What follows belongs to an exercise in optimizing a design on an open flow for small area; a production flow would make more cautious choices. RTL that was checked went through simulation tests only; none was proved equivalent to the original. The series may have gaps, and a smaller design here may also do less where the tests do not look. For runs 5 and 6, only the layout was checked, not whether the RTL still works. In runs 4 to 9 the design's own scripts or RTL, not TritonCTS, make the clock network. The clock input has no modelled driver; a real chip could not lean on it and would need a root buffer or a full tree.

### flow/config.mk
export PLATFORM = sky130hd
export DESIGN_NAME = main_fpga
export DESIGN_NICKNAME = main_fpga
export VERILOG_FILES = /design/flow/design.v
export SDC_FILE = /design/flow/constraint.sdc
export NUM_CORES = 4
export LEC_CHECK = 0
export CAP_MARGIN = 20
export CORE_MARGIN = 2
export CORE_UTILIZATION = 40
export SLEW_MARGIN = 20
### flow/constraint.sdc
create_clock -name core_clock -period 10.0 [get_ports {clk}]
set_input_delay 2.0000 -clock core_clock [delete_from_list [all_inputs] [get_ports {clk}]]
set_output_delay 2.0000 -clock core_clock [all_outputs]
set_load 0.01 [all_outputs]
### flow/design.v
`timescale 1ns / 1ps
module main_fpga (
    input clk,
    input rst,
    input btnCenter,
    input btnTop,
    input btnBottom,
    input btnLeft,
    input btnRight,
    input [15:0] sw,
    output [3:0] ssSel,
    output [7:0] ssDisp,
    output [15:0] led
);
    parameter arg0_str = 16'b0000110010111010;
    parameter arg1_str = 16'b0001110010111010;
    parameter op_str = 16'b1110000111010101;
    parameter res_str = 16'b1110010111011011;
    parameter TURN_CYCLES = 2000;
    reg [31:0] counter;
    reg [15:0] gbuf;
    reg [1:0] state;
    reg blinker;
    reg reset;
    reg player_win_temp;
    reg game_over_temp;
    reg [1:0] player_in;
    wire [1:0] comp_in_temp;
    reg [1:0] comp_in;
    wire game_over;
    wire player_win;
    reg [5:0] total;   
    assign led = 16'b0000100110011001;
    led_renderer renderer (
        .graphics(gbuf),
        .clk(clk),
        .rst(rst),
        .segSel(ssSel),
        .seg(ssDisp)
    );
    RandomNumberGenerator random_num (
                .clk(clk),
                .reset(reset),
                .random_number(comp_in_temp)
     );
    always @(posedge clk) begin
        if (rst) begin
        reset <= 1;
        player_in = 0;
        comp_in =0;
        player_win_temp = 0;
        game_over_temp = 0;
        total = 0;
        counter = 0;
        gbuf[3:0]   <= 4'b1111;
        gbuf[7:4]   <= 4'b1111;
        gbuf[11:8]  <= (total / 10);
        gbuf[15:12] <= (total % 10);
        state = 0;
        blinker = 0;
        end else
        if (reset) begin
            counter = 0;
            blinker = 0;
            state = 0;
            reset <= 0;
            total=0;
            player_in =0;
            comp_in =0;
            player_win_temp =0;
            game_over_temp =0;
        end else begin
            counter = counter + 1;
            blinker = counter[24];
            if ((state == 0) && btnCenter&&(!game_over_temp)) begin
                player_in = 2;
                total = total + player_in;   
                state = 1;
                if(total>=31) begin
                player_win_temp = 0;
                game_over_temp = 1;
                end
                counter = 0; 
            end else if ((state == 0) && btnLeft&&(!game_over_temp)) begin
                player_in = 1;
                total = total + player_in;   
                state = 1;
                if(total>=31) begin
                player_win_temp = 0;
                game_over_temp = 1;
                end
                counter = 0; 
            end else if ((state == 0) && btnRight&&(!game_over_temp)) begin
                player_in = 3;
                total = total + player_in;   
                state = 1;
                if(total>=31) begin
                player_win_temp = 0;
                game_over_temp = 1;
                end
                counter = 0; 
            end
            if (state == 1 && counter >= TURN_CYCLES &&(!game_over_temp)) begin
                total = total + comp_in_temp;
                if(total>=31) begin
                player_win_temp = 1;
                game_over_temp = 1;
                end
                state =  0;
                counter = 0;   
            end
            if (game_over_temp && player_win_temp) begin
                gbuf[3:0]   <= 4'b1011; 
                gbuf[7:4]   <= 4'b1100; 
                gbuf[11:8]  <= 1; 
                gbuf[15:12] <= 4'b1110; 
                if(counter>= TURN_CYCLES)begin
                reset <= 1;
                end
            end
            else if(game_over_temp && !player_win_temp) begin
                gbuf[3:0]   <= 4'b1010; 
                gbuf[7:4]   <= 0; 
                gbuf[11:8]  <= 5; 
                gbuf[15:12] <= 4'b1101; 
                if(counter>= TURN_CYCLES)begin
                reset <= 1;
                end
            end
            else begin
                gbuf[3:0]   <= 4'b1111;
                gbuf[7:4]   <= 4'b1111;
                gbuf[11:8]  <= (total / 10);
                gbuf[15:12] <= (total % 10);
            end
        end
    end
endmodule
module led_renderer (
    input [15:0] graphics,
    input clk,
    input rst,
    output reg [3:0] segSel,
    output reg [7:0] seg
);
  parameter REFRESH_CYCLES = 100;
  integer counter;
  wire [7:0] res0, res1, res2, res3;
  bcd_to_7seg pos0 (
      .bcd(graphics[3:0]),
      .seg(res0)
  );
  bcd_to_7seg pos1 (
      .bcd(graphics[7:4]),
      .seg(res1)
  );
  bcd_to_7seg pos2 (
      .bcd(graphics[11:8]),
      .seg(res2)
  );
  bcd_to_7seg pos3 (
      .bcd(graphics[15:12]),
      .seg(res3)
  );
  always @(posedge clk) begin
    if (rst) begin
    counter <= 0;
    segSel <= 14;
    seg <= 8'b11111111;
    end else begin
    counter <= counter + 1;
    if (counter == REFRESH_CYCLES) begin
      counter <= 0;
      case (segSel)
        14: begin
          segSel <= 13;
          seg <= res1;
        end
        13: begin
          segSel <= 11;
          seg <= res2;
        end
        11: begin
          segSel <= 7;
          seg <= res3;
        end
        7: begin
          segSel <= 14;
          seg <= res0;
        end
      endcase
    end
    end
  end
endmodule
module bcd_to_7seg (
    input [3:0] bcd,
    output reg [7:0] seg
);
  always @(*) begin
    case (bcd)
      4'b0000: seg = 8'b11000000;   
      4'b0001: seg = 8'b11111001;   
      4'b0010: seg = 8'b10100100;   
      4'b0011: seg = 8'b10110000;   
      4'b0100: seg = 8'b10011001;   
      4'b0101: seg = 8'b10010010;   
      4'b0110: seg = 8'b10000010;   
      4'b0111: seg = 8'b11111000;   
      4'b1000: seg = 8'b10000000;   
      4'b1001: seg = 8'b10010000;   
      4'b1010: seg = 8'b11000111;   
      4'b1011: seg = 8'b11000011;   
      4'b1100: seg = 8'b11100001;   
      4'b1101: seg = 8'b10000110;   
      4'b1110: seg = 8'b11001000;   
      4'b1111: seg = 8'b11111111;   
      default: seg = 8'b11111111;
    endcase
  end
endmodule
module RandomNumberGenerator (
  input clk,
  input reset,
  output reg [1:0] random_number
);
  reg [1:0] lfsr;
  always @(posedge clk) begin
    if (reset) begin
      lfsr <= 2'b11;
      random_number <= 0;
    end else begin
      if (lfsr == 2'b00) begin
        lfsr <= 2'b11;
        random_number <= 2'b11;
      end else begin
        lfsr <= {lfsr[0], lfsr[1] ^ lfsr[0]};
        random_number <= {lfsr[0], lfsr[1] ^ lfsr[0]};
      end
    end
  end
endmodule
### flow/run.sh
#!/bin/bash
# synth_recipe.tcl (not shown) runs the flow's synth.tcl, then flattens the netlist and writes it again
# the make line also repeats each setting of config.mk as NAME=value (left out here)
make -C /OpenROAD-flow-scripts/flow DESIGN_CONFIG=/design/flow/config.mk WORK_HOME=/design/flow/orfs CLKGATE_MAP_FILE= SYNTH_SCRIPT=/design/flow/synth_recipe.tcl finish
==> run_1/metal_stack.png <==
Scale bar: 50 µm.
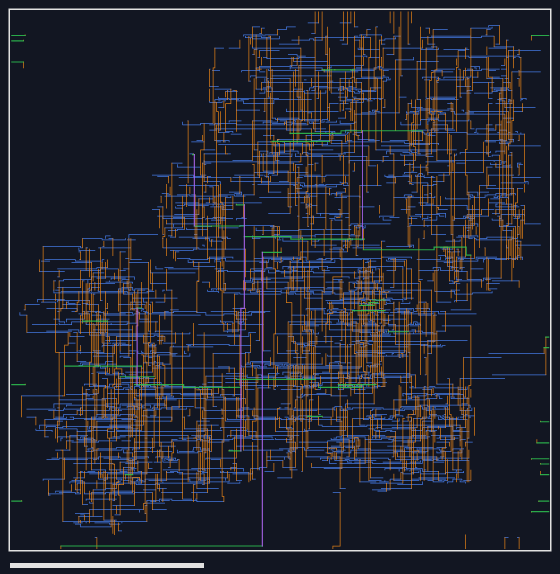
[purple] met4 | wire length: 206 µm
[green] met3 | wire length: 369 µm
[blue] met1 | wire length: 7730 µm
[orange] met2 | wire length: 6870 µm

==> run_1/gate_families.png <==
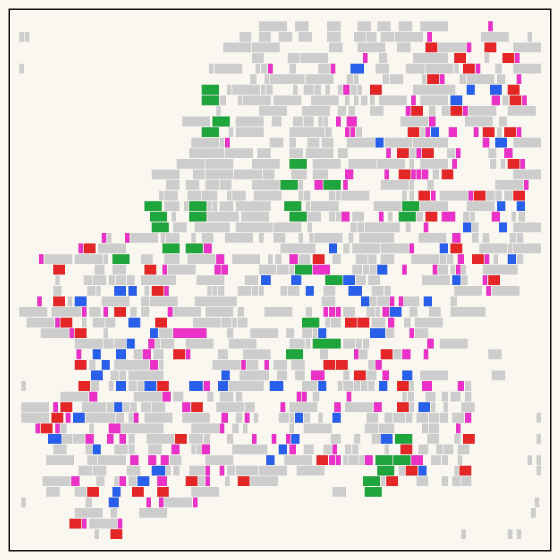
[green] adder and majority cells | cells: 30
[blue] AND and OR gates | cells: 61
[red] XOR/XNOR gates | cells: 66 | where: all over the die
[magenta] NOR gates | cells: 149 | where: all over the die

==> metrics.md, run 1 <==
| Metric | Value |
|---|---|
| Multi-input gate area | `approximately 4300 µm²` |
| Capture endpoint of the worst hold path | `random_num.lfsr[0]` |
| Post-CTS sizing | `0` |
| Layout clock area frac | `approximately 7.6%` |
| Cell occurring most often along the worst timing path | `sky130_fd_sc_hd__ha_1` |
| Hold Path Cell Cnt | `1` |
| Worst setup margin | `2.22 ns` |
| Fraction of met2 tracks used by global routing | `roughly a quarter` |
| Top Usage Layer GRT | `met2` |
| Result of the run | `timing/DRC/antenna clean` |
| Clock root buffer master | `sky130_fd_sc_hd__clkbuf_16` |
| Final cell utilization of the core | `between 40% and 50%` |
| Height of the die | `139 µm` |
| Relative slew margins | `~31%` |
| Layout-stage area growth over the synthesis result | `10.3%` |
| Yosys top cell area share | `approximately a third` |
| Placed Instances | `around 1100` |
| Biggest area consumer among cell classes | `multi-input gates` |
| Max Cap Violations | `0` |
| Post-synthesis compound-gate area fraction | `between 10% and 20%` |
| Clock network latency to the later pin of the worst-skew pair | `0.42 ns` |
| Hold buffer count at CTS | `0` |
| Standard-cell rows | `49` |
| Data arrival, critical path | `around 8.1 ns` |
| Terminus of the critical flop-to-flop path | `renderer.res3[0]` |
| Wire length of the first global-routing pass | `between 20 and 30 mm` |
| Number of endpoints failing setup at the final stage | `0` |
| Total routed wire length on the met1 layer | `just under 8 mm` |
| Final sequential cell count | `about 120` |
| Crit share post-route | `between 70% and 80%` |
| Detail Route met2 WL | `6.87 mm` |
| Overall die width | `approximately 140 µm` |
| Number of synthesized flops with an enable pin | `0` |
| Adder-cell area share of the yosys netlist | `between 5 and 6%` |
| Final min period | `7.78 ns` |
| Required time of the critical path | `approximately 10 ns` |
| Cell types with the largest area share after synthesis | `sky130_fd_sc_hd__dfxtp_1 (34%), sky130_fd_sc_hd__ha_1 (5.0%), sky130_fd_sc_hd__nor2_1 (4.6%)` |
| Total die area | `between 15000 and 20000 µm²` |
==> run_1/zoom.png <==
Region (10, 10) to (60, 60) µm. Cells in gray, sequential cells in the stronger gray; small squares are vias.
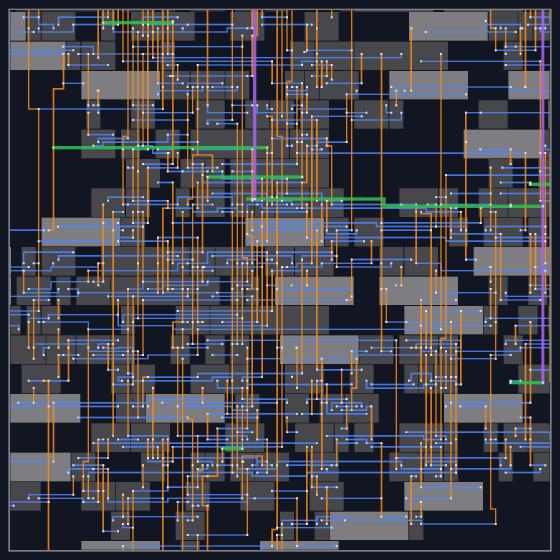
[green] met3
[blue] met1
[purple] met4
[orange] met2
cells with their middle in the window: 164
most frequent: dfxtp_1 (19), nor2_1 (15)
sequential cells in the window: 19
netlist names of flops here include: counter (17)

## run 1: flip-flops by register name, summed over array words and instances, names as in the netlist
signal / flops
counter: 32
renderer.counter: 32
gbuf: 9
renderer.res2: 7
renderer.res3: 7
renderer.seg: 7
total: 6
renderer.res1: 5
renderer.res0: 4
renderer.segSel: 4
random_num.lfsr: 2
random_num.random_number: 2
state: 2
game_over_temp: 1
player_win_temp: 1
reset: 1
## run 1: worst max-delay path by stage
stage | from | to | cells past startpoint
2_1_floorplan | btnCenter | renderer.res3[0] | 23
3_3_place_gp | btnCenter | renderer.res3[0] | 21
3_5_place_dp | btnCenter | renderer.res3[0] | 21
4_1_cts | btnCenter | renderer.res3[0] | 21
5_1_grt | btnCenter | renderer.res3[0] | 21
6_report | btnCenter | renderer.res3[0] | 21
## run 1: worst reg2reg max path: cells and delay by family, from the launching register on
kind                     cells  cell delay, ns
AO/OA/AOI/OAI                7            2.37
adder cells (fa/ha/maj)      2            0.59
flip-flops                   1            0.50
multiplexers                 1            0.58
AND/OR/NAND/NOR              8            2.23
==> run 2: changes to the inputs <==
==> flow/design.v (replaced) <==
`timescale 1ns / 1ps
module main_fpga (
    input clk,
    input rst,
    input btnCenter,
    input btnTop,
    input btnBottom,
    input btnLeft,
    input btnRight,
    input [15:0] sw,
    output [3:0] ssSel,
    output [7:0] ssDisp,
    output [15:0] led
);
    assign led = 16'b0000100110011001;
    reg [1:0] th;      
    reg [3:0] tu;      
    reg S;             
    reg [10:0] C;      
    reg [1:0] g;       
    localparam [10:0] T_SEED = 11'd10;
    localparam [10:0] T_MASK = 11'h3FB;
    wire P1 = ~(g[1] | g[0]);                    
    wire P2 = tu[3] & tu[1];                     
    wire th3 = th[1] & th[0];
    wire over = th3 & ~tu[3] & ~tu[2] & (tu[1] | tu[0]);    
    wire show = th3 & (tu[3] | tu[2] | tu[1] | tu[0]);      
    wire win = ~S;
    wire btn = btnCenter | btnLeft | btnRight;
    wire [1:0] n = {btnCenter | ~btnLeft, ~btnCenter};
    wire tdone = ~|(C & T_MASK);
    wire press = btn & ~P1 & ~over & (~S | P2);
    wire comp = S & ~over & tdone;
    wire timeout = over & tdone;
    wire [1:0] add = ({2{press}} & n) | ({2{comp}} & g);
    wire s0 = tu[0] ^ add[0];
    wire c0 = tu[0] & add[0];
    wire s1 = tu[1] ^ add[1] ^ c0;
    wire c1 = (tu[1] & add[1]) | (c0 & (tu[1] | add[1]));
    wire s2 = tu[2] ^ c1;
    wire c2 = tu[2] & c1;
    wire s3 = tu[3] ^ c2;
    wire carry = s3 & (s2 | s1);                 
    wire [3:0] nu = carry ? {2'b00, s2, s0} : {s3, s2, s1, s0};
    wire [1:0] nh = {th[1] ^ (th[0] & carry), th[0] ^ carry};
    wire gz = tu[1] | tu[0];                     
    always @(posedge clk) begin
        if (rst) begin
            th <= 0;
            tu <= 0;
            S <= 0;
            g <= 0;
        end else begin
            th <= nh;
            tu <= P1 ? {gz, 1'b0, gz, 1'b0} : nu;
            S <= press | (S & ~comp & ~P2);
            g <= timeout ? 2'b00 : {g[0] | ~g[1], ~(g[1] & g[0])};
        end
        C <= (press | comp) ? T_SEED : {C[9:0], C[10] ^ C[1]};
    end
    reg [6:0] rc;      
    reg [1:0] pos;     
    reg [3:0] code;    
    localparam [6:0] R_SEED = 7'd25;
    wire step = ~|rc[4:0];
    wire [1:0] np = {pos[0], ~pos[1]};
    reg [3:0] dg;
    always @* begin
        case (np)
            2'b00: dg = show ? {3'b101, win} : 4'hF;
            2'b01: dg = show ? {win, win, 2'b00} : 4'hF;
            2'b11: dg = show ? {1'b0, ~win, 1'b0, 1'b1} : {2'b00, th};
            default: dg = show ? {2'b11, win, ~win} : tu;
        endcase
    end
    always @(posedge clk) begin
        if (rst) begin
            rc <= R_SEED;
            pos <= 0;
            code <= 4'hF;
        end else begin
            rc <= step ? R_SEED : {rc[5:0], rc[6] ^ rc[0]};
            if (step) begin
                pos <= np;
                code <= dg;
            end
        end
    end
    assign ssSel = {~pos[1] | pos[0], ~(pos[1] & pos[0]), pos[1] | ~pos[0], pos[1] | pos[0]};
    assign ssDisp[7] = 1'b1;
    assign ssDisp[0] = (code[3] & ~code[2] & code[1]) | (code[2] & ~code[1] & ~code[0]) | (code[3] & code[1] & code[0]) | (~code[3] & ~code[2] & ~code[1] & code[0]);
    assign ssDisp[1] = (code[2] & ~code[1] & code[0]) | (code[3] & ~code[2] & code[1]) | (code[3] & code[2] & code[0]) | (~code[3] & code[2] & code[1] & ~code[0]);
    assign ssDisp[2] = (code[3] & code[2] & code[0]) | (~code[2] & code[1] & ~code[0]);
    assign ssDisp[3] = (code[3] & code[2] & code[1]) | (code[2] & code[1] & code[0]) | (~code[3] & ~code[2] & ~code[1] & code[0]) | (~code[3] & code[2] & ~code[1] & ~code[0]);
    assign ssDisp[4] = (~code[3] & code[0]) | (~code[2] & ~code[1] & code[0]) | (~code[3] & code[2] & ~code[1]) | (code[2] & code[1] & code[0]);
    assign ssDisp[5] = (~code[3] & ~code[2] & code[0]) | (code[2] & code[1] & code[0]) | (~code[3] & ~code[2] & code[1]) | (code[3] & code[2] & ~code[1] & ~code[0]);
    assign ssDisp[6] = (code[3] & code[1]) | (~code[3] & ~code[2] & ~code[1]) | (code[3] & code[2] & ~code[0]) | (code[2] & code[1] & code[0]);
endmodule
==> run_2/drive_strength.png <==
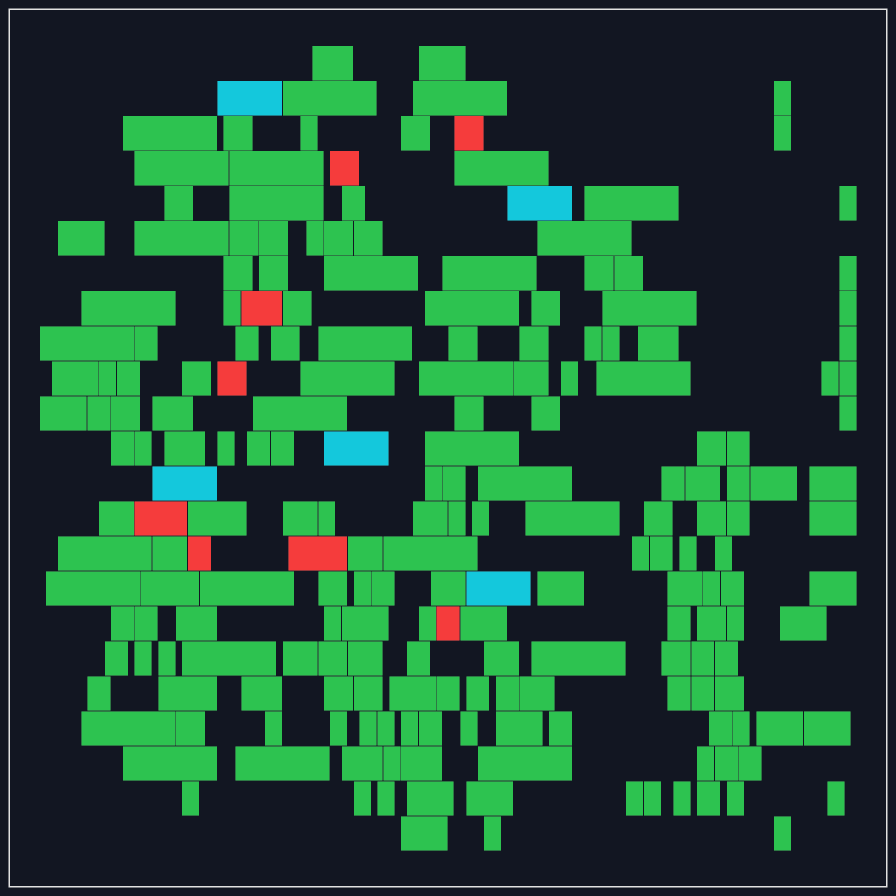
[red] drive 2 | cells: 8 | share: 3.9%
[green] drive 1 or less | cells: 194 | share: 94%
[cyan] drive 6 and up | cells: 5 | share: 2.4%

==> run_2/gate_families.png <==
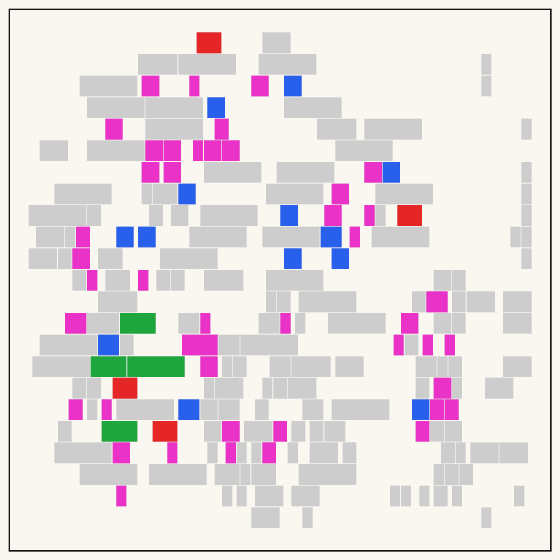
Post-Layout Cell Count: 257
multi-input gate share of the layout cell area: 46.5%

==> metrics.md, run 2 <==
| Metric | Value |
|---|---|
| Largest stage delay on the critical path | `0.54 ns` |
| Overall die width | `68.1 µm (-51%)` |
| Post-CTS sizing | `0 (unchanged)` |
| Core footprint | `approximately 4000 µm²` |
| Layout-stage area growth over the synthesis result | `11.4%` |
| Crit share post-route | `44.6% (-33 points)` |
| Critical path startpoint | `btnCenter` |
| Reg2Reg Depth | `11` |
| Number of synthesized flops with an enable pin | `0 (unchanged)` |
| Total die area | `4630 µm² (-76%)` |
| Max FFs per register | `11` |
| TritonCTS clock tree | `yes` |
| Post-CTS setup-driven buffer insertion count | `0` |
| Initial antenna violation count | `0` |
| Total routed wire length on the met1 layer | `1.33 mm (-83%)` |
| Reg2reg setup slack | `a little under 7 ns` |
| Standard-cell rows | `23 (-53%)` |
| Detail Route met2 WL | `1.44 mm (-79%)` |
| Fraction of final layout cells with drive strength greater than 1 | `6.28%` |
| Cell depth of the worst setup path | `9 (-57%)` |
| Initial Util | `just over 40%` |
| Max Cap Violations | `0 (unchanged)` |
| Post-Synth Simple-Gate Area | `24.6%` |
| Final cell utilization of the core | `46.1% (+1.3 points)` |
| Registers with the most flip-flops | `C: 11 flops, rc: 7 flops` |
| Termination of the worst setup path | `tu[3]` |
| Total number of H-tree levels | `2` |
| Top Usage Layer GRT | `met2` |
| Largest register by flop count | `C` |
| Master of the slowest instance on the critical path | `sky130_fd_sc_hd__or4_1` |
| Hold Path Cell Cnt | `1 (unchanged)` |
| Type of the setup path with the least slack | `primary input to register` |
| Data arrival, critical path | `4.66 ns (-3.41 ns)` |
| Number of top-level design ports | `51` |
| Required time of the critical path | `10.20 ns (-0.10 ns)` |
| Capture endpoint of the worst hold path | `C[3]` |
| Launching point of the worst reg2reg path | `th[0]` |
| Result of the run | `timing/DRC/antenna clean` |
| Number of endpoints failing setup at the final stage | `0 (unchanged)` |
| Adder-cell area share of the yosys netlist | `3.51% (-1.8 points)` |
| Yosys top cell area share | `40.2% (+6.7 points)` |
| Wire length of the first global-routing pass | `5.11 mm (-80%)` |
| Cell types with the largest area share after synthesis | `sky130_fd_sc_hd__dfxtp_1 (40%), sky130_fd_sc_hd__buf_4 (7.8%), sky130_fd_sc_hd__nor2b_1 (6.1%)` |
| Maximum operating frequency | `between 200 and 250 MHz` |
| Worst clock skew | `around 0.0027 ns` |
| Clock slew at reported path FFs | `approximately 0.06 ns` |
| Post-synthesis compound-gate area fraction | `16.4% (about the same)` |
| Mean instance size in the synthesized netlist | `roughly 8.4 µm²` |
| Drt drc | `0` |
| Cell taking the most area after synthesis | `sky130_fd_sc_hd__dfxtp_1` |
| Relative slew margins | `49.9% (+19 points)` |
| Count of inserted antenna diode cells | `0` |
| Final min period | `4.46 ns (-3.31 ns)` |
| Critical path peak fanout | `3` |
| Height of the die | `68.1 µm (-51%)` |
| Total congestion overflow after global routing | `0` |
| Vias in the first global route | `roughly 1100` |
| Clock root buffer master | `sky130_fd_sc_hd__clkbuf_8` |
| Hold buffer count at CTS | `0 (unchanged)` |
| Terminus of the critical flop-to-flop path | `tu[1]` |
| Clock network latency to the later pin of the worst-skew pair | `0.28 ns (-0.14 ns)` |
| Fraction of met2 tracks used by global routing | `23.9% (-1.0 points)` |
==> run_2/metal_stack.png <==
Scale bar: 20 µm.
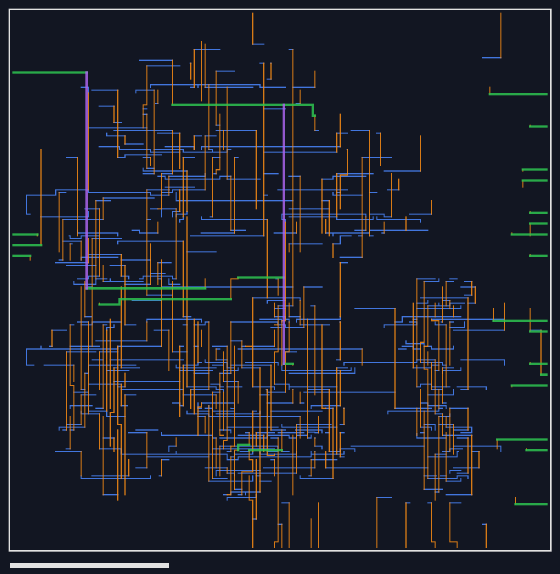
total via count in the routed design: 1283
Total Routed Length: 2.97 mm
gr usage total: 15.0%

[run 2: logic make-up (layout without fill, tap and decap cells)]
group	count (synthesis)	after routing
AND/OR/NAND/NOR	75	75
AO/OA/AOI/OAI	43	43
flip-flops	33	33
buffers and inverters	32	29
adder cells (fa/ha/maj)	4	4
XOR/XNOR	4	4
other	2	17
multiplexers	2	2
[run 2: per-stage QoR]
step | worst slack (ns) | std cells | hold slack (ns)
floorplan | 5.93 | 210 | 0.393
global placement | 5.29 | 249 | 0.401
detailed placement | 5.24 | 249 | 0.409
CTS | 5.53 | 257 | 0.421
global route | 5.34 | 257 | 0.427
finish | 5.54 | 257 | 0.414
[run 2: final cells by class]
type	instances	area (µm²)	share of cell area (%)
multi-input combinational	145	851	46.5
timing repair buffer	15	150	8.21
tap	50	62.6	3.42
clock inverter	2	10.0	0.547
inverter	6	22.5	1.23
sequential	33	661	36.1
clock buffer	6	72.6	3.97
==> run_2/met3.png <==
Scale bar: 20 µm.
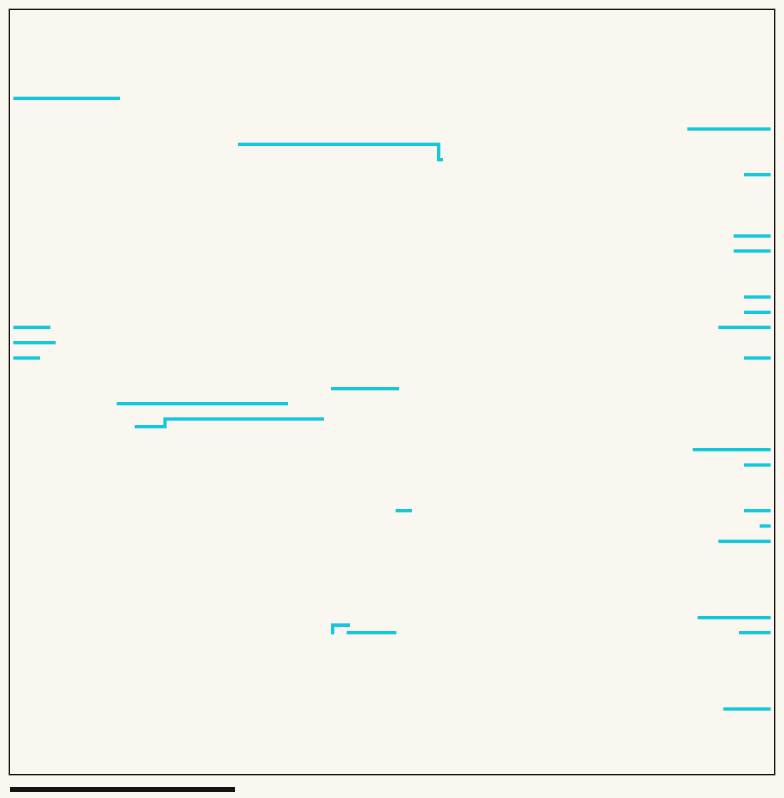

==> run 3: changes to the inputs <==
--- a/flow/design.v
+++ b/flow/design.v
@@ -44,17 +44,17 @@
     wire [3:0] nu = carry ? {2'b00, s2, s0} : {s3, s2, s1, s0};
     wire [1:0] nh = {th[1] ^ (th[0] & carry), th[0] ^ carry};
-    wire gz = tu[1] | tu[0];                     
     always @(posedge clk) begin
-        if (rst) begin
-            th <= 0;
-            tu <= 0;
-            S <= 0;
-            g <= 0;
+        if (P1) begin
+            th <= 2'd3;
+            tu <= 4'd10;
         end else begin
             th <= nh;
-            tu <= P1 ? {gz, 1'b0, gz, 1'b0} : nu;
-            S <= press | (S & ~comp & ~P2);
-            g <= timeout ? 2'b00 : {g[0] | ~g[1], ~(g[1] & g[0])};
+            tu <= nu;
         end
+        S <= press | (S & ~comp & ~P2);
+        if (rst)
+            g <= 0;
+        else
+            g <= (timeout & ~P1) ? 2'b00 : {g[0] | ~g[1], ~(g[1] & g[0])};
         C <= (press | comp) ? T_SEED : {C[9:0], C[10] ^ C[1]};
     end
==> flow/flow/run.sh (new file) <==
#!/bin/bash
# Layout flow: the standard ORFS flow (standard.sh) with
#  - port buffers of the smallest buffer cell;
#  - one clock-tree cluster for the few registers, no dummy loads.
set -euo pipefail
W=$(pwd)
F=$W/flow

# synthesis script: ORFS synth.tcl with its abc call using flow/area.abc
sed -e "s#log_cmd abc {\*}\$abc_args#log_cmd abc -script $F/area.abc {*}\$lib_args {*}\$lib_dont_use_args#" \
  "$FLOW_HOME/scripts/synth.tcl" > "$W/synth_area.tcl"
grep -q "area.abc" "$W/synth_area.tcl"
sed -e "s#\$::env(SCRIPTS_DIR)/synth.tcl#$W/synth_area.tcl#" synth_recipe.tcl > "$W/synth_recipe_area.tcl"
grep -q "synth_area.tcl" "$W/synth_recipe_area.tcl"

ARGS=(
  SYNTH_SCRIPT="$W/synth_recipe_area.tcl"
  ADDER_MAP_FILE=
  BUFFER_PORTS_ARGS="-buffer_cell sky130_fd_sc_hd__buf_1"
  CTS_ARGS="-sink_clustering_enable -repair_clock_nets -sink_clustering_size 50 -sink_clustering_max_diameter 300 -dont_use_dummy_load -buf_list {sky130_fd_sc_hd__clkbuf_4 sky130_fd_sc_hd__clkbuf_8}"
)
bash standard.sh "${ARGS[@]}" finish > "$W/standard_finish.log" 2>&1
==> flow/flow/area.abc (new file) <==
strash
dch -f
amap
topo
==> flow/standard.sh (new file) <==
#!/bin/bash
# synth_recipe.tcl (not shown) runs the flow's synth.tcl, then flattens the netlist and writes it again
# the make line also repeats each setting of config.mk as NAME=value (left out here)
make -C /OpenROAD-flow-scripts/flow DESIGN_CONFIG=/design/flow/config.mk WORK_HOME=/design/flow/orfs CLKGATE_MAP_FILE= SYNTH_SCRIPT=/design/flow/synth_recipe.tcl "${@:-finish}"
removed: flow/run.sh
==> run_3/met3.png <==
Scale bar: 20 µm.
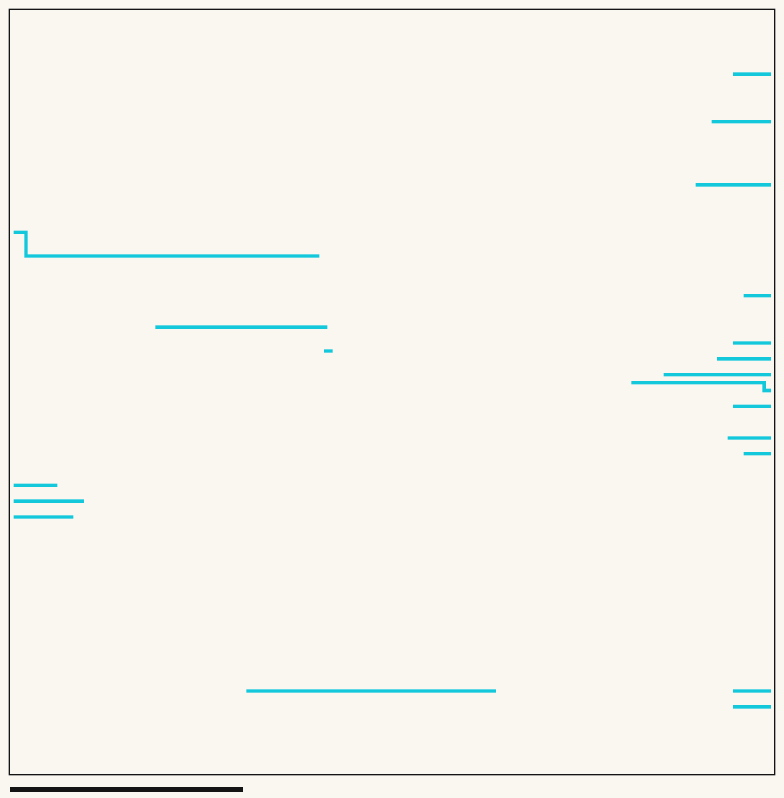
wire length on this layer: 137 µm
nets with wire on the layer: 18
main direction: horizontal
longest straight run: 25.1 µm

==> run_3/drive_strength.png <==
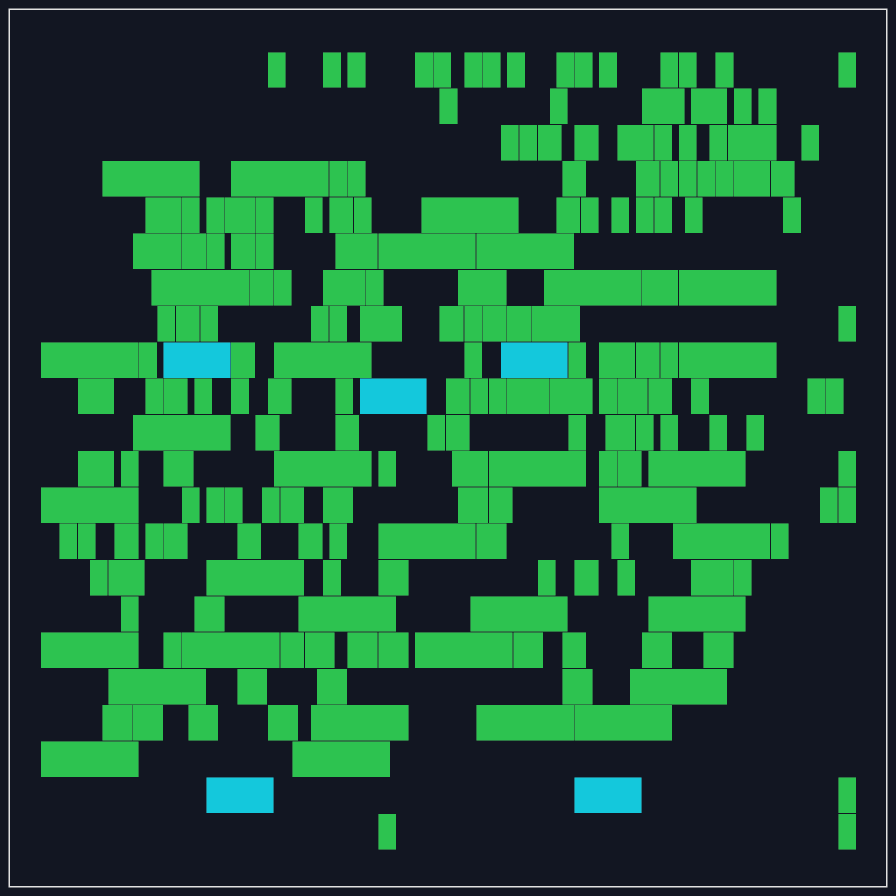
[green] drive 1 or less | cells: 207 | share: 98%
[cyan] drive 6 and up | cells: 5 | share: 2.4%
post-route cell area: 1640 µm²
nonclk buf count: 15
worst setup margin: 6.19 ns
layout-stage area growth over the synthesis result: 7.48%

==> metrics.md, run 3 <==
| Metric | Value |
|---|---|
| Registers with the most flip-flops | `C: 11 flops, rc: 7 flops` |
| Post-Synth Simple-Gate Area | `21.2% (-3.4 points)` |
| Final sequential cell count | `33 (unchanged)` |
| Multi-input gate area | `697 µm² (-18%)` |
| Register share of the cell area | `40.4% (+4.3 points)` |
| Data arrival, critical path | `4.01 ns (-0.65 ns)` |
| Final cell utilization of the core | `44.7% (-1.4 points)` |
| Total number of H-tree levels | `2 (unchanged)` |
| Post-CTS setup-driven buffer insertion count | `0 (unchanged)` |
| Height of the die | `65.7 µm (-3.5%)` |
| Count of inserted antenna diode cells | `0 (unchanged)` |
| Clock network latency to the later pin of the worst-skew pair | `0.28 ns (about the same)` |
| Layout clock buffer count | `5 (-1)` |
| Multi-Input Combinational | `134 (-7.6%)` |
| Inverters | `25 (+19)` |
| Critical path peak fanout | `3 (unchanged)` |
| Fraction of met2 tracks used by global routing | `20.5% (-3.5 points)` |
| Result of the run | `timing/DRC/antenna clean` |
| Post-synthesis compound-gate area fraction | `20.4% (+4.0 points)` |
| Wire length of the first global-routing pass | `4.57 mm (-11%)` |
| Core footprint | `3660 µm² (-7.8%)` |
| Largest register by flop count | `C` |
| Critical path startpoint | `btnCenter` |
| Worst slack on hold paths | `0.416 ns (+0.00226 ns)` |
| Launching point of the worst reg2reg path | `tu[3]` |
| Multi-input gate share of the layout cell area | `42.6% (-3.9 points)` |
| Hold buffer count at CTS | `0 (unchanged)` |
| Detail Route met2 WL | `1.12 mm (-22%)` |
| Worst clock skew | `0.00807 ns (+0.00542 ns)` |
| Vias in the first global route | `1092 (-2.8%)` |
| Drt drc | `0 (unchanged)` |
| Portion of the layout cell area used by non-clock buffers | `3.44% (-4.8 points)` |
| Post-Layout Cell Count | `260 (+1.2%)` |
| Mean instance size in the synthesized netlist | `7.85 µm² (-6.8%)` |
| Sequential cell area | `661 µm² (unchanged)` |
| Setup Slack @ Placement | `5.94 ns (+0.699 ns)` |
| Number of synthesized flops with an enable pin | `0 (unchanged)` |
| Clock root buffer master | `sky130_fd_sc_hd__clkbuf_8` |
| Top Usage Layer GRT | `met2` |
| Termination of the worst setup path | `th[0]` |
| Number of tapcells | `48 (-4.0%)` |
| TritonCTS clock tree | `yes` |
==> run_3/metal_stack.png <==
Scale bar: 20 µm.
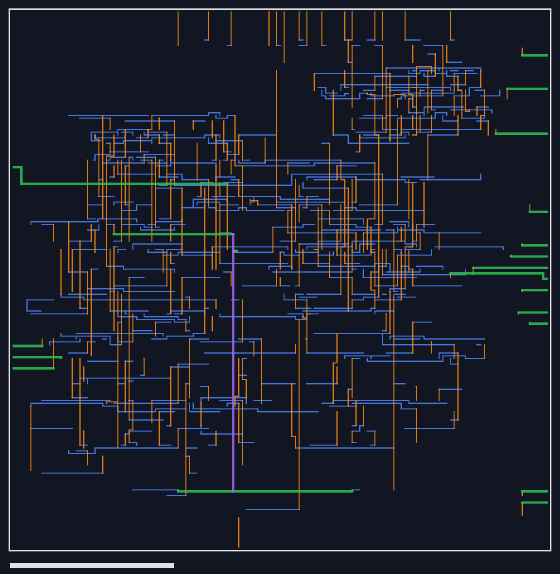
gr usage total: 13.7%
total via count in the routed design: 1242
DR WL/cell: 10.2 µm
Total Routed Length: 2.66 mm

run 3: cell types whose count changed after synthesis, moves of 4 or more:
cell / change
sky130_fd_sc_hd__inv_1: -6
sky130_fd_sc_hd__clkbuf_1: -7
sky130_fd_sc_hd__or2_0: +6
sky130_fd_sc_hd__xnor2_1: -4
sky130_fd_sc_hd__clkinv_1: +25
sky130_fd_sc_hd__nor2b_1: -7
sky130_fd_sc_hd__nor2_1: +10
sky130_fd_sc_hd__nand2_1: +4
run 3: critical path, cell delays in order:
cell and delay [ns]:
sky130_fd_sc_hd__buf_1 0.12, sky130_fd_sc_hd__nor3_1 0.06, sky130_fd_sc_hd__nor3_1 0.25, sky130_fd_sc_hd__clkinv_1 0.15, sky130_fd_sc_hd__o22ai_1 0.25, sky130_fd_sc_hd__nand2_1 0.14, sky130_fd_sc_hd__nand2_1 0.08, sky130_fd_sc_hd__o21ai_0 0.10
sky130_fd_sc_hd__nor2_1 0.17, sky130_fd_sc_hd__nor2_1 0.06, sky130_fd_sc_hd__a21oi_1 0.21, sky130_fd_sc_hd__nor2_1 0.10, sky130_fd_sc_hd__nand2_1 0.10, sky130_fd_sc_hd__clkinv_1 0.07, sky130_fd_sc_hd__o21ai_0 0.15
==> run 4: changes to the inputs <==
--- a/flow/flow/run.sh
+++ b/flow/flow/run.sh
@@ -1,6 +1,11 @@
 #!/bin/bash
 # Layout flow: the standard ORFS flow (standard.sh) with
+#  - synthesis as standard, but ABC maps for area (flow/area.abc) and no
+#    adder extraction;
+#  - one tie cell for all constant outputs (flow/ties.tcl);
 #  - port buffers of the smallest buffer cell;
-#  - one clock-tree cluster for the few registers, no dummy loads.
+#  - one clock buffer for the few registers in place of the H-tree
+#    (flow/cts_single.tcl).
+# Each tool's output goes to the ORFS logs under orfs/logs and to *.log here.
 set -euo pipefail
 W=$(pwd)
@@ -17,6 +22,7 @@
   SYNTH_SCRIPT="$W/synth_recipe_area.tcl"
   ADDER_MAP_FILE=
+  POST_FLOORPLAN_TCL="$F/ties.tcl"
   BUFFER_PORTS_ARGS="-buffer_cell sky130_fd_sc_hd__buf_1"
-  CTS_ARGS="-sink_clustering_enable -repair_clock_nets -sink_clustering_size 50 -sink_clustering_max_diameter 300 -dont_use_dummy_load -buf_list {sky130_fd_sc_hd__clkbuf_4 sky130_fd_sc_hd__clkbuf_8}"
+  PRE_CTS_TCL="$F/cts_single.tcl"
 )
 bash standard.sh "${ARGS[@]}" finish > "$W/standard_finish.log" 2>&1
==> flow/flow/cts_single.tcl (new file) <==
# Clock tree for a design with few registers: one clock buffer drives every
# register clock pin; the clock port drives only that buffer. Replaces
# clock_tree_synthesis in ORFS's cts.tcl (sourced there as PRE_CTS_TCL).
proc clock_tree_synthesis { args } {
  set block [ord::get_db_block]
  set db [ord::get_db]
  set clk_net [$block findNet clk]
  set master [$db findMaster sky130_fd_sc_hd__clkbuf_16]
  set buf [odb::dbInst_create $block $master clkbuf_0_clk]
  set leaf [odb::dbNet_create $block clknet_0_clk]
  $leaf setSigType CLOCK
  $clk_net setSigType CLOCK
  set sx 0; set sy 0; set n 0
  foreach it [$clk_net getITerms] {
    set inst [$it getInst]
    set box [$inst getBBox]
    set sx [expr {$sx + ([$box xMin] + [$box xMax]) / 2}]
    set sy [expr {$sy + ([$box yMin] + [$box yMax]) / 2}]
    incr n
    $it disconnect
    $it connect $leaf
  }
  [$buf findITerm A] connect $clk_net
  [$buf findITerm X] connect $leaf
  $buf setLocation [expr {$sx / $n}] [expr {$sy / $n}]
  $buf setPlacementStatus PLACED
  puts "cts_single: clkbuf_0_clk drives $n clock pins"
}
==> flow/flow/ties.tcl (new file) <==
# One tie cell for all constant outputs: the first conb_1 drives every net
# that any tie cell drove, through its HI or LO pin. Sourced as POST_FLOORPLAN_TCL.
proc merge_ties {} {
  set block [ord::get_db_block]
  set keep ""
  set n 0
  foreach inst [$block getInsts] {
    if { [[$inst getMaster] getName] ne "sky130_fd_sc_hd__conb_1" } { continue }
    incr n
    if { $keep eq "" } { set keep $inst; continue }
    foreach pin {HI LO} {
      set net [[$inst findITerm $pin] getNet]
      if { $net eq "NULL" || $net eq "" } { continue }
      [$inst findITerm $pin] disconnect
      set knet [[$keep findITerm $pin] getNet]
      if { $knet eq "NULL" || $knet eq "" } {
        [$keep findITerm $pin] connect $net
      } else {
        foreach it [$net getITerms] { $it disconnect; $it connect $knet }
        foreach bt [$net getBTerms] { $bt disconnect; $bt connect $knet }
        odb::dbNet_destroy $net
      }
    }
    odb::dbInst_destroy $inst
  }
  puts "merge_ties: $n tie cells merged into one"
}
merge_ties
==> run_4/metal_stack.png <==
Scale bar: 20 µm.
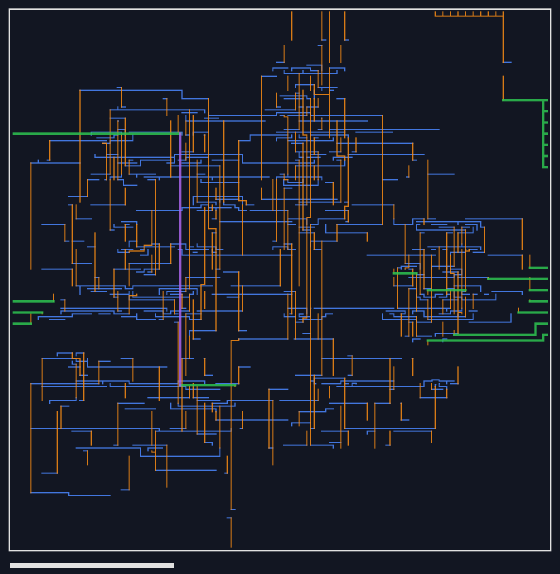
[orange] met2 | wire length: 1030 µm
[green] met3 | wire length: 105 µm
[blue] met1 | wire length: 1220 µm
[purple] met4 | wire length: 30.6 µm
gr usage total: 11.4%
DR WL/cell: 9.93 µm
total via count in the routed design: 1163
Total Routed Length: 2.38 mm

==> run_4/gate_families.png <==
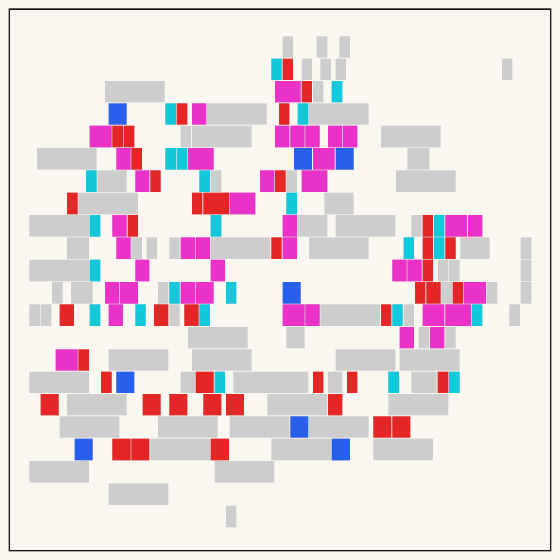
Post-Layout Cell Count: 240
multi-input gate share of the layout cell area: 41.6%

==> run_4/drive_strength.png <==
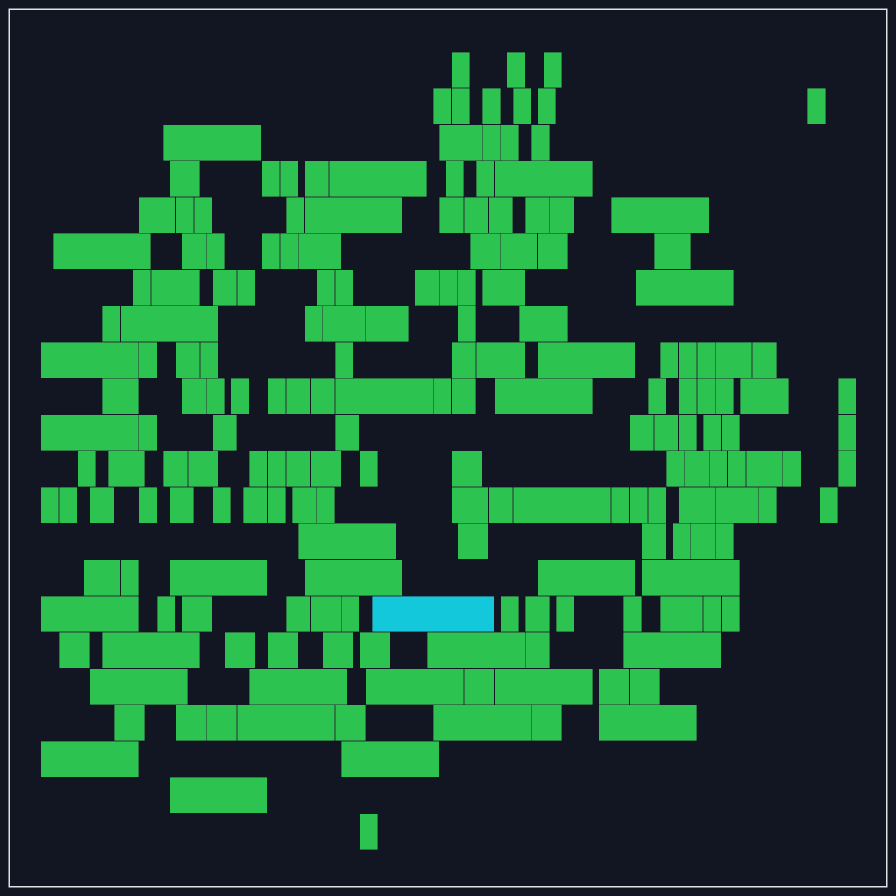
[cyan] drive 6 and up | cells: 1 | share: 0.52%
[green] drive 1 or less | cells: 191 | share: 99%
layout-stage area growth over the synthesis result: 0.657%
post-route cell area: 1530 µm²

==> metrics.md, run 4 <==
| Metric | Value |
|---|---|
| Crit. End Element | `register` |
| Hold buffer count at CTS | `0 (unchanged)` |
| Most frequent standard cell in the layout excluding fill and tap cells | `sky130_fd_sc_hd__dfxtp_1` |
| Largest register by flop count | `C` |
| Dpl cell area | `1510 µm²` |
| Total die area | `approximately 4300 µm²` |
| Count of inserted antenna diode cells | `0 (unchanged)` |
| Capture endpoint of the worst hold path | `C[3]` |
| Worst min path class | `register to register` |
| Most frequently used flop master after synthesis | `sky130_fd_sc_hd__dfxtp_1` |
| CP Launch Type | `primary input` |
| Buffers added on ports | `15` |
| Registers with the most flip-flops | `C: 11 flops, rc: 7 flops` |
| Setup repair after global routing missed its margin | `false` |
| Family of cells with the greatest summed delay on the critical path | `simple AND/OR/NAND/NOR gates` |
| Mean instance size in the synthesized netlist | `7.85 µm² (unchanged)` |
| Number of buffers and inverters on the critical path | `3 (unchanged)` |
| Standard-cell rows | `22` |
| Vias in the first global route | `988 (-9.5%)` |
| Post-synthesis async set-or-reset flop share | `0%` |
| Adder-cell area share of the yosys netlist | `0%` |
| Worst clock skew | `0.00797 ns (-0.000102 ns)` |
| Drt drc | `0 (unchanged)` |
| Post-synthesis compound-gate area fraction | `20.4% (unchanged)` |
| Worst slew pin tran | `slightly below 0.9 ns` |
| Critical path peak fanout | `3 (unchanged)` |
| Largest net degree at the start of global routing | `34` |
| First-pass iteration count of the detailed router | `4` |
| Number of synthesized flops with an enable pin | `0 (unchanged)` |
| Routability congestion estimate | `a little under 0.8` |
| Share of synthesized area occupied by flip-flops and latches | `between 40% and 50%` |
| Launching point of the worst reg2reg path | `tu[3]` |
| Initial antenna violation count | `0` |
| Height of the die | `65.7 µm (unchanged)` |
| Cell breakdown of the critical path | `buf_1 -> nor3_1 -> nor3_1 -> clkinv_1 -> o22ai_1 -> nand2_1 -> nand2_1 -> o21ai_0 -> nor2_1 -> nor2_1 -> a21oi_1 -> nor2_1 -> nand2_1 -> clkinv_1 -> o21ai_0` |
| Clock slew at reported path FFs | `0.12 ns` |
| Estimated wirelength of the detail-placed design | `1.86 mm` |
| Clock network latency to the later pin of the worst-skew pair | `0.18 ns (-0.10 ns)` |
| Result of the run | `timing/DRC/antenna clean` |
| Core footprint | `3660 µm² (unchanged)` |
| Post-Synth Simple-Gate Area | `21.2% (unchanged)` |
| Most frequent cell after synthesis | `sky130_fd_sc_hd__dfxtp_1` |
| Antenna-violating nets left | `0` |
| Portion of netlist area occupied by mux cells | `0%` |
| Largest stage delay on the critical path | `0.25 ns (about the same)` |
| Overall die width | `around 66 µm` |
| Placed Instances | `between 200 and 250` |
| Master of the slowest instance on the critical path | `sky130_fd_sc_hd__o22ai_1` |
| Worst slack on hold paths | `0.434 ns (+0.0176 ns)` |
| Wire length of the first global-routing pass | `4.13 mm (-9.7%)` |
| Data arrival, critical path | `3.97 ns (-0.04 ns)` |
| Post-CTS setup-driven buffer insertion count | `0 (unchanged)` |
| Cells after Synth | `194` |
| First DRT Iteration DRCs | `slightly below 50` |
| Combinational family with the most area after synthesis | `simple AND/OR/NAND/NOR gates` |
==> run 4: per-stage QoR <==
step | util, % | worst slack, ns
6_report | 41.9 | 6.15
5_1_grt | 41.9 | 5.76
4_1_cts | 41.9 | 5.95
3_5_place_dp | 41.2 | 5.98
3_3_place_gp | 41.2 | 5.96
2_1_floorplan | - | 6.36
==> run 4: layer usage <==
layer  track usage [%]  wire length, µm
met4              1.30               30
met3              1.20              105
met2              19.9             1030
met1              15.4             1220
met5                 0                0
==> run 4: cell type report <==
type	instances	area (µm²)
timing repair buffer	15	56.3
multi-input combinational	118	637
sequential	33	661
fill	381	2130
inverter	25	93.8
tap	48	60.1
buffer	1	25.0
==> run 4: worst max path at each step <==
stage | from | end | slack (ns) | depth (start not counted)
after floorplan | btnLeft | th[1] | 6.36 | 14
after global placement | btnCenter | th[0] | 5.96 | 15
after detailed placement | btnCenter | th[1] | 5.98 | 15
after CTS | btnCenter | th[1] | 5.95 | 15
after global routing | btnCenter | th[1] | 5.76 | 15
final | btnCenter | th[0] | 6.15 | 15
==> run 5: changes to the inputs <==
--- a/flow/design.v
+++ b/flow/design.v
@@ -68,8 +68,8 @@
     always @* begin
         case (np)
-            2'b00: dg = show ? {3'b101, win} : 4'hF;
-            2'b01: dg = show ? {win, win, 2'b00} : 4'hF;
-            2'b11: dg = show ? {1'b0, ~win, 1'b0, 1'b1} : {2'b00, th};
-            default: dg = show ? {2'b11, win, ~win} : tu;
+            2'b00: dg = show ? (win ? 4'd6 : 4'd0) : 4'd4;
+            2'b01: dg = show ? (win ? 4'd10 : 4'd0) : 4'd1;
+            2'b11: dg = show ? (win ? 4'd1 : 4'd7) : {2'b00, th};
+            default: dg = show ? (win ? 4'd10 : 4'd12) : tu;
         endcase
     end
@@ -78,5 +78,5 @@
             rc <= R_SEED;
             pos <= 0;
-            code <= 4'hF;
+            code <= 4'd4;
         end else begin
             rc <= step ? R_SEED : {rc[5:0], rc[6] ^ rc[0]};
@@ -89,10 +89,10 @@
     assign ssSel = {~pos[1] | pos[0], ~(pos[1] & pos[0]), pos[1] | ~pos[0], pos[1] | pos[0]};
     assign ssDisp[7] = 1'b1;
-    assign ssDisp[0] = (code[3] & ~code[2] & code[1]) | (code[2] & ~code[1] & ~code[0]) | (code[3] & code[1] & code[0]) | (~code[3] & ~code[2] & ~code[1] & code[0]);
-    assign ssDisp[1] = (code[2] & ~code[1] & code[0]) | (code[3] & ~code[2] & code[1]) | (code[3] & code[2] & code[0]) | (~code[3] & code[2] & code[1] & ~code[0]);
-    assign ssDisp[2] = (code[3] & code[2] & code[0]) | (~code[2] & code[1] & ~code[0]);
-    assign ssDisp[3] = (code[3] & code[2] & code[1]) | (code[2] & code[1] & code[0]) | (~code[3] & ~code[2] & ~code[1] & code[0]) | (~code[3] & code[2] & ~code[1] & ~code[0]);
-    assign ssDisp[4] = (~code[3] & code[0]) | (~code[2] & ~code[1] & code[0]) | (~code[3] & code[2] & ~code[1]) | (code[2] & code[1] & code[0]);
-    assign ssDisp[5] = (~code[3] & ~code[2] & code[0]) | (code[2] & code[1] & code[0]) | (~code[3] & ~code[2] & code[1]) | (code[3] & code[2] & ~code[1] & ~code[0]);
-    assign ssDisp[6] = (code[3] & code[1]) | (~code[3] & ~code[2] & ~code[1]) | (code[3] & code[2] & ~code[0]) | (code[2] & code[1] & code[0]);
+    assign ssDisp[0] = (~pos[1] & ~pos[0]) | (~code[3] & ~code[2] & ~code[1] & code[0]) | (~pos[1] & code[3]) | (~code[3] & code[2] & ~code[1] & ~code[0]);
+    assign ssDisp[1] = (~pos[1] & ~pos[0]) | (pos[0] & code[2]) | (~pos[1] & code[0]) | (code[3] & code[2]) | (code[2] & ~code[1] & code[0]) | (code[2] & code[1] & ~code[0]);
+    assign ssDisp[2] = (~pos[1] & ~pos[0] & ~code[1]) | (~code[3] & ~code[2] & code[1] & ~code[0]) | (code[3] & code[2]) | (~pos[1] & code[0]);
+    assign ssDisp[3] = (~code[3] & ~code[2] & ~code[1] & code[0]) | (~code[3] & code[2] & ~code[1] & ~code[0]) | (~pos[0] & code[3] & code[1]) | (~pos[0] & code[2] & code[1] & code[0]);
+    assign ssDisp[4] = (code[0]) | (~code[3] & code[2] & ~code[1]);
+    assign ssDisp[5] = (~code[3] & ~code[2] & code[0]) | (pos[0] & code[1] & ~code[0]) | (~code[3] & ~code[2] & code[1]) | (~pos[1] & code[2] & ~code[1]) | (~pos[0] & code[1] & code[0]);
+    assign ssDisp[6] = (~code[3] & ~code[2] & ~code[1]) | (~pos[1]) | (code[3] & code[1]) | (~pos[0] & code[2] & code[1] & code[0]);
 endmodule
==> flow/flow/cts_single.tcl (replaced) <==
# Clock tree for a design with few registers: the clock port drives one small
# inverter, which drives one large inverter, which drives every register clock
# pin. Replaces clock_tree_synthesis in ORFS's cts.tcl (sourced as PRE_CTS_TCL;
# cts.tcl then legalizes the placement and repairs timing as usual).
proc clock_tree_synthesis { args } {
  set block [ord::get_db_block]
  set db [ord::get_db]
  set clk_net [$block findNet clk]
  set leaf [odb::dbNet_create $block clknet_0_clk]
  set mid [odb::dbNet_create $block clknet_1_clk]
  $leaf setSigType CLOCK
  $mid setSigType CLOCK
  $clk_net setSigType CLOCK
  set sx 0; set sy 0; set n 0
  foreach it [$clk_net getITerms] {
    set box [[$it getInst] getBBox]
    set sx [expr {$sx + ([$box xMin] + [$box xMax]) / 2}]
    set sy [expr {$sy + ([$box yMin] + [$box yMax]) / 2}]
    incr n
    $it disconnect
    $it connect $leaf
  }
  set x [expr {$sx / $n}]
  set y [expr {$sy / $n}]
  set i1 [odb::dbInst_create $block [$db findMaster sky130_fd_sc_hd__inv_2] clkinv_1_clk]
  set i0 [odb::dbInst_create $block [$db findMaster sky130_fd_sc_hd__inv_16] clkinv_0_clk]
  [$i1 findITerm A] connect $clk_net
  [$i1 findITerm Y] connect $mid
  [$i0 findITerm A] connect $mid
  [$i0 findITerm Y] connect $leaf
  foreach i [list $i1 $i0] {
    $i setLocation $x $y
    $i setPlacementStatus PLACED
  }
  puts "cts_single: clkinv_0_clk drives $n clock pins"
}
==> run_5/metal_stack.png <==
Scale bar: 20 µm.
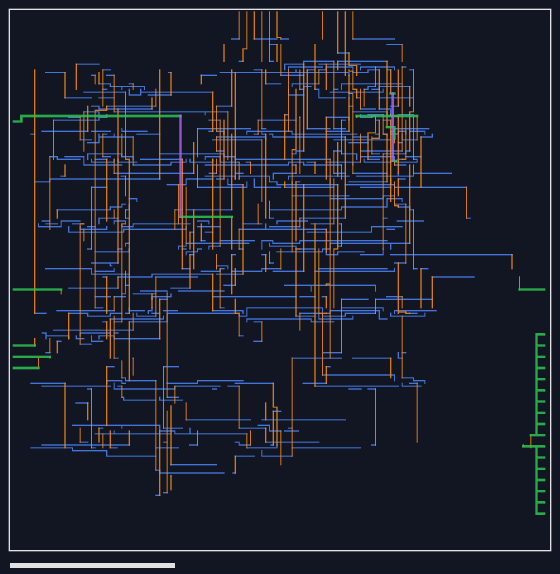
gr usage total: 13.1%
Total Routed Length: 2.65 mm

==> run_5/met3.png <==
Scale bar: 20 µm.
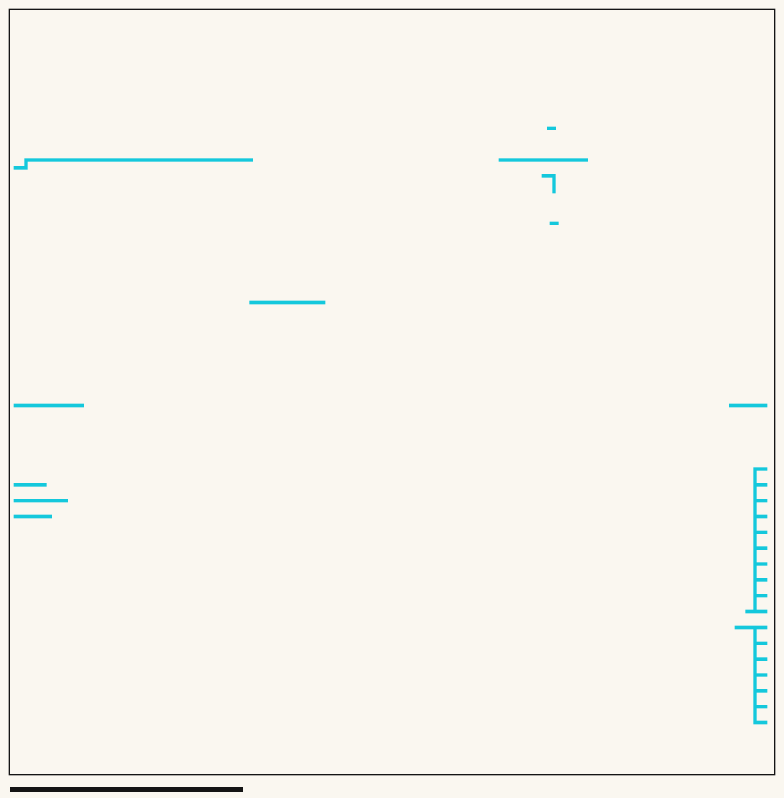
wire length on this layer: 94.2 µm
longest straight run: 19.3 µm
share of all routed wire: 3.6%
main direction: horizontal
nets with wire on the layer: 11
total via count in the routed design: 1197
met3 demand-to-capacity share in global routing: 0.685%

==> metrics.md, run 5 <==
| Metric | Value |
|---|---|
| Result of the run | `timing/DRC/antenna clean` |
| Clock network latency to the later pin of the worst-skew pair | `0.18 ns (about the same)` |
| Number of buffers and inverters on the critical path | `2 (-1)` |
| Family of cells with the greatest summed delay on the critical path | `simple AND/OR/NAND/NOR gates` |
| Drt drc | `0 (unchanged)` |
| Number of tapcells | `48 (unchanged)` |
| Total routed wire length on the met1 layer | `1.37 mm (+13%)` |
| First DRT Iteration DRCs | `55 (+12%)` |
| Registers with the most flip-flops | `C: 11 flops, rc: 7 flops` |
| Hold Path Cell Cnt | `1` |
| Overall die width | `65.6 µm (-0.20%)` |
| Crit. End Element | `register` |
| Setup Slack @ Placement | `6.07 ns (+0.0959 ns)` |
| CP Launch Type | `primary input` |
| Cell breakdown of the critical path | `buf_1 -> nor3_1 -> nor2_1 -> nand3_1 -> o21ai_0 -> nor2_1 -> o21ai_0 -> nand2_1 -> nor2_1 -> a21oi_1 -> clkinv_1 -> nand2_1 -> nor2_1 -> a21oi_1 -> or2_0` |
| Largest net degree at the start of global routing | `34 (unchanged)` |
| Top Usage Layer GRT | `met2` |
| Worst clock skew | `0.00268 ns (-0.00529 ns)` |
| Most frequently used flop master after synthesis | `sky130_fd_sc_hd__dfxtp_1` |
| Launching point of the worst reg2reg path | `C[8]` |
| Post-CTS setup-driven buffer insertion count | `0 (unchanged)` |
| Detail Route met2 WL | `1.16 mm (+12%)` |
| Inverters | `28 (+12%)` |
| Post-synthesis async set-or-reset flop share | `0% (unchanged)` |
| Met3 layer wire length in the routed design | `94 µm (-10%)` |
| Hold buffer count at CTS | `0 (unchanged)` |
| Wire length of the first global-routing pass | `4.75 mm (+15%)` |
| Most frequent cell after synthesis | `sky130_fd_sc_hd__dfxtp_1` |
| Setup repair after global routing missed its margin | `false` |
| Final sequential cell count | `33 (unchanged)` |
| Share of synthesized area occupied by flip-flops and latches | `43.6% (+0.18 points)` |
| Initial antenna violation count | `0 (unchanged)` |
| Met1 Track Usage GR | `18.9% (+3.6 points)` |
| Total die area | `4300 µm² (-0.40%)` |
| Antenna-violating nets left | `0 (unchanged)` |
| Standard-cell rows | `22 (unchanged)` |
| Routability congestion estimate | `0.836 (+7.7%)` |
| First-pass iteration count of the detailed router | `4 (unchanged)` |
| Total congestion overflow after global routing | `0` |
| Post-Layout Cell Count | `241 (+0.42%)` |
| DR WL/cell | `11.0 µm (+11%)` |
| Largest register by flop count | `C` |
| Data arrival, critical path | `3.79 ns (-0.18 ns)` |
| Clock slew at reported path FFs | `0.10 ns (-0.02 ns)` |
| Buffers added on ports | `15 (unchanged)` |
| Count of inserted antenna diode cells | `0 (unchanged)` |
| Core footprint | `3660 µm² (unchanged)` |
| Most frequent standard cell in the layout excluding fill and tap cells | `sky130_fd_sc_hd__dfxtp_1` |
| Number of synthesized flops with an enable pin | `0 (unchanged)` |
| Mean instance size in the synthesized netlist | `7.82 µm² (-0.41%)` |
| Final cell utilization of the core | `41.7% (-0.20 points)` |
| Cells after Synth | `194 (unchanged)` |
| Sequential cell area | `661 µm² (unchanged)` |
| Master of the slowest instance on the critical path | `sky130_fd_sc_hd__o21ai_0` |
| Estimated wirelength of the detail-placed design | `2.06 mm (+11%)` |
| Largest stage delay on the critical path | `0.31 ns (+0.06 ns)` |
| Highest-count cells in the layout ignoring fill and taps | `sky130_fd_sc_hd__dfxtp_1 (33), sky130_fd_sc_hd__clkinv_1 (26), sky130_fd_sc_hd__nor2_1 (25)` |
| Filler Cells Inserted | `380 (-0.26%)` |
| Biggest area consumer among cell classes | `flip-flops and latches` |
| Height of the die | `65.6 µm (-0.20%)` |
| Multi-input gate area | `627 µm² (-1.6%)` |
| Fraction of met2 tracks used by global routing | `21.7% (+1.7 points)` |
| Highest Signal Layer | `met4` |
| Multi-input gate share of the layout cell area | `41.1% (-0.45 points)` |
| Post-CTS sizing | `0` |
| Capture endpoint of the worst hold path | `C[3]` |
| Vias in the first global route | `1138 (+15%)` |
| Placed Instances | `239 (unchanged)` |
| Worst slack on hold paths | `0.428 ns (-0.00589 ns)` |
| Critical path peak fanout | `4 (+1)` |
| Final min period | `roughly 3.7 ns` |
| Worst min path class | `register to register` |
| Crit share post-route | `a little under two fifths` |
| Dpl cell area | `1500 µm² (-0.42%)` |
==> run_5/drive_strength.png <==
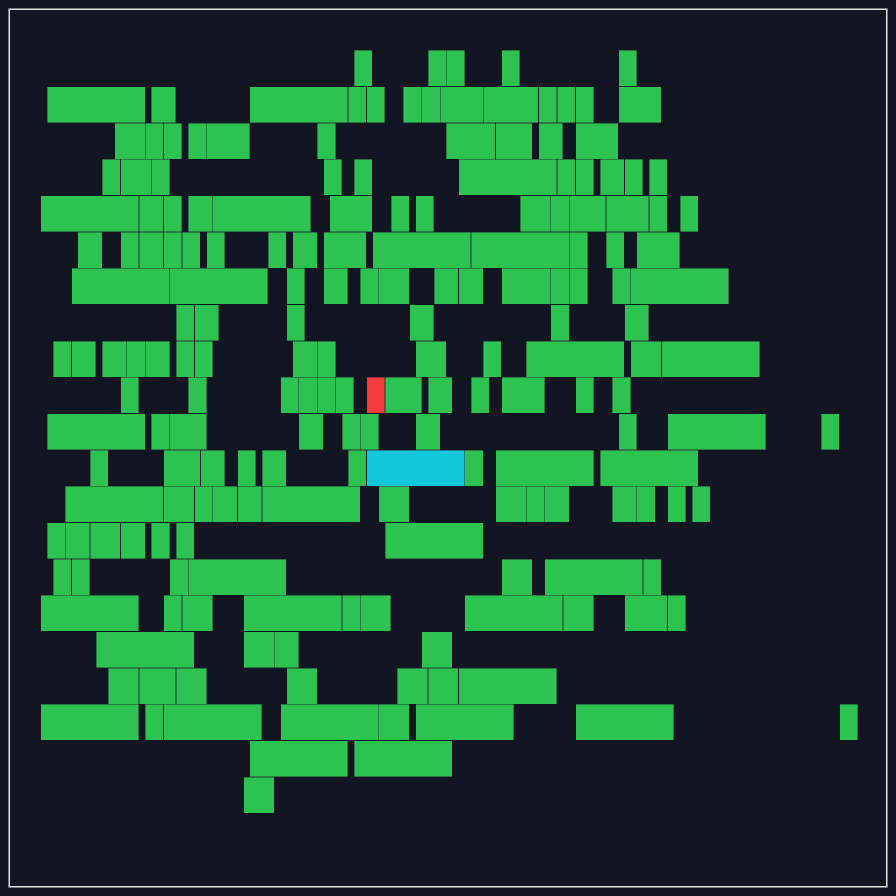
layout-stage area growth over the synthesis result: 0.577%
worst setup margin: 6.28 ns
post-route cell area: 1530 µm²

==> run 5: changes by cell type after synthesis, sizes merged, moves of 2 or more <==
cell    delta
o21a       -2
o22ai      +2
a21oi      -6
o311ai     -2
o221ai     +4
or3        +2
nand2      +3
a221o      -2
o31ai      -3
o32a       -2
or2        -4
==> run 5: worst max path at each step <==
stage / to / start / slack, ns / depth (start not counted)
floorplan: th[0] / btnLeft / 6.45 / 14
global placement: th[0] / btnCenter / 6.08 / 15
detailed placement: th[0] / btnCenter / 6.07 / 15
CTS: th[0] / btnCenter / 6.05 / 15
global route: th[0] / btnCenter / 5.99 / 15
finish: th[0] / btnCenter / 6.28 / 15
==> run 5: cells by family after synthesis <==
logic type	count (synthesis)	share of synthesized area, %
flip-flops	33	43.6
buffers and inverters	43	14.9
other	2	0.495
AO/OA/AOI/OAI	45	19.8
AND/OR/NAND/NOR	71	21.3
==> run 6: changes to the inputs <==
--- a/flow/design.v
+++ b/flow/design.v
@@ -59,40 +59,50 @@
         C <= (press | comp) ? T_SEED : {C[9:0], C[10] ^ C[1]};
     end
+    localparam [1:0] G0O = 2'd3;
+    localparam [1:0] G0W = 2'd0;
+    localparam [1:0] G0L = 2'd2;
+    localparam [1:0] G1O = 2'd1;
+    localparam [1:0] G1W = 2'd0;
+    localparam [1:0] G1L = 2'd2;
+    localparam [2:0] G2L = 3'd5;
+    localparam [3:0] G3W = 4'd12;
+    localparam [3:0] G3L = 4'd14;
     reg [6:0] rc;      
-    reg [1:0] pos;     
-    reg [3:0] code;    
+    reg [4:0] J;       
     localparam [6:0] R_SEED = 7'd25;
     wire step = ~|rc[4:0];
-    wire [1:0] np = {pos[0], ~pos[1]};
-    reg [3:0] dg;
+    wire d3 = J[4];
+    wire d2 = ~J[4] & J[3];
+    wire d1 = ~J[4] & ~J[3] & J[2];
+    wire d0 = ~J[4] & ~J[3] & ~J[2];
+    reg [4:0] nj;
     always @* begin
-        case (np)
-            2'b00: dg = show ? (win ? 4'd6 : 4'd0) : 4'd4;
-            2'b01: dg = show ? (win ? 4'd10 : 4'd0) : 4'd1;
-            2'b11: dg = show ? (win ? 4'd1 : 4'd7) : {2'b00, th};
-            default: dg = show ? (win ? 4'd10 : 4'd12) : tu;
-        endcase
+        if (d0)
+            nj = {3'b001, show ? (win ? G1W : G1L) : G1O};
+        else if (d1)
+            nj = {2'b01, show ? (win ? 3'd1 : G2L) : {1'b0, th}};
+        else if (d2)
+            nj = {1'b1, show ? (win ? G3W : G3L) : tu};
+        else
+            nj = {3'b000, show ? (win ? G0W : G0L) : G0O};
     end
     always @(posedge clk) begin
         if (rst) begin
             rc <= R_SEED;
-            pos <= 0;
-            code <= 4'd4;
+            J <= {3'b000, G0O};
         end else begin
             rc <= step ? R_SEED : {rc[5:0], rc[6] ^ rc[0]};
-            if (step) begin
-                pos <= np;
-                code <= dg;
-            end
+            if (step)
+                J <= nj;
         end
     end
-    assign ssSel = {~pos[1] | pos[0], ~(pos[1] & pos[0]), pos[1] | ~pos[0], pos[1] | pos[0]};
+    assign ssSel = {~d3, ~d2, ~d1, ~d0};
     assign ssDisp[7] = 1'b1;
-    assign ssDisp[0] = (~pos[1] & ~pos[0]) | (~code[3] & ~code[2] & ~code[1] & code[0]) | (~pos[1] & code[3]) | (~code[3] & code[2] & ~code[1] & ~code[0]);
-    assign ssDisp[1] = (~pos[1] & ~pos[0]) | (pos[0] & code[2]) | (~pos[1] & code[0]) | (code[3] & code[2]) | (code[2] & ~code[1] & code[0]) | (code[2] & code[1] & ~code[0]);
-    assign ssDisp[2] = (~pos[1] & ~pos[0] & ~code[1]) | (~code[3] & ~code[2] & code[1] & ~code[0]) | (code[3] & code[2]) | (~pos[1] & code[0]);
-    assign ssDisp[3] = (~code[3] & ~code[2] & ~code[1] & code[0]) | (~code[3] & code[2] & ~code[1] & ~code[0]) | (~pos[0] & code[3] & code[1]) | (~pos[0] & code[2] & code[1] & code[0]);
-    assign ssDisp[4] = (code[0]) | (~code[3] & code[2] & ~code[1]);
-    assign ssDisp[5] = (~code[3] & ~code[2] & code[0]) | (pos[0] & code[1] & ~code[0]) | (~code[3] & ~code[2] & code[1]) | (~pos[1] & code[2] & ~code[1]) | (~pos[0] & code[1] & code[0]);
-    assign ssDisp[6] = (~code[3] & ~code[2] & ~code[1]) | (~pos[1]) | (code[3] & code[1]) | (~pos[0] & code[2] & code[1] & code[0]);
+    assign ssDisp[0] = (~J[4] & ~J[3] & ~J[2]) | (~J[4] & ~J[3] & ~J[1]) | (~J[3] & J[2] & ~J[1] & ~J[0]) | (~J[4] & ~J[2] & ~J[1] & J[0]) | (~J[3] & ~J[2] & ~J[1] & J[0]);
+    assign ssDisp[1] = (J[2] & ~J[1] & J[0]) | (~J[4] & ~J[3] & ~J[2]) | (J[4] & J[2] & J[1] & ~J[0]);
+    assign ssDisp[2] = (~J[2] & J[1] & ~J[0]) | (~J[4] & ~J[3] & J[0]) | (J[4] & J[3] & J[1]);
+    assign ssDisp[3] = (~J[4] & ~J[3] & J[0]) | (J[4] & J[2] & ~J[1] & ~J[0]) | (J[2] & J[1] & J[0]) | (~J[4] & ~J[2] & ~J[1] & J[0]) | (~J[3] & ~J[2] & ~J[1] & J[0]);
+    assign ssDisp[4] = (J[0]) | (J[4] & ~J[3] & J[2] & ~J[1]);
+    assign ssDisp[5] = (J[1] & J[0]) | (~J[4] & ~J[3] & J[2] & ~J[1]) | (~J[4] & J[3] & J[1]) | (~J[3] & ~J[2] & J[0]) | (J[4] & ~J[2] & J[1]) | (~J[4] & ~J[2] & J[0]);
+    assign ssDisp[6] = (~J[4] & ~J[3]) | (~J[4] & ~J[2] & ~J[1]) | (~J[3] & ~J[2] & ~J[1]) | (J[2] & J[1] & J[0]) | (J[4] & J[3] & J[2] & ~J[1]);
 endmodule
==> run_6/metal_stack.png <==
Scale bar: 20 µm.
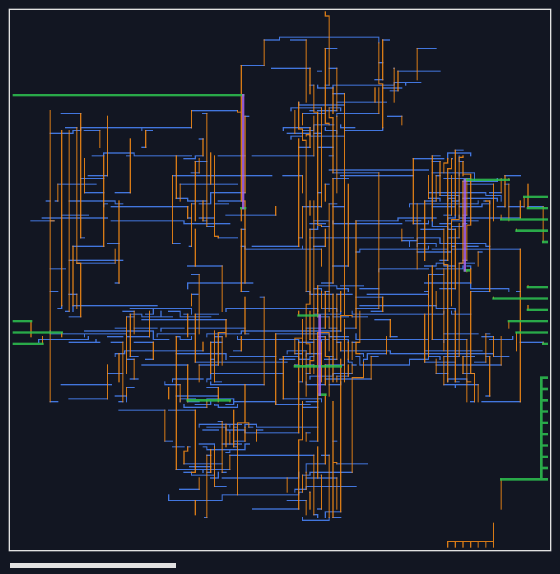
DR WL/cell: 11.8 µm
Total Routed Length: 2.80 mm
gr usage total: 13.9%
total via count in the routed design: 1209

==> run_6/gate_families.png <==
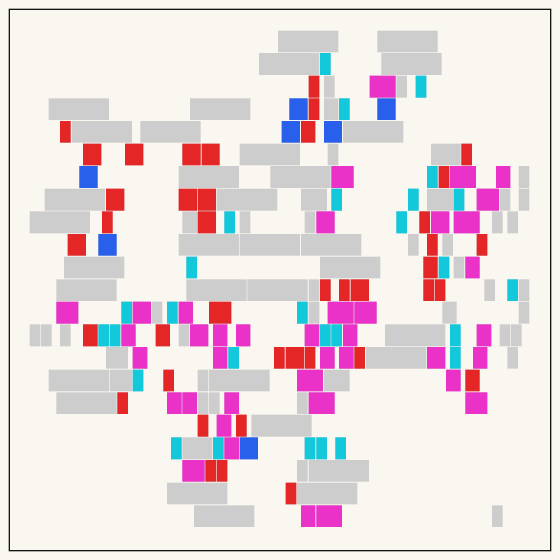
[cyan] inverters | cells: 28
[red] NOR gates | cells: 40
[magenta] inverting AOI/OAI gates | cells: 39
[blue] AND and OR gates | cells: 7

==> metrics.md, run 6 <==
| Metric | Value |
|---|---|
| Met3 demand-to-capacity share in global routing | `1.04% (+0.36 points)` |
| Buffers added on ports | `15 (unchanged)` |
| Drt drc | `0 (unchanged)` |
| CP Launch Type | `primary input` |
| Most frequent standard cell in the layout excluding fill and tap cells | `sky130_fd_sc_hd__dfxtp_1` |
| Clock slew at reported path FFs | `0.09 ns (about the same)` |
| Worst min path class | `register to register` |
| Data arrival, critical path | `4.03 ns (+0.24 ns)` |
| Final cell utilization of the core | `41.5% (-0.16 points)` |
| First DRT Iteration DRCs | `36 (-35%)` |
| Vias in the first global route | `1202 (+5.6%)` |
| Registers with the most flip-flops | `C: 11 flops, rc: 7 flops, J: 5 flops` |
| Mean instance size in the synthesized netlist | `7.83 µm² (+0.17%)` |
| Family of cells with the greatest summed delay on the critical path | `simple AND/OR/NAND/NOR gates` |
| Top Usage Layer GRT | `met2` |
| Dpl cell area | `1470 µm² (-1.9%)` |
| Total routed wire length on the met1 layer | `1.28 mm (-6.7%)` |
| Clock network latency to the later pin of the worst-skew pair | `0.17 ns (about the same)` |
| Post-CTS sizing | `0 (unchanged)` |
| Largest register by flop count | `C` |
| Setup Slack @ Placement | `5.93 ns (-0.143 ns)` |
| Number of synthesized flops with an enable pin | `0 (unchanged)` |
| Result of the run | `timing/DRC/antenna clean` |
| Estimated wirelength of the detail-placed design | `2.26 mm (+9.5%)` |
| Post-route cell area | `1500 µm² (-1.9%)` |
| Met3 layer wire length in the routed design | `115 µm (+22%)` |
| Count of inserted antenna diode cells | `0 (unchanged)` |
| Share of synthesized area occupied by flip-flops and latches | `43.1% (-0.50 points)` |
| Critical path peak fanout | `3 (-1)` |
| Cell breakdown of the critical path | `buf_1 -> nor3_1 -> nor3_1 -> clkinv_1 -> o22ai_1 -> nand2_1 -> nand2_1 -> o21ai_0 -> nor2_1 -> nor2_1 -> a21oi_1 -> nor2_1 -> nand2_1 -> clkinv_1 -> o221ai_1` |
| Number of buffers and inverters on the critical path | `3 (+1)` |
| Post-synthesis async set-or-reset flop share | `0% (unchanged)` |
| Total congestion overflow after global routing | `0 (unchanged)` |
| Termination of the worst setup path | `th[1]` |
| Crit share post-route | `39.3% (+2.1 points)` |
| Cell depth of the worst setup path | `15 (unchanged)` |
| Detail Route met2 WL | `1.37 mm (+18%)` |
| Placed Instances | `235 (-1.7%)` |
| Post-CTS setup-driven buffer insertion count | `0 (unchanged)` |
| Layout-stage area growth over the synthesis result | `0.589% (about the same)` |
| Overall die width | `65.0 µm (-0.89%)` |
| Largest stage delay on the critical path | `0.27 ns (-0.04 ns)` |
| Largest net degree at the start of global routing | `33 (-2.9%)` |
| Crit. End Element | `register` |
| Highest-count cells in the layout ignoring fill and taps | `sky130_fd_sc_hd__dfxtp_1 (32), sky130_fd_sc_hd__clkinv_1 (28), sky130_fd_sc_hd__nor2_1 (23)` |
==> run_6/met3.png <==
Scale bar: 20 µm.
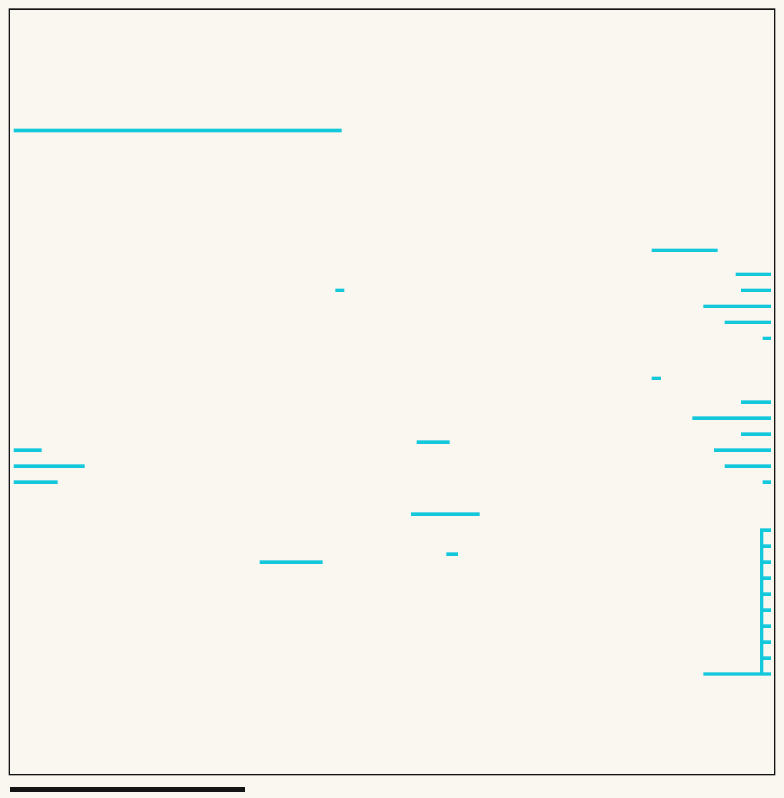
wire length on this layer: 116 µm
share of all routed wire: 4.1%
main direction: horizontal
nets with wire on the layer: 20

## run 6: final cells by class
cell class	count	area, µm²	area share [%]
tap	48	60.1	4.01
timing repair buffer	15	56.3	3.76
inverter	30	129	8.61
sequential	32	641	42.8
multi-input combinational	112	611	40.8
## run 6: worst min-delay path by stage
stage / to / cells past startpoint / startpoint / slack [ns]
after detailed placement: rc[2] / 2 / rc[1] / 0.42
after global routing: rc[2] / 2 / rc[1] / 0.45
after CTS: rc[2] / 2 / rc[1] / 0.42
after global placement: C[3] / 1 / C[2] / 0.41
final: rc[2] / 2 / rc[1] / 0.43
after floorplan: C[3] / 1 / C[2] / 0.39
## run 6: cell families after synthesis
family                 count (synthesis)  share of synthesized area (%)
and+or+nand+nor                       65                           20.4
AOI/OAI and AO/OA                     46                           20.4
buffers and inverters                 45                           15.6
DFF                                   32                           43.1
other                                  2                          0.505
==> run 7: changes to the inputs <==
--- a/flow/design.v
+++ b/flow/design.v
@@ -24,6 +24,6 @@
     wire P2 = tu[3] & tu[1];                     
     wire th3 = th[1] & th[0];
-    wire over = th3 & ~tu[3] & ~tu[2] & (tu[1] | tu[0]);    
-    wire show = th3 & (tu[3] | tu[2] | tu[1] | tu[0]);      
+    wire over = th3 & ~tu[3] & (tu[1] | tu[0]);   
+    wire show = th3 & (tu[3] | tu[1] | tu[0]);    
     wire win = ~S;
     wire btn = btnCenter | btnLeft | btnRight;
@@ -99,10 +99,44 @@
     assign ssSel = {~d3, ~d2, ~d1, ~d0};
     assign ssDisp[7] = 1'b1;
-    assign ssDisp[0] = (~J[4] & ~J[3] & ~J[2]) | (~J[4] & ~J[3] & ~J[1]) | (~J[3] & J[2] & ~J[1] & ~J[0]) | (~J[4] & ~J[2] & ~J[1] & J[0]) | (~J[3] & ~J[2] & ~J[1] & J[0]);
-    assign ssDisp[1] = (J[2] & ~J[1] & J[0]) | (~J[4] & ~J[3] & ~J[2]) | (J[4] & J[2] & J[1] & ~J[0]);
-    assign ssDisp[2] = (~J[2] & J[1] & ~J[0]) | (~J[4] & ~J[3] & J[0]) | (J[4] & J[3] & J[1]);
-    assign ssDisp[3] = (~J[4] & ~J[3] & J[0]) | (J[4] & J[2] & ~J[1] & ~J[0]) | (J[2] & J[1] & J[0]) | (~J[4] & ~J[2] & ~J[1] & J[0]) | (~J[3] & ~J[2] & ~J[1] & J[0]);
-    assign ssDisp[4] = (J[0]) | (J[4] & ~J[3] & J[2] & ~J[1]);
-    assign ssDisp[5] = (J[1] & J[0]) | (~J[4] & ~J[3] & J[2] & ~J[1]) | (~J[4] & J[3] & J[1]) | (~J[3] & ~J[2] & J[0]) | (J[4] & ~J[2] & J[1]) | (~J[4] & ~J[2] & J[0]);
-    assign ssDisp[6] = (~J[4] & ~J[3]) | (~J[4] & ~J[2] & ~J[1]) | (~J[3] & ~J[2] & ~J[1]) | (J[2] & J[1] & J[0]) | (J[4] & J[3] & J[2] & ~J[1]);
+    wire dn_00;
+    wire dn_01;
+    wire dn_02;
+    wire dn_03;
+    wire dn_04;
+    wire dn_05;
+    wire dn_06;
+    wire dn_07;
+    wire dn_08;
+    wire dn_09;
+    wire dn_10;
+    wire dn_11;
+    wire dn_12;
+    wire dn_13;
+    wire dn_14;
+    wire dn_15;
+    wire dn_16;
+    assign dn_00 = (~(J[0]));
+    assign dn_01 = (~(J[2]));
+    assign dn_02 = (~(J[1]));
+    assign dn_03 = (~(dn_01)&~(dn_02));
+    assign dn_04 = ((J[4])&(dn_00)&(dn_03));
+    assign dn_05 = (~(J[3])&~(J[4]));
+    assign dn_06 = (~(dn_05));
+    assign dn_07 = (~(J[3])) | (~(J[4]));
+    assign dn_08 = (~(J[2])&~(J[1]));
+    assign dn_09 = (~(dn_07)&~(J[0])&~(dn_05)) | (~(dn_07)&~(dn_03)&~(dn_05)) | (~(dn_08)&~(J[0])&~(dn_05)) | (~(dn_08)&~(dn_03)&~(dn_05));
+    assign dn_10 = (~(dn_00)&~(dn_09));
+    assign dn_11 = (~(J[1])&~(dn_10)) | (~(dn_06)&~(dn_10));
+    assign dn_12 = (~(dn_05)&~(dn_10));
+    assign dn_13 = (~(J[2])) | (~(dn_02));
+    assign ssDisp[5] = (~(dn_12)&~(dn_13)) | (~(dn_04)&~(dn_11));
+    assign dn_14 = (~(J[3])&~(dn_01)) | (~(J[3])&~(dn_00)) | (~(J[4])&~(dn_01)) | (~(J[4])&~(dn_00));
+    assign ssDisp[2] = (~(dn_00)&~(dn_06)) | (~(dn_02)&~(dn_14));
+    assign dn_15 = (~(J[4])) | (~(dn_00)) | (~(J[2])) | (~(dn_02));
+    assign ssDisp[3] = (~(dn_00)&~(dn_09)) | (~(dn_15));
+    assign dn_16 = (~(dn_01)&~(dn_04)) | (~(dn_05)&~(dn_04));
+    assign ssDisp[1] = (~(dn_00)&~(dn_13)) | (~(dn_16));
+    assign ssDisp[0] = (~(J[3])&~(dn_15)) | (~(dn_03)&~(dn_12));
+    assign ssDisp[6] = (~(dn_07)&~(dn_13)) | (~(dn_09));
+    assign ssDisp[4] = (~(J[3])&~(dn_15)) | (~(dn_00));
 endmodule
==> run_7/drive_strength.png <==
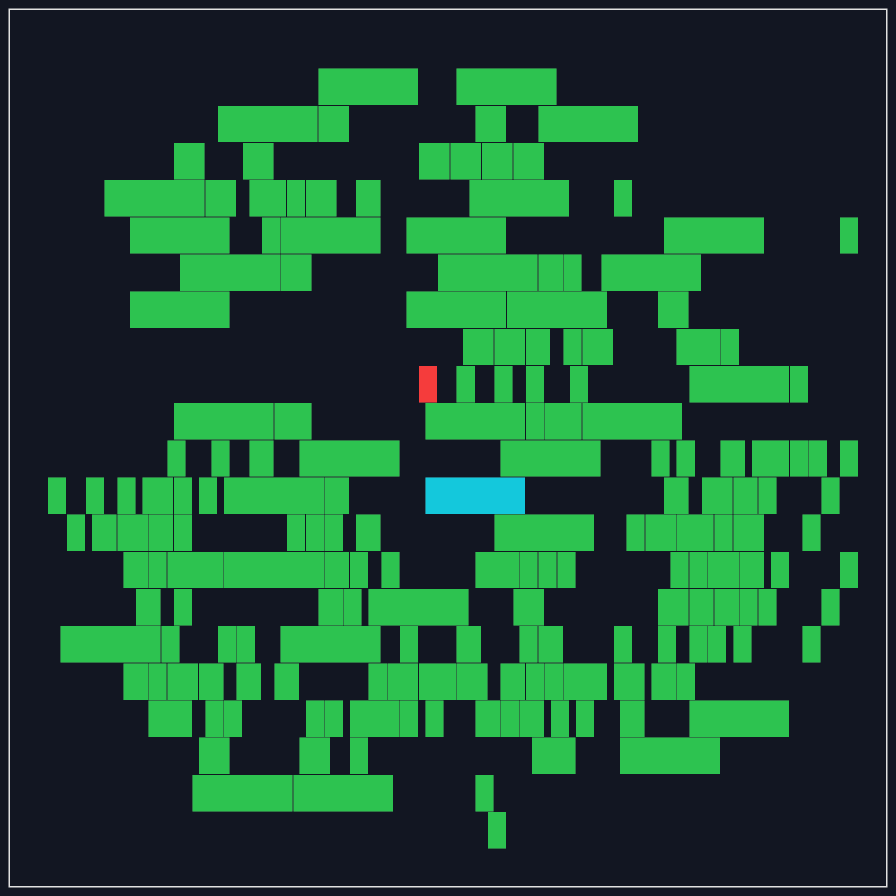
[red] drive 2 | cells: 1 | share: 0.55%
[green] drive 1 or less | cells: 181 | share: 99%
[cyan] drive 6 and up | cells: 1 | share: 0.55%
layout-stage area growth over the synthesis result: 0.433%
worst setup margin: 5.98 ns

==> run_7/met3.png <==
Scale bar: 20 µm.
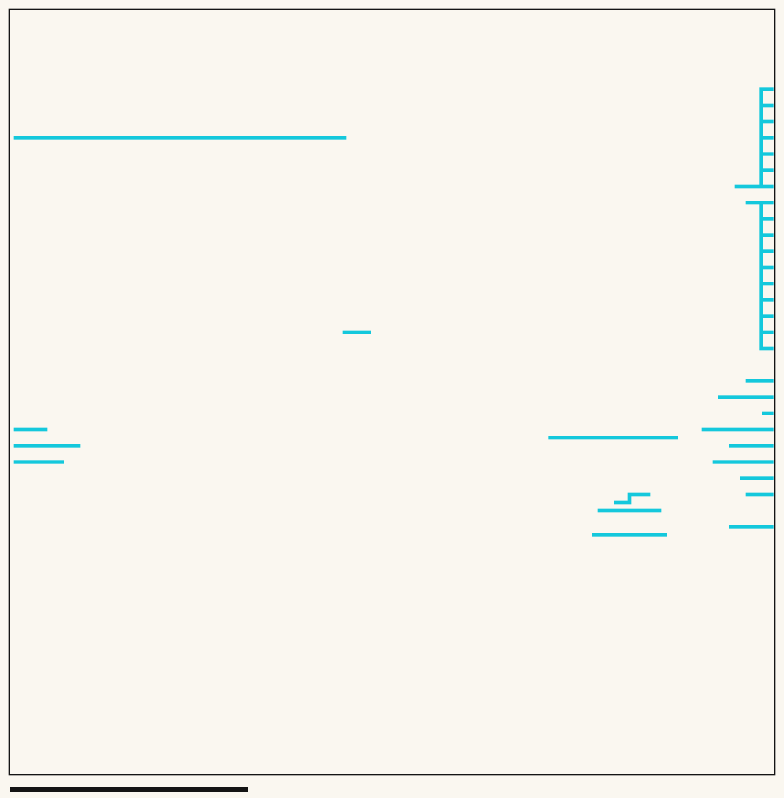
nets with wire on the layer: 19
longest straight run: 27.6 µm
wire length on this layer: 135 µm
met3 demand-to-capacity share in global routing: 0.704%
total via count in the routed design: 1163
Total Routed Length: 2.57 mm

==> run_7/gate_families.png <==
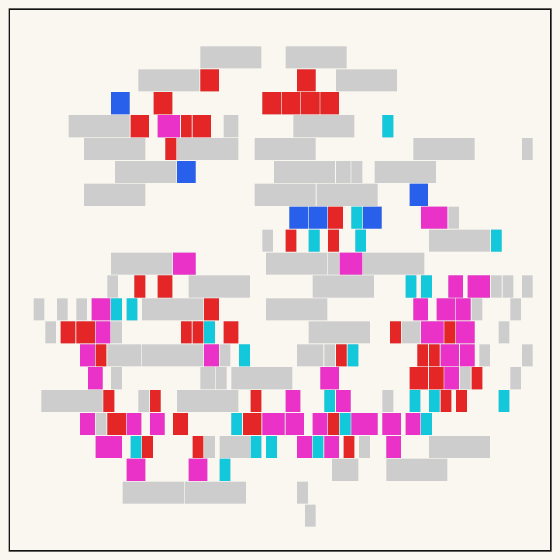
Post-Layout Cell Count: 229
most frequent standard cell in the layout excluding fill and tap cells: sky130_fd_sc_hd__dfxtp_1
multi-input gate share of the layout cell area: 40.2%

==> metrics.md, run 7 <==
| Metric | Value |
|---|---|
| Highest Signal Layer | `met4` |
| Dpl cell area | `1430 µm² (-3.1%)` |
| CP Launch Type | `primary input` |
| Registers with the most flip-flops | `C: 11 flops, rc: 7 flops, J: 5 flops` |
| Setup repair after global routing missed its margin | `false` |
| Maximum operating frequency | `249 MHz` |
| Detail Route met2 WL | `1.14 mm (-16%)` |
| Master of the slowest instance on the critical path | `sky130_fd_sc_hd__a221o_1` |
| Initial Util | `between 40 and 50%` |
| Highest-count cells in the layout ignoring fill and taps | `sky130_fd_sc_hd__dfxtp_1 (32), sky130_fd_sc_hd__clkinv_1 (24), sky130_fd_sc_hd__nor2_1 (23)` |
| Number of synthesis warnings | `1` |
| Post-CTS setup-driven buffer insertion count | `0 (unchanged)` |
| Yosys top cell area share | `between 40% and 50%` |
| Number of synthesized flops with an enable pin | `0 (unchanged)` |
| Most frequent cell after synthesis | `sky130_fd_sc_hd__dfxtp_1` |
| Cell area after synthesis | `around 1400 µm²` |
| Total congestion overflow after global routing | `0 (unchanged)` |
| Share of the synthesized netlist area taken by xor and xnor gates | `0% (unchanged)` |
| Post-synthesis async set-or-reset flop share | `0% (unchanged)` |
| Post-DR vias/cell | `5.08` |
| Critical path startpoint | `btnCenter` |
| Fraction of met2 tracks used by global routing | `23.3%` |
| Overall die width | `64.1 µm (-1.4%)` |
| Post-route cell area | `1450 µm² (-3.0%)` |
| Adder-cell area share of the yosys netlist | `0% (unchanged)` |
| Total die area | `4110 µm²` |
| Data arrival, critical path | `4.09 ns (+0.06 ns)` |
| Critical path peak fanout | `4 (+1)` |
| Largest stage delay on the critical path | `0.34 ns (+0.07 ns)` |
| Buffers added on ports | `15 (unchanged)` |
| Reg2reg setup slack | `around 7.2 ns` |
| Required time of the critical path | `approximately 10 ns` |
| Most frequently used flop master after synthesis | `sky130_fd_sc_hd__dfxtp_1` |
| Wire length of the first global-routing pass | `between 4 and 5 mm` |
| Placed Instances | `227 (-3.4%)` |
| Filler Cells Inserted | `360` |
| Gr usage total | `13.2% (-0.71 points)` |
| Top Usage Layer GRT | `met2` |
| Mean instance size in the synthesized netlist | `7.85 µm² (+0.31%)` |
| Cells after Synth | `184` |
| Type of the setup path with the least slack | `primary input to register` |
| Met3 layer wire length in the routed design | `134 µm (+17%)` |
| DR WL/cell | `11.2 µm (-4.8%)` |
| First DRT Iteration DRCs | `52 (+44%)` |
| Setup Slack @ Placement | `5.77 ns (-0.162 ns)` |
| Met1 Track Usage GR | `approximately a fifth` |
| Count of final max-slew check failures | `0` |
| Hold buffer count at CTS | `0` |
| Routability congestion estimate | `about 0.9` |
| Clock network latency to the later pin of the worst-skew pair | `0.18 ns (about the same)` |
| Core footprint | `3420 µm²` |
| Terminus of the critical flop-to-flop path | `th[1]` |
| Combinational family with the most area after synthesis | `simple AND/OR/NAND/NOR gates` |
| Number of top-level design ports | `slightly above 50` |
| Number of endpoints failing setup at the final stage | `0` |
| Height of the die | `about 64 µm` |
| Worst slack on hold paths | `about 0.44 ns` |
| Hold Violations, Final | `0` |
| Reg2Reg Depth | `14` |
| Portion of netlist area occupied by mux cells | `0% (unchanged)` |
| Cell types with the largest area share after synthesis | `sky130_fd_sc_hd__dfxtp_1 (44%), sky130_fd_sc_hd__buf_4 (8.8%), sky130_fd_sc_hd__clkinv_1 (6.2%)` |
| Post-CTS sizing | `0 (unchanged)` |
| Vias in the first global route | `1097 (-8.7%)` |
| Total routed wire length on the met1 layer | `1.28 mm (-0.23%)` |
| Launching point of the worst reg2reg path | `C[1]` |
| Final min period | `~4 ns` |
| Count of inserted antenna diode cells | `0 (unchanged)` |
| Worst clock skew | `0.00661 ns` |
| Crit share post-route | `40.2% (+0.91 points)` |
| Estimated wirelength of the detail-placed design | `2.01 mm (-11%)` |
| Max Cap Violations | `0` |
| Cell breakdown of the critical path | `buf_1 -> nor3_1 -> nor2_1 -> nand3_1 -> o21ai_0 -> nand2_1 -> o21ai_0 -> nand2_1 -> o21ai_0 -> nor2b_1 -> nor2_1 -> nand2_1 -> clkinv_1 -> a221o_1` |
| Cell types with the highest counts after synthesis | `sky130_fd_sc_hd__dfxtp_1 (32), sky130_fd_sc_hd__clkinv_1 (24), sky130_fd_sc_hd__nor2_1 (23), sky130_fd_sc_hd__buf_4 (17), sky130_fd_sc_hd__nand2_1 (15)` |
| Post-layout net count | `209` |
| Antenna-violating nets left | `0` |
| Max FFs per register | `11` |
| Flip-flop and latch count after synthesis | `32` |
| Post-synth cell types | `26` |
| Largest net degree at the start of global routing | `33 (unchanged)` |
| Post-Synth Simple-Gate Area | `22.0% (+1.6 points)` |
| Clock slew at reported path FFs | `0.10 ns (about the same)` |
| Multi-input gate area | `583 µm² (-4.5%)` |
| Fraction of final layout cells with drive strength greater than 1 | `between 1 and 1.5%` |
| Result of the run | `timing/DRC/antenna clean` |
| Crit. End Element | `register` |
| Share of synthesized area occupied by flip-flops and latches | `44.3% (+1.3 points)` |
| Final cell utilization of the core | `42.5% (+0.99 points)` |
| Sum of negative setup slack | `0 ns` |
| Drt drc | `0 (unchanged)` |
| Worst min path class | `register to register` |
| Standard-cell rows | `21` |
| First-pass iteration count of the detailed router | `4` |
| Largest register by flop count | `C` |
| Termination of the worst setup path | `th[1]` |
| Post-synthesis compound-gate area fraction | `18.1% (-2.3 points)` |
| Initial antenna violation count | `0` |
| Cell taking the most area after synthesis | `sky130_fd_sc_hd__dfxtp_1` |
| Sequential cell area | `641 µm² (unchanged)` |
-- run 7: cell types whose count changed after synthesis, sizes merged, moves of 2 or more --
cell	change
o22ai	+5
nor3	+2
a21oi	-4
o21ai	+2
clkinv	-4
o21a	-2
nor2b	+2
a211oi	+2
-- run 7: worst min path at each step --
stage                  to  slack, ns  startpoint  cells past startpoint
floorplan            C[3]       0.39        C[2]                      1
global placement     C[3]       0.40        C[2]                      1
detailed placement   C[3]       0.42        C[2]                      1
CTS                  C[3]       0.42        C[2]                      1
global route        rc[2]       0.46       rc[1]                      2
finish               C[3]       0.44        C[2]                      1
-- run 7: area by class of cell --
class | instances | area share (%)
Timing Repair Buffer | 15 | 3.88
Inverter | 26 | 7.84
Multi-Input combinational cell | 110 | 40.2
Tap cell | 46 | 3.97
Sequential cell | 32 | 44.1
-- run 7: critical path, delay by kind of cell --
kind                   cells  cell delay (ns)
AO/OA/AOI/OAI              4             0.95
AND/OR/NAND/NOR            8             0.96
buffers and inverters      2             0.18
==> run 8: changes to the inputs <==
==> flow/design.v (replaced) <==
`timescale 1ns / 1ps
module main_fpga (
    input clk,
    input rst,
    input btnCenter,
    input btnTop,
    input btnBottom,
    input btnLeft,
    input btnRight,
    input [15:0] sw,
    output [3:0] ssSel,
    output [7:0] ssDisp,
    output [15:0] led
);
    assign led = 16'b0000100110011001;
    reg [1:0] th;      
    wire [1:0] th_v = th ^ 2'd0;   
    reg [3:0] tu;      
    wire [3:0] tu_v = tu ^ 4'd0;   
    reg S;             
    wire [0:0] S_v = S ^ 1'd1;   
    reg [10:0] C;      
    wire [10:0] C_v = C ^ 11'd0;   
    reg [1:0] g;       
    wire [1:0] g_v = g ^ 2'd0;   
    localparam [10:0] T_SEED = 11'd10;
    localparam [10:0] T_MASK = 11'h3FB;
    wire P1 = ~(g_v[1] | g_v[0]);                    
    wire P2 = tu_v[3] & tu_v[1];                     
    wire th3 = th_v[1] & th_v[0];
    wire over = th3 & ~tu_v[3] & (tu_v[1] | tu_v[0]);   
    wire show = th3 & (tu_v[3] | tu_v[1] | tu_v[0]);    
    wire win = ~S_v;
    wire btn = btnCenter | btnLeft | btnRight;
    wire [1:0] n = {btnCenter | ~btnLeft, ~btnCenter};
    wire tdone = ~|(C_v & T_MASK);
    wire press = btn & ~P1 & ~over & (~S_v | P2);
    wire comp = S_v & ~over & tdone;
    wire timeout = over & tdone;
    wire [1:0] add = ({2{press}} & n) | ({2{comp}} & g_v);
    wire s0 = tu_v[0] ^ add[0];
    wire c0 = tu_v[0] & add[0];
    wire s1 = tu_v[1] ^ add[1] ^ c0;
    wire c1 = (tu_v[1] & add[1]) | (c0 & (tu_v[1] | add[1]));
    wire s2 = tu_v[2] ^ c1;
    wire c2 = tu_v[2] & c1;
    wire s3 = tu_v[3] ^ c2;
    wire carry = s3 & (s2 | s1);                 
    wire [3:0] nu = carry ? {2'b00, s2, s0} : {s3, s2, s1, s0};
    wire [1:0] nh = {th_v[1] ^ (th_v[0] & carry), th_v[0] ^ carry};
    always @(posedge clk) begin
        if (P1) begin
            th <= (2'd3) ^ 2'd0;
            tu <= (4'd10) ^ 4'd0;
        end else begin
            th <= (nh) ^ 2'd0;
            tu <= (nu) ^ 4'd0;
        end
        S <= (press | (S_v & ~comp & ~P2)) ^ 1'd1;
        if (rst)
            g <= (0) ^ 2'd0;
        else
            g <= ((timeout & ~P1) ? 2'b00 : {g_v[0] | ~g_v[1], ~(g_v[1] & g_v[0])}) ^ 2'd0;
        C <= ((press | comp) ? T_SEED : {C_v[9:0], C_v[10] ^ C_v[1]}) ^ 11'd0;
    end
    localparam [1:0] G0O = 2'd3;
    localparam [1:0] G0W = 2'd0;
    localparam [1:0] G0L = 2'd2;
    localparam [1:0] G1O = 2'd1;
    localparam [1:0] G1W = 2'd0;
    localparam [1:0] G1L = 2'd2;
    localparam [2:0] G2L = 3'd5;
    localparam [3:0] G3W = 4'd12;
    localparam [3:0] G3L = 4'd14;
    reg [6:0] rc;      
    wire [6:0] rc_v = rc ^ 7'd21;   
    reg [4:0] J;       
    wire [4:0] J_v = J ^ 5'd3;   
    localparam [6:0] R_SEED = 7'd25;
    wire step = ~|rc_v[4:0];
    wire d3 = J_v[4];
    wire d2 = ~J_v[4] & J_v[3];
    wire d1 = ~J_v[4] & ~J_v[3] & J_v[2];
    wire d0 = ~J_v[4] & ~J_v[3] & ~J_v[2];
    reg [4:0] nj;
    always @* begin
        if (d0)
            nj = {3'b001, show ? (win ? G1W : G1L) : G1O};
        else if (d1)
            nj = {2'b01, show ? (win ? 3'd1 : G2L) : {1'b0, th_v}};
        else if (d2)
            nj = {1'b1, show ? (win ? G3W : G3L) : tu_v};
        else
            nj = {3'b000, show ? (win ? G0W : G0L) : G0O};
    end
    always @(posedge clk) begin
        if (rst) begin
            rc <= (R_SEED) ^ 7'd21;
            J <= ({3'b000, G0O}) ^ 5'd3;
        end else begin
            rc <= (step ? R_SEED : {rc_v[5:0], rc_v[6] ^ rc_v[0]}) ^ 7'd21;
            if (step)
                J <= (nj) ^ 5'd3;
        end
    end
    assign ssSel = {~d3, ~d2, ~d1, ~d0};
    assign ssDisp[7] = 1'b1;
    wire dn_00;
    wire dn_01;
    wire dn_02;
    wire dn_03;
    wire dn_04;
    wire dn_05;
    wire dn_06;
    wire dn_07;
    wire dn_08;
    wire dn_09;
    wire dn_10;
    wire dn_11;
    wire dn_12;
    wire dn_13;
    wire dn_14;
    wire dn_15;
    wire dn_16;
    assign dn_00 = (~(J_v[0]));
    assign dn_01 = (~(J_v[2]));
    assign dn_02 = (~(J_v[1]));
    assign dn_03 = (~(dn_01)&~(dn_02));
    assign dn_04 = ((J_v[4])&(dn_00)&(dn_03));
    assign dn_05 = (~(J_v[3])&~(J_v[4]));
    assign dn_06 = (~(dn_05));
    assign dn_07 = (~(J_v[3])) | (~(J_v[4]));
    assign dn_08 = (~(J_v[2])&~(J_v[1]));
    assign dn_09 = (~(dn_07)&~(J_v[0])&~(dn_05)) | (~(dn_07)&~(dn_03)&~(dn_05)) | (~(dn_08)&~(J_v[0])&~(dn_05)) | (~(dn_08)&~(dn_03)&~(dn_05));
    assign dn_10 = (~(dn_00)&~(dn_09));
    assign dn_11 = (~(J_v[1])&~(dn_10)) | (~(dn_06)&~(dn_10));
    assign dn_12 = (~(dn_05)&~(dn_10));
    assign dn_13 = (~(J_v[2])) | (~(dn_02));
    assign ssDisp[5] = (~(dn_12)&~(dn_13)) | (~(dn_04)&~(dn_11));
    assign dn_14 = (~(J_v[3])&~(dn_01)) | (~(J_v[3])&~(dn_00)) | (~(J_v[4])&~(dn_01)) | (~(J_v[4])&~(dn_00));
    assign ssDisp[2] = (~(dn_00)&~(dn_06)) | (~(dn_02)&~(dn_14));
    assign dn_15 = (~(J_v[4])) | (~(dn_00)) | (~(J_v[2])) | (~(dn_02));
    assign ssDisp[3] = (~(dn_00)&~(dn_09)) | (~(dn_15));
    assign dn_16 = (~(dn_01)&~(dn_04)) | (~(dn_05)&~(dn_04));
    assign ssDisp[1] = (~(dn_00)&~(dn_13)) | (~(dn_16));
    assign ssDisp[0] = (~(J_v[3])&~(dn_15)) | (~(dn_03)&~(dn_12));
    assign ssDisp[6] = (~(dn_07)&~(dn_13)) | (~(dn_09));
    assign ssDisp[4] = (~(J_v[3])&~(dn_15)) | (~(dn_00));
endmodule
==> run_8/drive_strength.png <==
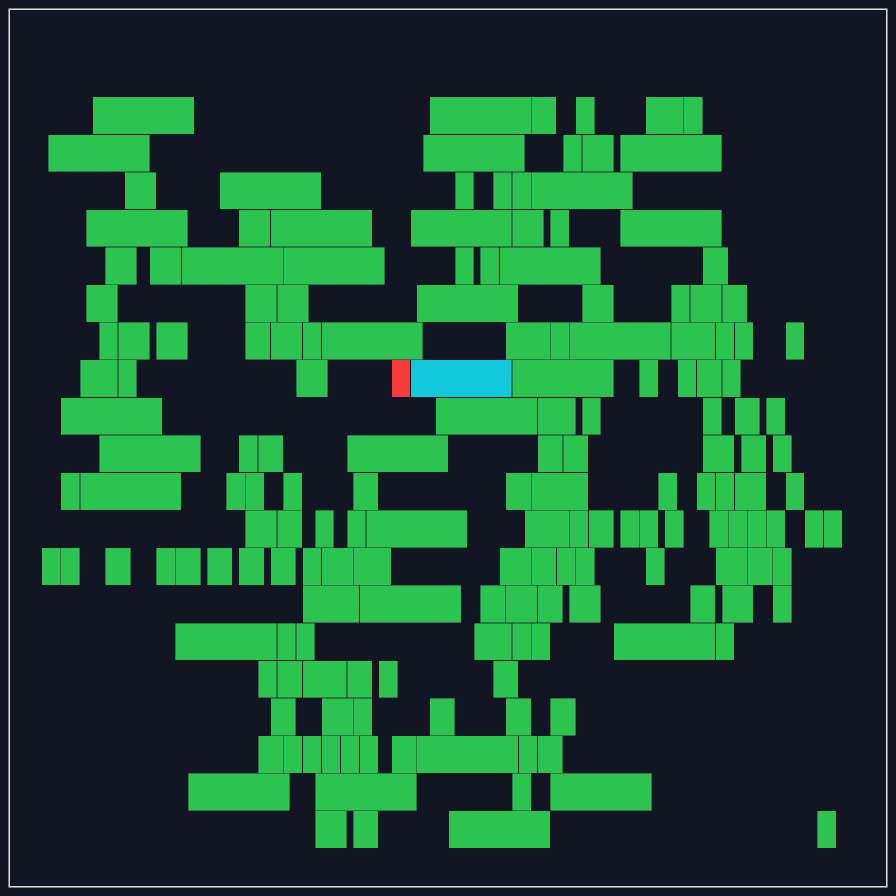
[cyan] drive 6 and up | cells: 1 | share: 0.57%
[green] drive 1 or less | cells: 174 | share: 99%
[red] drive 2 | cells: 1 | share: 0.57%

==> run_8/met3.png <==
Scale bar: 20 µm.
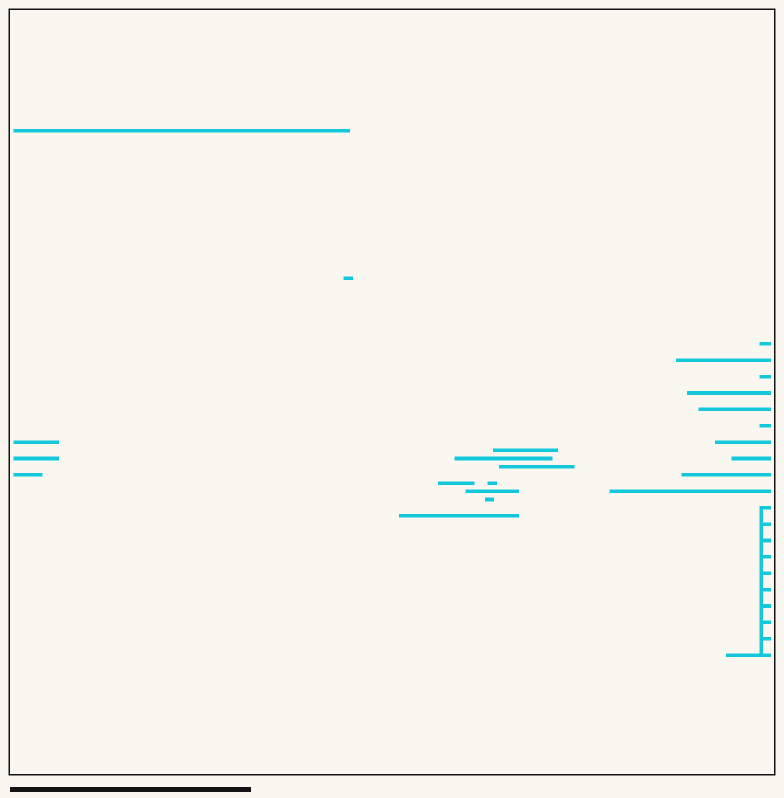
total via count in the routed design: 1158
Total Routed Length: 2.67 mm

==> run_8/metal_stack.png <==
Scale bar: 20 µm.
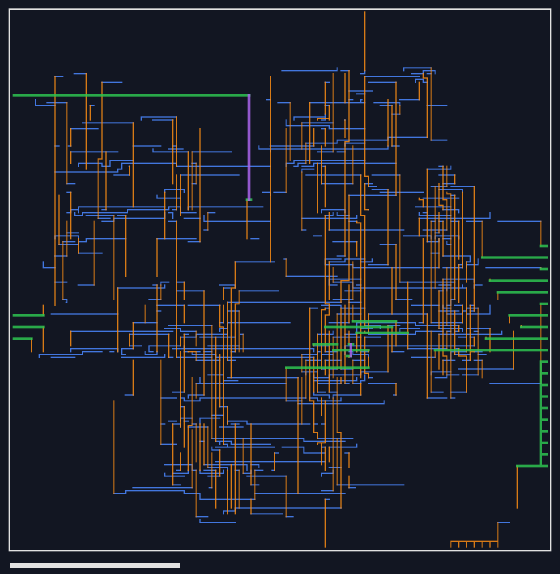
[blue] met1 | wire length: 1210 µm
[purple] met4 | wire length: 13.6 µm
[orange] met2 | wire length: 1300 µm
[green] met3 | wire length: 144 µm
gr usage total: 13.2%
DR WL/cell: 12.0 µm

==> metrics.md, run 8 <==
| Metric | Value |
|---|---|
| Result of the run | `timing/DRC/antenna clean` |
| First-pass iteration count of the detailed router | `4 (unchanged)` |
| Hold Violations, Final | `0 (unchanged)` |
| Hold buffer count at CTS | `0 (unchanged)` |
| Highest Signal Layer | `met4` |
| Fraction of met2 tracks used by global routing | `26.1% (+2.7 points)` |
| Setup repair after global routing missed its margin | `false` |
| Clock network latency to the later pin of the worst-skew pair | `0.17 ns (about the same)` |
| Launching point of the worst reg2reg path | `tu[1]` |
| Reg2reg setup slack | `7.10 ns (-0.05 ns)` |
| Largest register by flop count | `C` |
| First DRT Iteration DRCs | `41 (-21%)` |
| Routability congestion estimate | `0.823 (-7.4%)` |
| Yosys top cell area share | `45.4% (+1.1 points)` |
| Clock slew at reported path FFs | `0.09 ns (about the same)` |
| Placed Instances | `220 (-3.1%)` |
| Post-synth cell types | `25 (-3.8%)` |
| Worst slack on hold paths | `0.396 ns (-0.0449 ns)` |
| Master of the slowest instance on the critical path | `sky130_fd_sc_hd__nor4_1` |
| Layout-stage area growth over the synthesis result | `0.443% (about the same)` |
| Family of cells with the greatest summed delay on the critical path | `simple AND/OR/NAND/NOR gates` |
| Crit. End Element | `register` |
| CP Launch Type | `primary input` |
| Crit share post-route | `41.9% (+1.7 points)` |
| Fraction of final layout cells with drive strength greater than 1 | `1.14% (+0.043 points)` |
| Cell types with the largest area share after synthesis | `sky130_fd_sc_hd__dfxtp_1 (45%), sky130_fd_sc_hd__buf_4 (9.0%), sky130_fd_sc_hd__o21ai_0 (6.7%)` |
| Worst clock skew | `0.00354 ns (-0.00307 ns)` |
| Post-route cell area | `1420 µm² (-2.3%)` |
| Min-Delay Startpoint | `rc[1]` |
| Worst min path class | `register to register` |
| Met3 demand-to-capacity share in global routing | `0.893% (+0.19 points)` |
| Critical path peak fanout | `4 (unchanged)` |
| Reg2Reg Depth | `13 (-1)` |
| Required time of the critical path | `10.06 ns (about the same)` |
| Cell types with the highest counts after synthesis | `sky130_fd_sc_hd__dfxtp_1 (32), sky130_fd_sc_hd__nor2_1 (25), sky130_fd_sc_hd__o21ai_0 (19), sky130_fd_sc_hd__buf_4 (17), sky130_fd_sc_hd__clkinv_1 (17)` |
| Count of final max-slew check failures | `0 (unchanged)` |
| Post-DR vias/cell | `5.22 (+2.7%)` |
| Share of synthesized area occupied by flip-flops and latches | `45.4% (+1.1 points)` |
| Most frequent standard cell in the layout excluding fill and tap cells | `sky130_fd_sc_hd__dfxtp_1` |
| Number of buffers and inverters on the critical path | `2 (unchanged)` |
| Cell breakdown of the critical path | `buf_1 -> nor3_1 -> nor4_1 -> clkinv_1 -> o21ai_0 -> nand2_1 -> o21ai_0 -> nand2_1 -> o21ai_0 -> nor2b_1 -> nor2_1 -> o21ai_0 -> o21ai_0` |
| Largest net degree at the start of global routing | `33 (unchanged)` |
| Setup Slack @ Placement | `5.57 ns (-0.197 ns)` |
| Vias in the first global route | `1091 (-0.55%)` |
| Initial Util | `42.0% (-0.34 points)` |
| Cell area after synthesis | `1410 µm² (-2.3%)` |
| Detail Route met2 WL | `1.30 mm (+14%)` |
| Max FFs per register | `11 (unchanged)` |
| Maximum operating frequency | `239 MHz (-4.1%)` |
| Buffers added on ports | `15 (unchanged)` |
| Multi-input gate area | `576 µm² (-1.3%)` |
| Met1 Track Usage GR | `16.2% (-2.4 points)` |
| Dpl cell area | `1390 µm² (-2.4%)` |
| Post-Layout Cell Count | `222 (-3.1%)` |
| Standard-cell rows | `21 (unchanged)` |
| Number of synthesized flops with an enable pin | `0 (unchanged)` |
| Data arrival, critical path | `4.25 ns (+0.16 ns)` |
| Registers with the most flip-flops | `C: 11 flops, rc: 7 flops, J: 5 flops` |
| Flip-flop and latch count after synthesis | `32 (unchanged)` |
| Total die area | `4020 µm² (-2.2%)` |
| Largest stage delay on the critical path | `0.43 ns (+0.09 ns)` |
| Total congestion overflow after global routing | `0 (unchanged)` |
| Post-CTS setup-driven buffer insertion count | `0 (unchanged)` |
| Cell occurring most often along the worst timing path | `sky130_fd_sc_hd__o21ai_0` |
| Highest-count cells in the layout ignoring fill and taps | `sky130_fd_sc_hd__dfxtp_1 (32), sky130_fd_sc_hd__nor2_1 (25), sky130_fd_sc_hd__o21ai_0 (19)` |
| Cells after Synth | `177 (-3.8%)` |
| Type of the setup path with the least slack | `primary input to register` |
| Core footprint | `3360 µm² (-1.5%)` |
| Total routed wire length on the met1 layer | `1.21 mm (-5.5%)` |
| Filler Cells Inserted | `369 (+2.5%)` |
| Max Cap Violations | `0 (unchanged)` |
| Estimated wirelength of the detail-placed design | `2.14 mm (+6.6%)` |
| Hold Path Cell Cnt | `1 (unchanged)` |
| Height of the die | `63.4 µm (-1.1%)` |
| Post-CTS sizing | `0 (unchanged)` |
| Count of inserted antenna diode cells | `0 (unchanged)` |
| Number of synthesis warnings | `1 (unchanged)` |
| Number of top-level design ports | `51 (unchanged)` |
| Antenna-violating nets left | `0 (unchanged)` |
| Drt drc | `0 (unchanged)` |
| Post-layout net count | `202 (-3.3%)` |
| Cell taking the most area after synthesis | `sky130_fd_sc_hd__dfxtp_1` |
| Sequential cell area | `641 µm² (unchanged)` |
| Final cell utilization of the core | `42.2% (-0.34 points)` |
| Final min period | `4.19 ns (+0.172 ns)` |
| Sum of negative setup slack | `0 ns (unchanged)` |
| Wire length of the first global-routing pass | `4.54 mm (-2.4%)` |
| Top Usage Layer GRT | `met2` |
| Post-synthesis async set-or-reset flop share | `0% (unchanged)` |
| Worst setup margin | `5.81 ns (-0.172 ns)` |
| Terminus of the critical flop-to-flop path | `th[0]` |
| Mean instance size in the synthesized netlist | `7.97 µm² (+1.5%)` |
| Met3 layer wire length in the routed design | `144 µm (+7.5%)` |
| Capture endpoint of the worst hold path | `rc[2]` |
| Number of endpoints failing setup at the final stage | `0 (unchanged)` |
| Most frequent cell after synthesis | `sky130_fd_sc_hd__dfxtp_1` |
| Overall die width | `63.4 µm (-1.1%)` |
| Most frequently used flop master after synthesis | `sky130_fd_sc_hd__dfxtp_1` |
| Initial antenna violation count | `0 (unchanged)` |
| Critical path startpoint | `btnCenter` |
## run 8: area by class of cell
type                       count  share of cell area [%]
inverter                      19                    6.18
multi-input combinational    110                    40.6
sequential                    32                    45.2
tap                           46                    4.06
timing repair buffer          15                    3.97
## run 8: worst max-delay path by stage
stage	to	depth (start not counted)
final	th[0]	13
after global placement	th[0]	13
after global routing	th[0]	13
after CTS	th[0]	13
after floorplan	th[0]	12
after detailed placement	th[0]	13
## run 8: cell families after synthesis
kind of cell,count (synthesis),share of synthesized area (%)
simple gates,64,21.1
buf+inv,34,13.6
compound gates,45,19.4
flops,32,45.4
other cells,2,0.532
==> run 9: changes to the inputs <==
--- a/flow/flow/run.sh
+++ b/flow/flow/run.sh
@@ -5,6 +5,6 @@
 #  - one tie cell for all constant outputs (flow/ties.tcl);
 #  - port buffers of the smallest buffer cell;
-#  - one clock buffer for the few registers in place of the H-tree
-#    (flow/cts_single.tcl).
+#  - in place of the clock H-tree, two inverters (small, then large) from the
+#    clock port to all the registers (flow/cts_single.tcl).
 # Each tool's output goes to the ORFS logs under orfs/logs and to *.log here.
 set -euo pipefail
==> run_9/gate_families.png <==
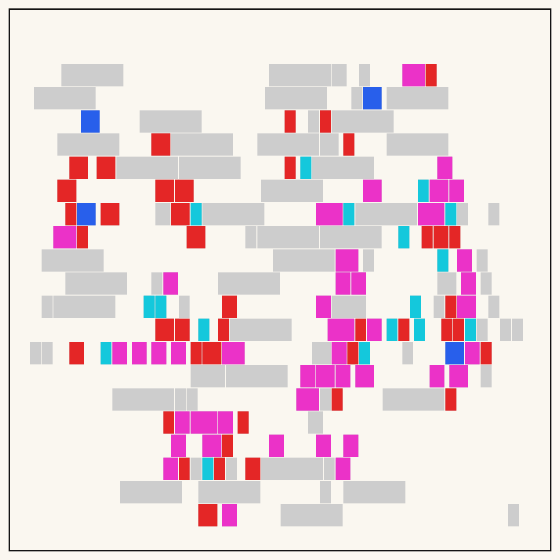
[blue] AND and OR gates | cells: 4
[red] NOR gates | cells: 42
[cyan] inverters | cells: 17
[magenta] inverting AOI/OAI gates | cells: 43

==> metrics.md, run 9 <==
| Metric | Value |
|---|---|
| Met3 layer wire length in the routed design | `144 µm (unchanged)` |
| Largest register by flop count | `C` |
| Post-synth cell types | `25 (unchanged)` |
| Sum of negative setup slack | `0 ns (unchanged)` |
| Launching point of the worst reg2reg path | `tu[1]` |
| Filler Cells Inserted | `369 (unchanged)` |
| Sequential cell area | `641 µm² (unchanged)` |
| First DRT Iteration DRCs | `41 (unchanged)` |
| Fraction of met2 tracks used by global routing | `26.1% (unchanged)` |
| Clock network latency to the later pin of the worst-skew pair | `0.17 ns (about the same)` |
| Multi-input gate area | `576 µm² (unchanged)` |
| Total via count in the routed design | `1158 (unchanged)` |
| Result of the run | `timing/DRC/antenna clean` |
| Post-DR vias/cell | `5.22 (unchanged)` |
| Setup Slack @ Placement | `5.57 ns (unchanged)` |
| Post-CTS setup-driven buffer insertion count | `0 (unchanged)` |
| Met1 Track Usage GR | `16.2% (unchanged)` |
| CP Launch Type | `primary input` |
| Hold Violations, Final | `0 (unchanged)` |
| Top Usage Layer GRT | `met2` |
| Fraction of final layout cells with drive strength greater than 1 | `1.14% (unchanged)` |
| Share of synthesized area occupied by flip-flops and latches | `45.4% (unchanged)` |
| Terminus of the critical flop-to-flop path | `th[0]` |
| Placed Instances | `220 (unchanged)` |
| Most frequent cell after synthesis | `sky130_fd_sc_hd__dfxtp_1` |
| Final cell utilization of the core | `42.2% (unchanged)` |
| Number of buffers and inverters on the critical path | `2 (unchanged)` |
| Data arrival, critical path | `4.25 ns (about the same)` |
| Routability congestion estimate | `0.823 (unchanged)` |
| Vias in the first global route | `1091 (unchanged)` |
| Post-Layout Cell Count | `222 (unchanged)` |
| Hold buffer count at CTS | `0 (unchanged)` |
| Number of synthesis warnings | `1 (unchanged)` |
| Flip-flop and latch count after synthesis | `32 (unchanged)` |
| Gr usage total | `13.2% (unchanged)` |
| Worst setup margin | `5.81 ns (unchanged)` |
| Met3 demand-to-capacity share in global routing | `0.893% (unchanged)` |
| Layout-stage area growth over the synthesis result | `0.443% (unchanged)` |
| Worst clock skew | `0.00354 ns (unchanged)` |
| Capture endpoint of the worst hold path | `rc[2]` |
| Overall die width | `63.4 µm (unchanged)` |
| Type of the setup path with the least slack | `primary input to register` |
| Cell types with the largest area share after synthesis | `sky130_fd_sc_hd__dfxtp_1 (45%), sky130_fd_sc_hd__buf_4 (9.0%), sky130_fd_sc_hd__o21ai_0 (6.7%)` |
| Hold Path Cell Cnt | `1 (unchanged)` |
| Highest-count cells in the layout ignoring fill and taps | `sky130_fd_sc_hd__dfxtp_1 (32), sky130_fd_sc_hd__nor2_1 (25), sky130_fd_sc_hd__o21ai_0 (19)` |
| Number of top-level design ports | `51 (unchanged)` |
| Buffers added on ports | `15 (unchanged)` |
| Most frequently used flop master after synthesis | `sky130_fd_sc_hd__dfxtp_1` |
| Mean instance size in the synthesized netlist | `7.97 µm² (unchanged)` |
| Crit share post-route | `41.9% (unchanged)` |
| Initial antenna violation count | `0 (unchanged)` |
| Antenna-violating nets left | `0 (unchanged)` |
| Dpl cell area | `1390 µm² (unchanged)` |
| Total routed wire length on the met1 layer | `1.21 mm (unchanged)` |
| Required time of the critical path | `10.06 ns (about the same)` |
| Most frequent standard cell in the layout excluding fill and tap cells | `sky130_fd_sc_hd__dfxtp_1` |
| Clock slew at reported path FFs | `0.09 ns (about the same)` |
| Master of the slowest instance on the critical path | `sky130_fd_sc_hd__nor4_1` |
| Post-layout net count | `202 (unchanged)` |
| Largest stage delay on the critical path | `0.43 ns (about the same)` |
| Yosys top cell area share | `45.4% (unchanged)` |
| Maximum operating frequency | `239 MHz (unchanged)` |
| Cell types with the highest counts after synthesis | `sky130_fd_sc_hd__dfxtp_1 (32), sky130_fd_sc_hd__nor2_1 (25), sky130_fd_sc_hd__o21ai_0 (19), sky130_fd_sc_hd__buf_4 (17), sky130_fd_sc_hd__clkinv_1 (17)` |
| Cell taking the most area after synthesis | `sky130_fd_sc_hd__dfxtp_1` |
| Largest net degree at the start of global routing | `33 (unchanged)` |
| DR WL/cell | `12.0 µm (unchanged)` |
| Initial Util | `42.0% (unchanged)` |
| Count of inserted antenna diode cells | `0 (unchanged)` |
| Reg2Reg Depth | `13 (unchanged)` |
| Worst min path class | `register to register` |
| Total congestion overflow after global routing | `0 (unchanged)` |
| Total die area | `4020 µm² (unchanged)` |
| Min-Delay Startpoint | `rc[1]` |
| Detail Route met2 WL | `1.30 mm (unchanged)` |
| Max FFs per register | `11 (unchanged)` |
| Crit. End Element | `register` |
| Post-synthesis async set-or-reset flop share | `0% (unchanged)` |
| Highest Signal Layer | `met4` |
| Number of synthesized flops with an enable pin | `0 (unchanged)` |
| Cells after Synth | `177 (unchanged)` |
| Estimated wirelength of the detail-placed design | `2.14 mm (unchanged)` |
| Worst slack on hold paths | `0.396 ns (unchanged)` |
| Max Cap Violations | `0 (unchanged)` |
| Critical path peak fanout | `4 (unchanged)` |
| Wire length of the first global-routing pass | `4.54 mm (unchanged)` |
| Cell occurring most often along the worst timing path | `sky130_fd_sc_hd__o21ai_0` |
| Final min period | `4.19 ns (unchanged)` |
| First-pass iteration count of the detailed router | `4 (unchanged)` |
| Registers with the most flip-flops | `C: 11 flops, rc: 7 flops, J: 5 flops` |
| Height of the die | `63.4 µm (unchanged)` |
| Cell breakdown of the critical path | `buf_1 -> nor3_1 -> nor4_1 -> clkinv_1 -> o21ai_0 -> nand2_1 -> o21ai_0 -> nand2_1 -> o21ai_0 -> nor2b_1 -> nor2_1 -> o21ai_0 -> o21ai_0` |
| Reg2reg setup slack | `7.10 ns (about the same)` |
| Drt drc | `0 (unchanged)` |
-- run 9: cell counts after synthesis --
Identical to the previous run, type by type.
-- run 9: worst max-delay path by stage --
| stage | depth (start not counted) | to | from | slack (ns) |
|---|---|---|---|---|
| after floorplan | 12 | th[0] | btnLeft | 6.15 |
| after global placement | 13 | th[0] | btnCenter | 5.80 |
| after detailed placement | 13 | th[0] | btnCenter | 5.57 |
| after CTS | 13 | th[0] | btnCenter | 5.57 |
| after global routing | 13 | th[0] | btnCenter | 5.45 |
| final | 13 | th[0] | btnCenter | 5.81 |
-- run 9: logic make-up (layout without fill, tap and decap cells) --
| family | Yosys count | in the layout | synth area share [%] |
|---|---|---|---|
| other cells | 2 | 1 | 0.532 |
| simple gates | 64 | 64 | 21.1 |
| compound gates | 45 | 45 | 19.4 |
| buf+inv | 34 | 34 | 13.6 |
| flops | 32 | 32 | 45.4 |
-- run 9: cell type report --
type | count | area share (%)
Tap cell | 46 | 4.06
Multi-Input combinational cell | 110 | 40.6
Sequential cell | 32 | 45.2
Timing Repair Buffer | 15 | 3.97
Inverter | 19 | 6.18

==> what the ideal ports hide <==
In the flow no input, the clock included, has a driving cell. The finished layouts below were timed again as built, in two steps.
Step 1, drivers: a clkbuf_16 drives clk and a buf_2 each remaining input, both assumed.
Step 2 adds t to the input delays and takes it off the output delays; t is the mean of the earliest and latest rising clock arrival at the registers after step 1. Input paths then give back, and output paths get back, about the clock's delay inside the block.
Slacks: ideal ports / drivers / drivers and shift; pairs: ideal ports / drivers.
run	shift t [ns]	setup WS [ns]	latest minus earliest clock arrival (ns)	pins driven straight from the clock port
run 1	0.459	2.222 / 2.233 / 1.774	0.009 / 0.009	1
run 2	0.305	5.536 / 5.540 / 5.234	0.003 / 0.003	1
run 3	0.294	6.190 / 6.187 / 5.893	0.008 / 0.008	1
run 4	0.203	6.146 / 6.154 / 5.951	0.012 / 0.012	1
run 5	0.200	6.282 / 6.287 / 6.087	0.003 / 0.003	1
run 6	0.199	6.074 / 6.077 / 5.878	0.004 / 0.004	1
run 7	0.202	5.983 / 5.987 / 5.785	0.007 / 0.006	1
run 8	0.195	5.811 / 5.814 / 5.619	0.003 / 0.004	1
run 9	0.195	5.811 / 5.814 / 5.619	0.003 / 0.004	1
After both steps setup and hold are still met in every run listed. The setup slack of run 1, which loses most, moves by +0.011 ns with the drivers and by -0.448 ns with both steps.
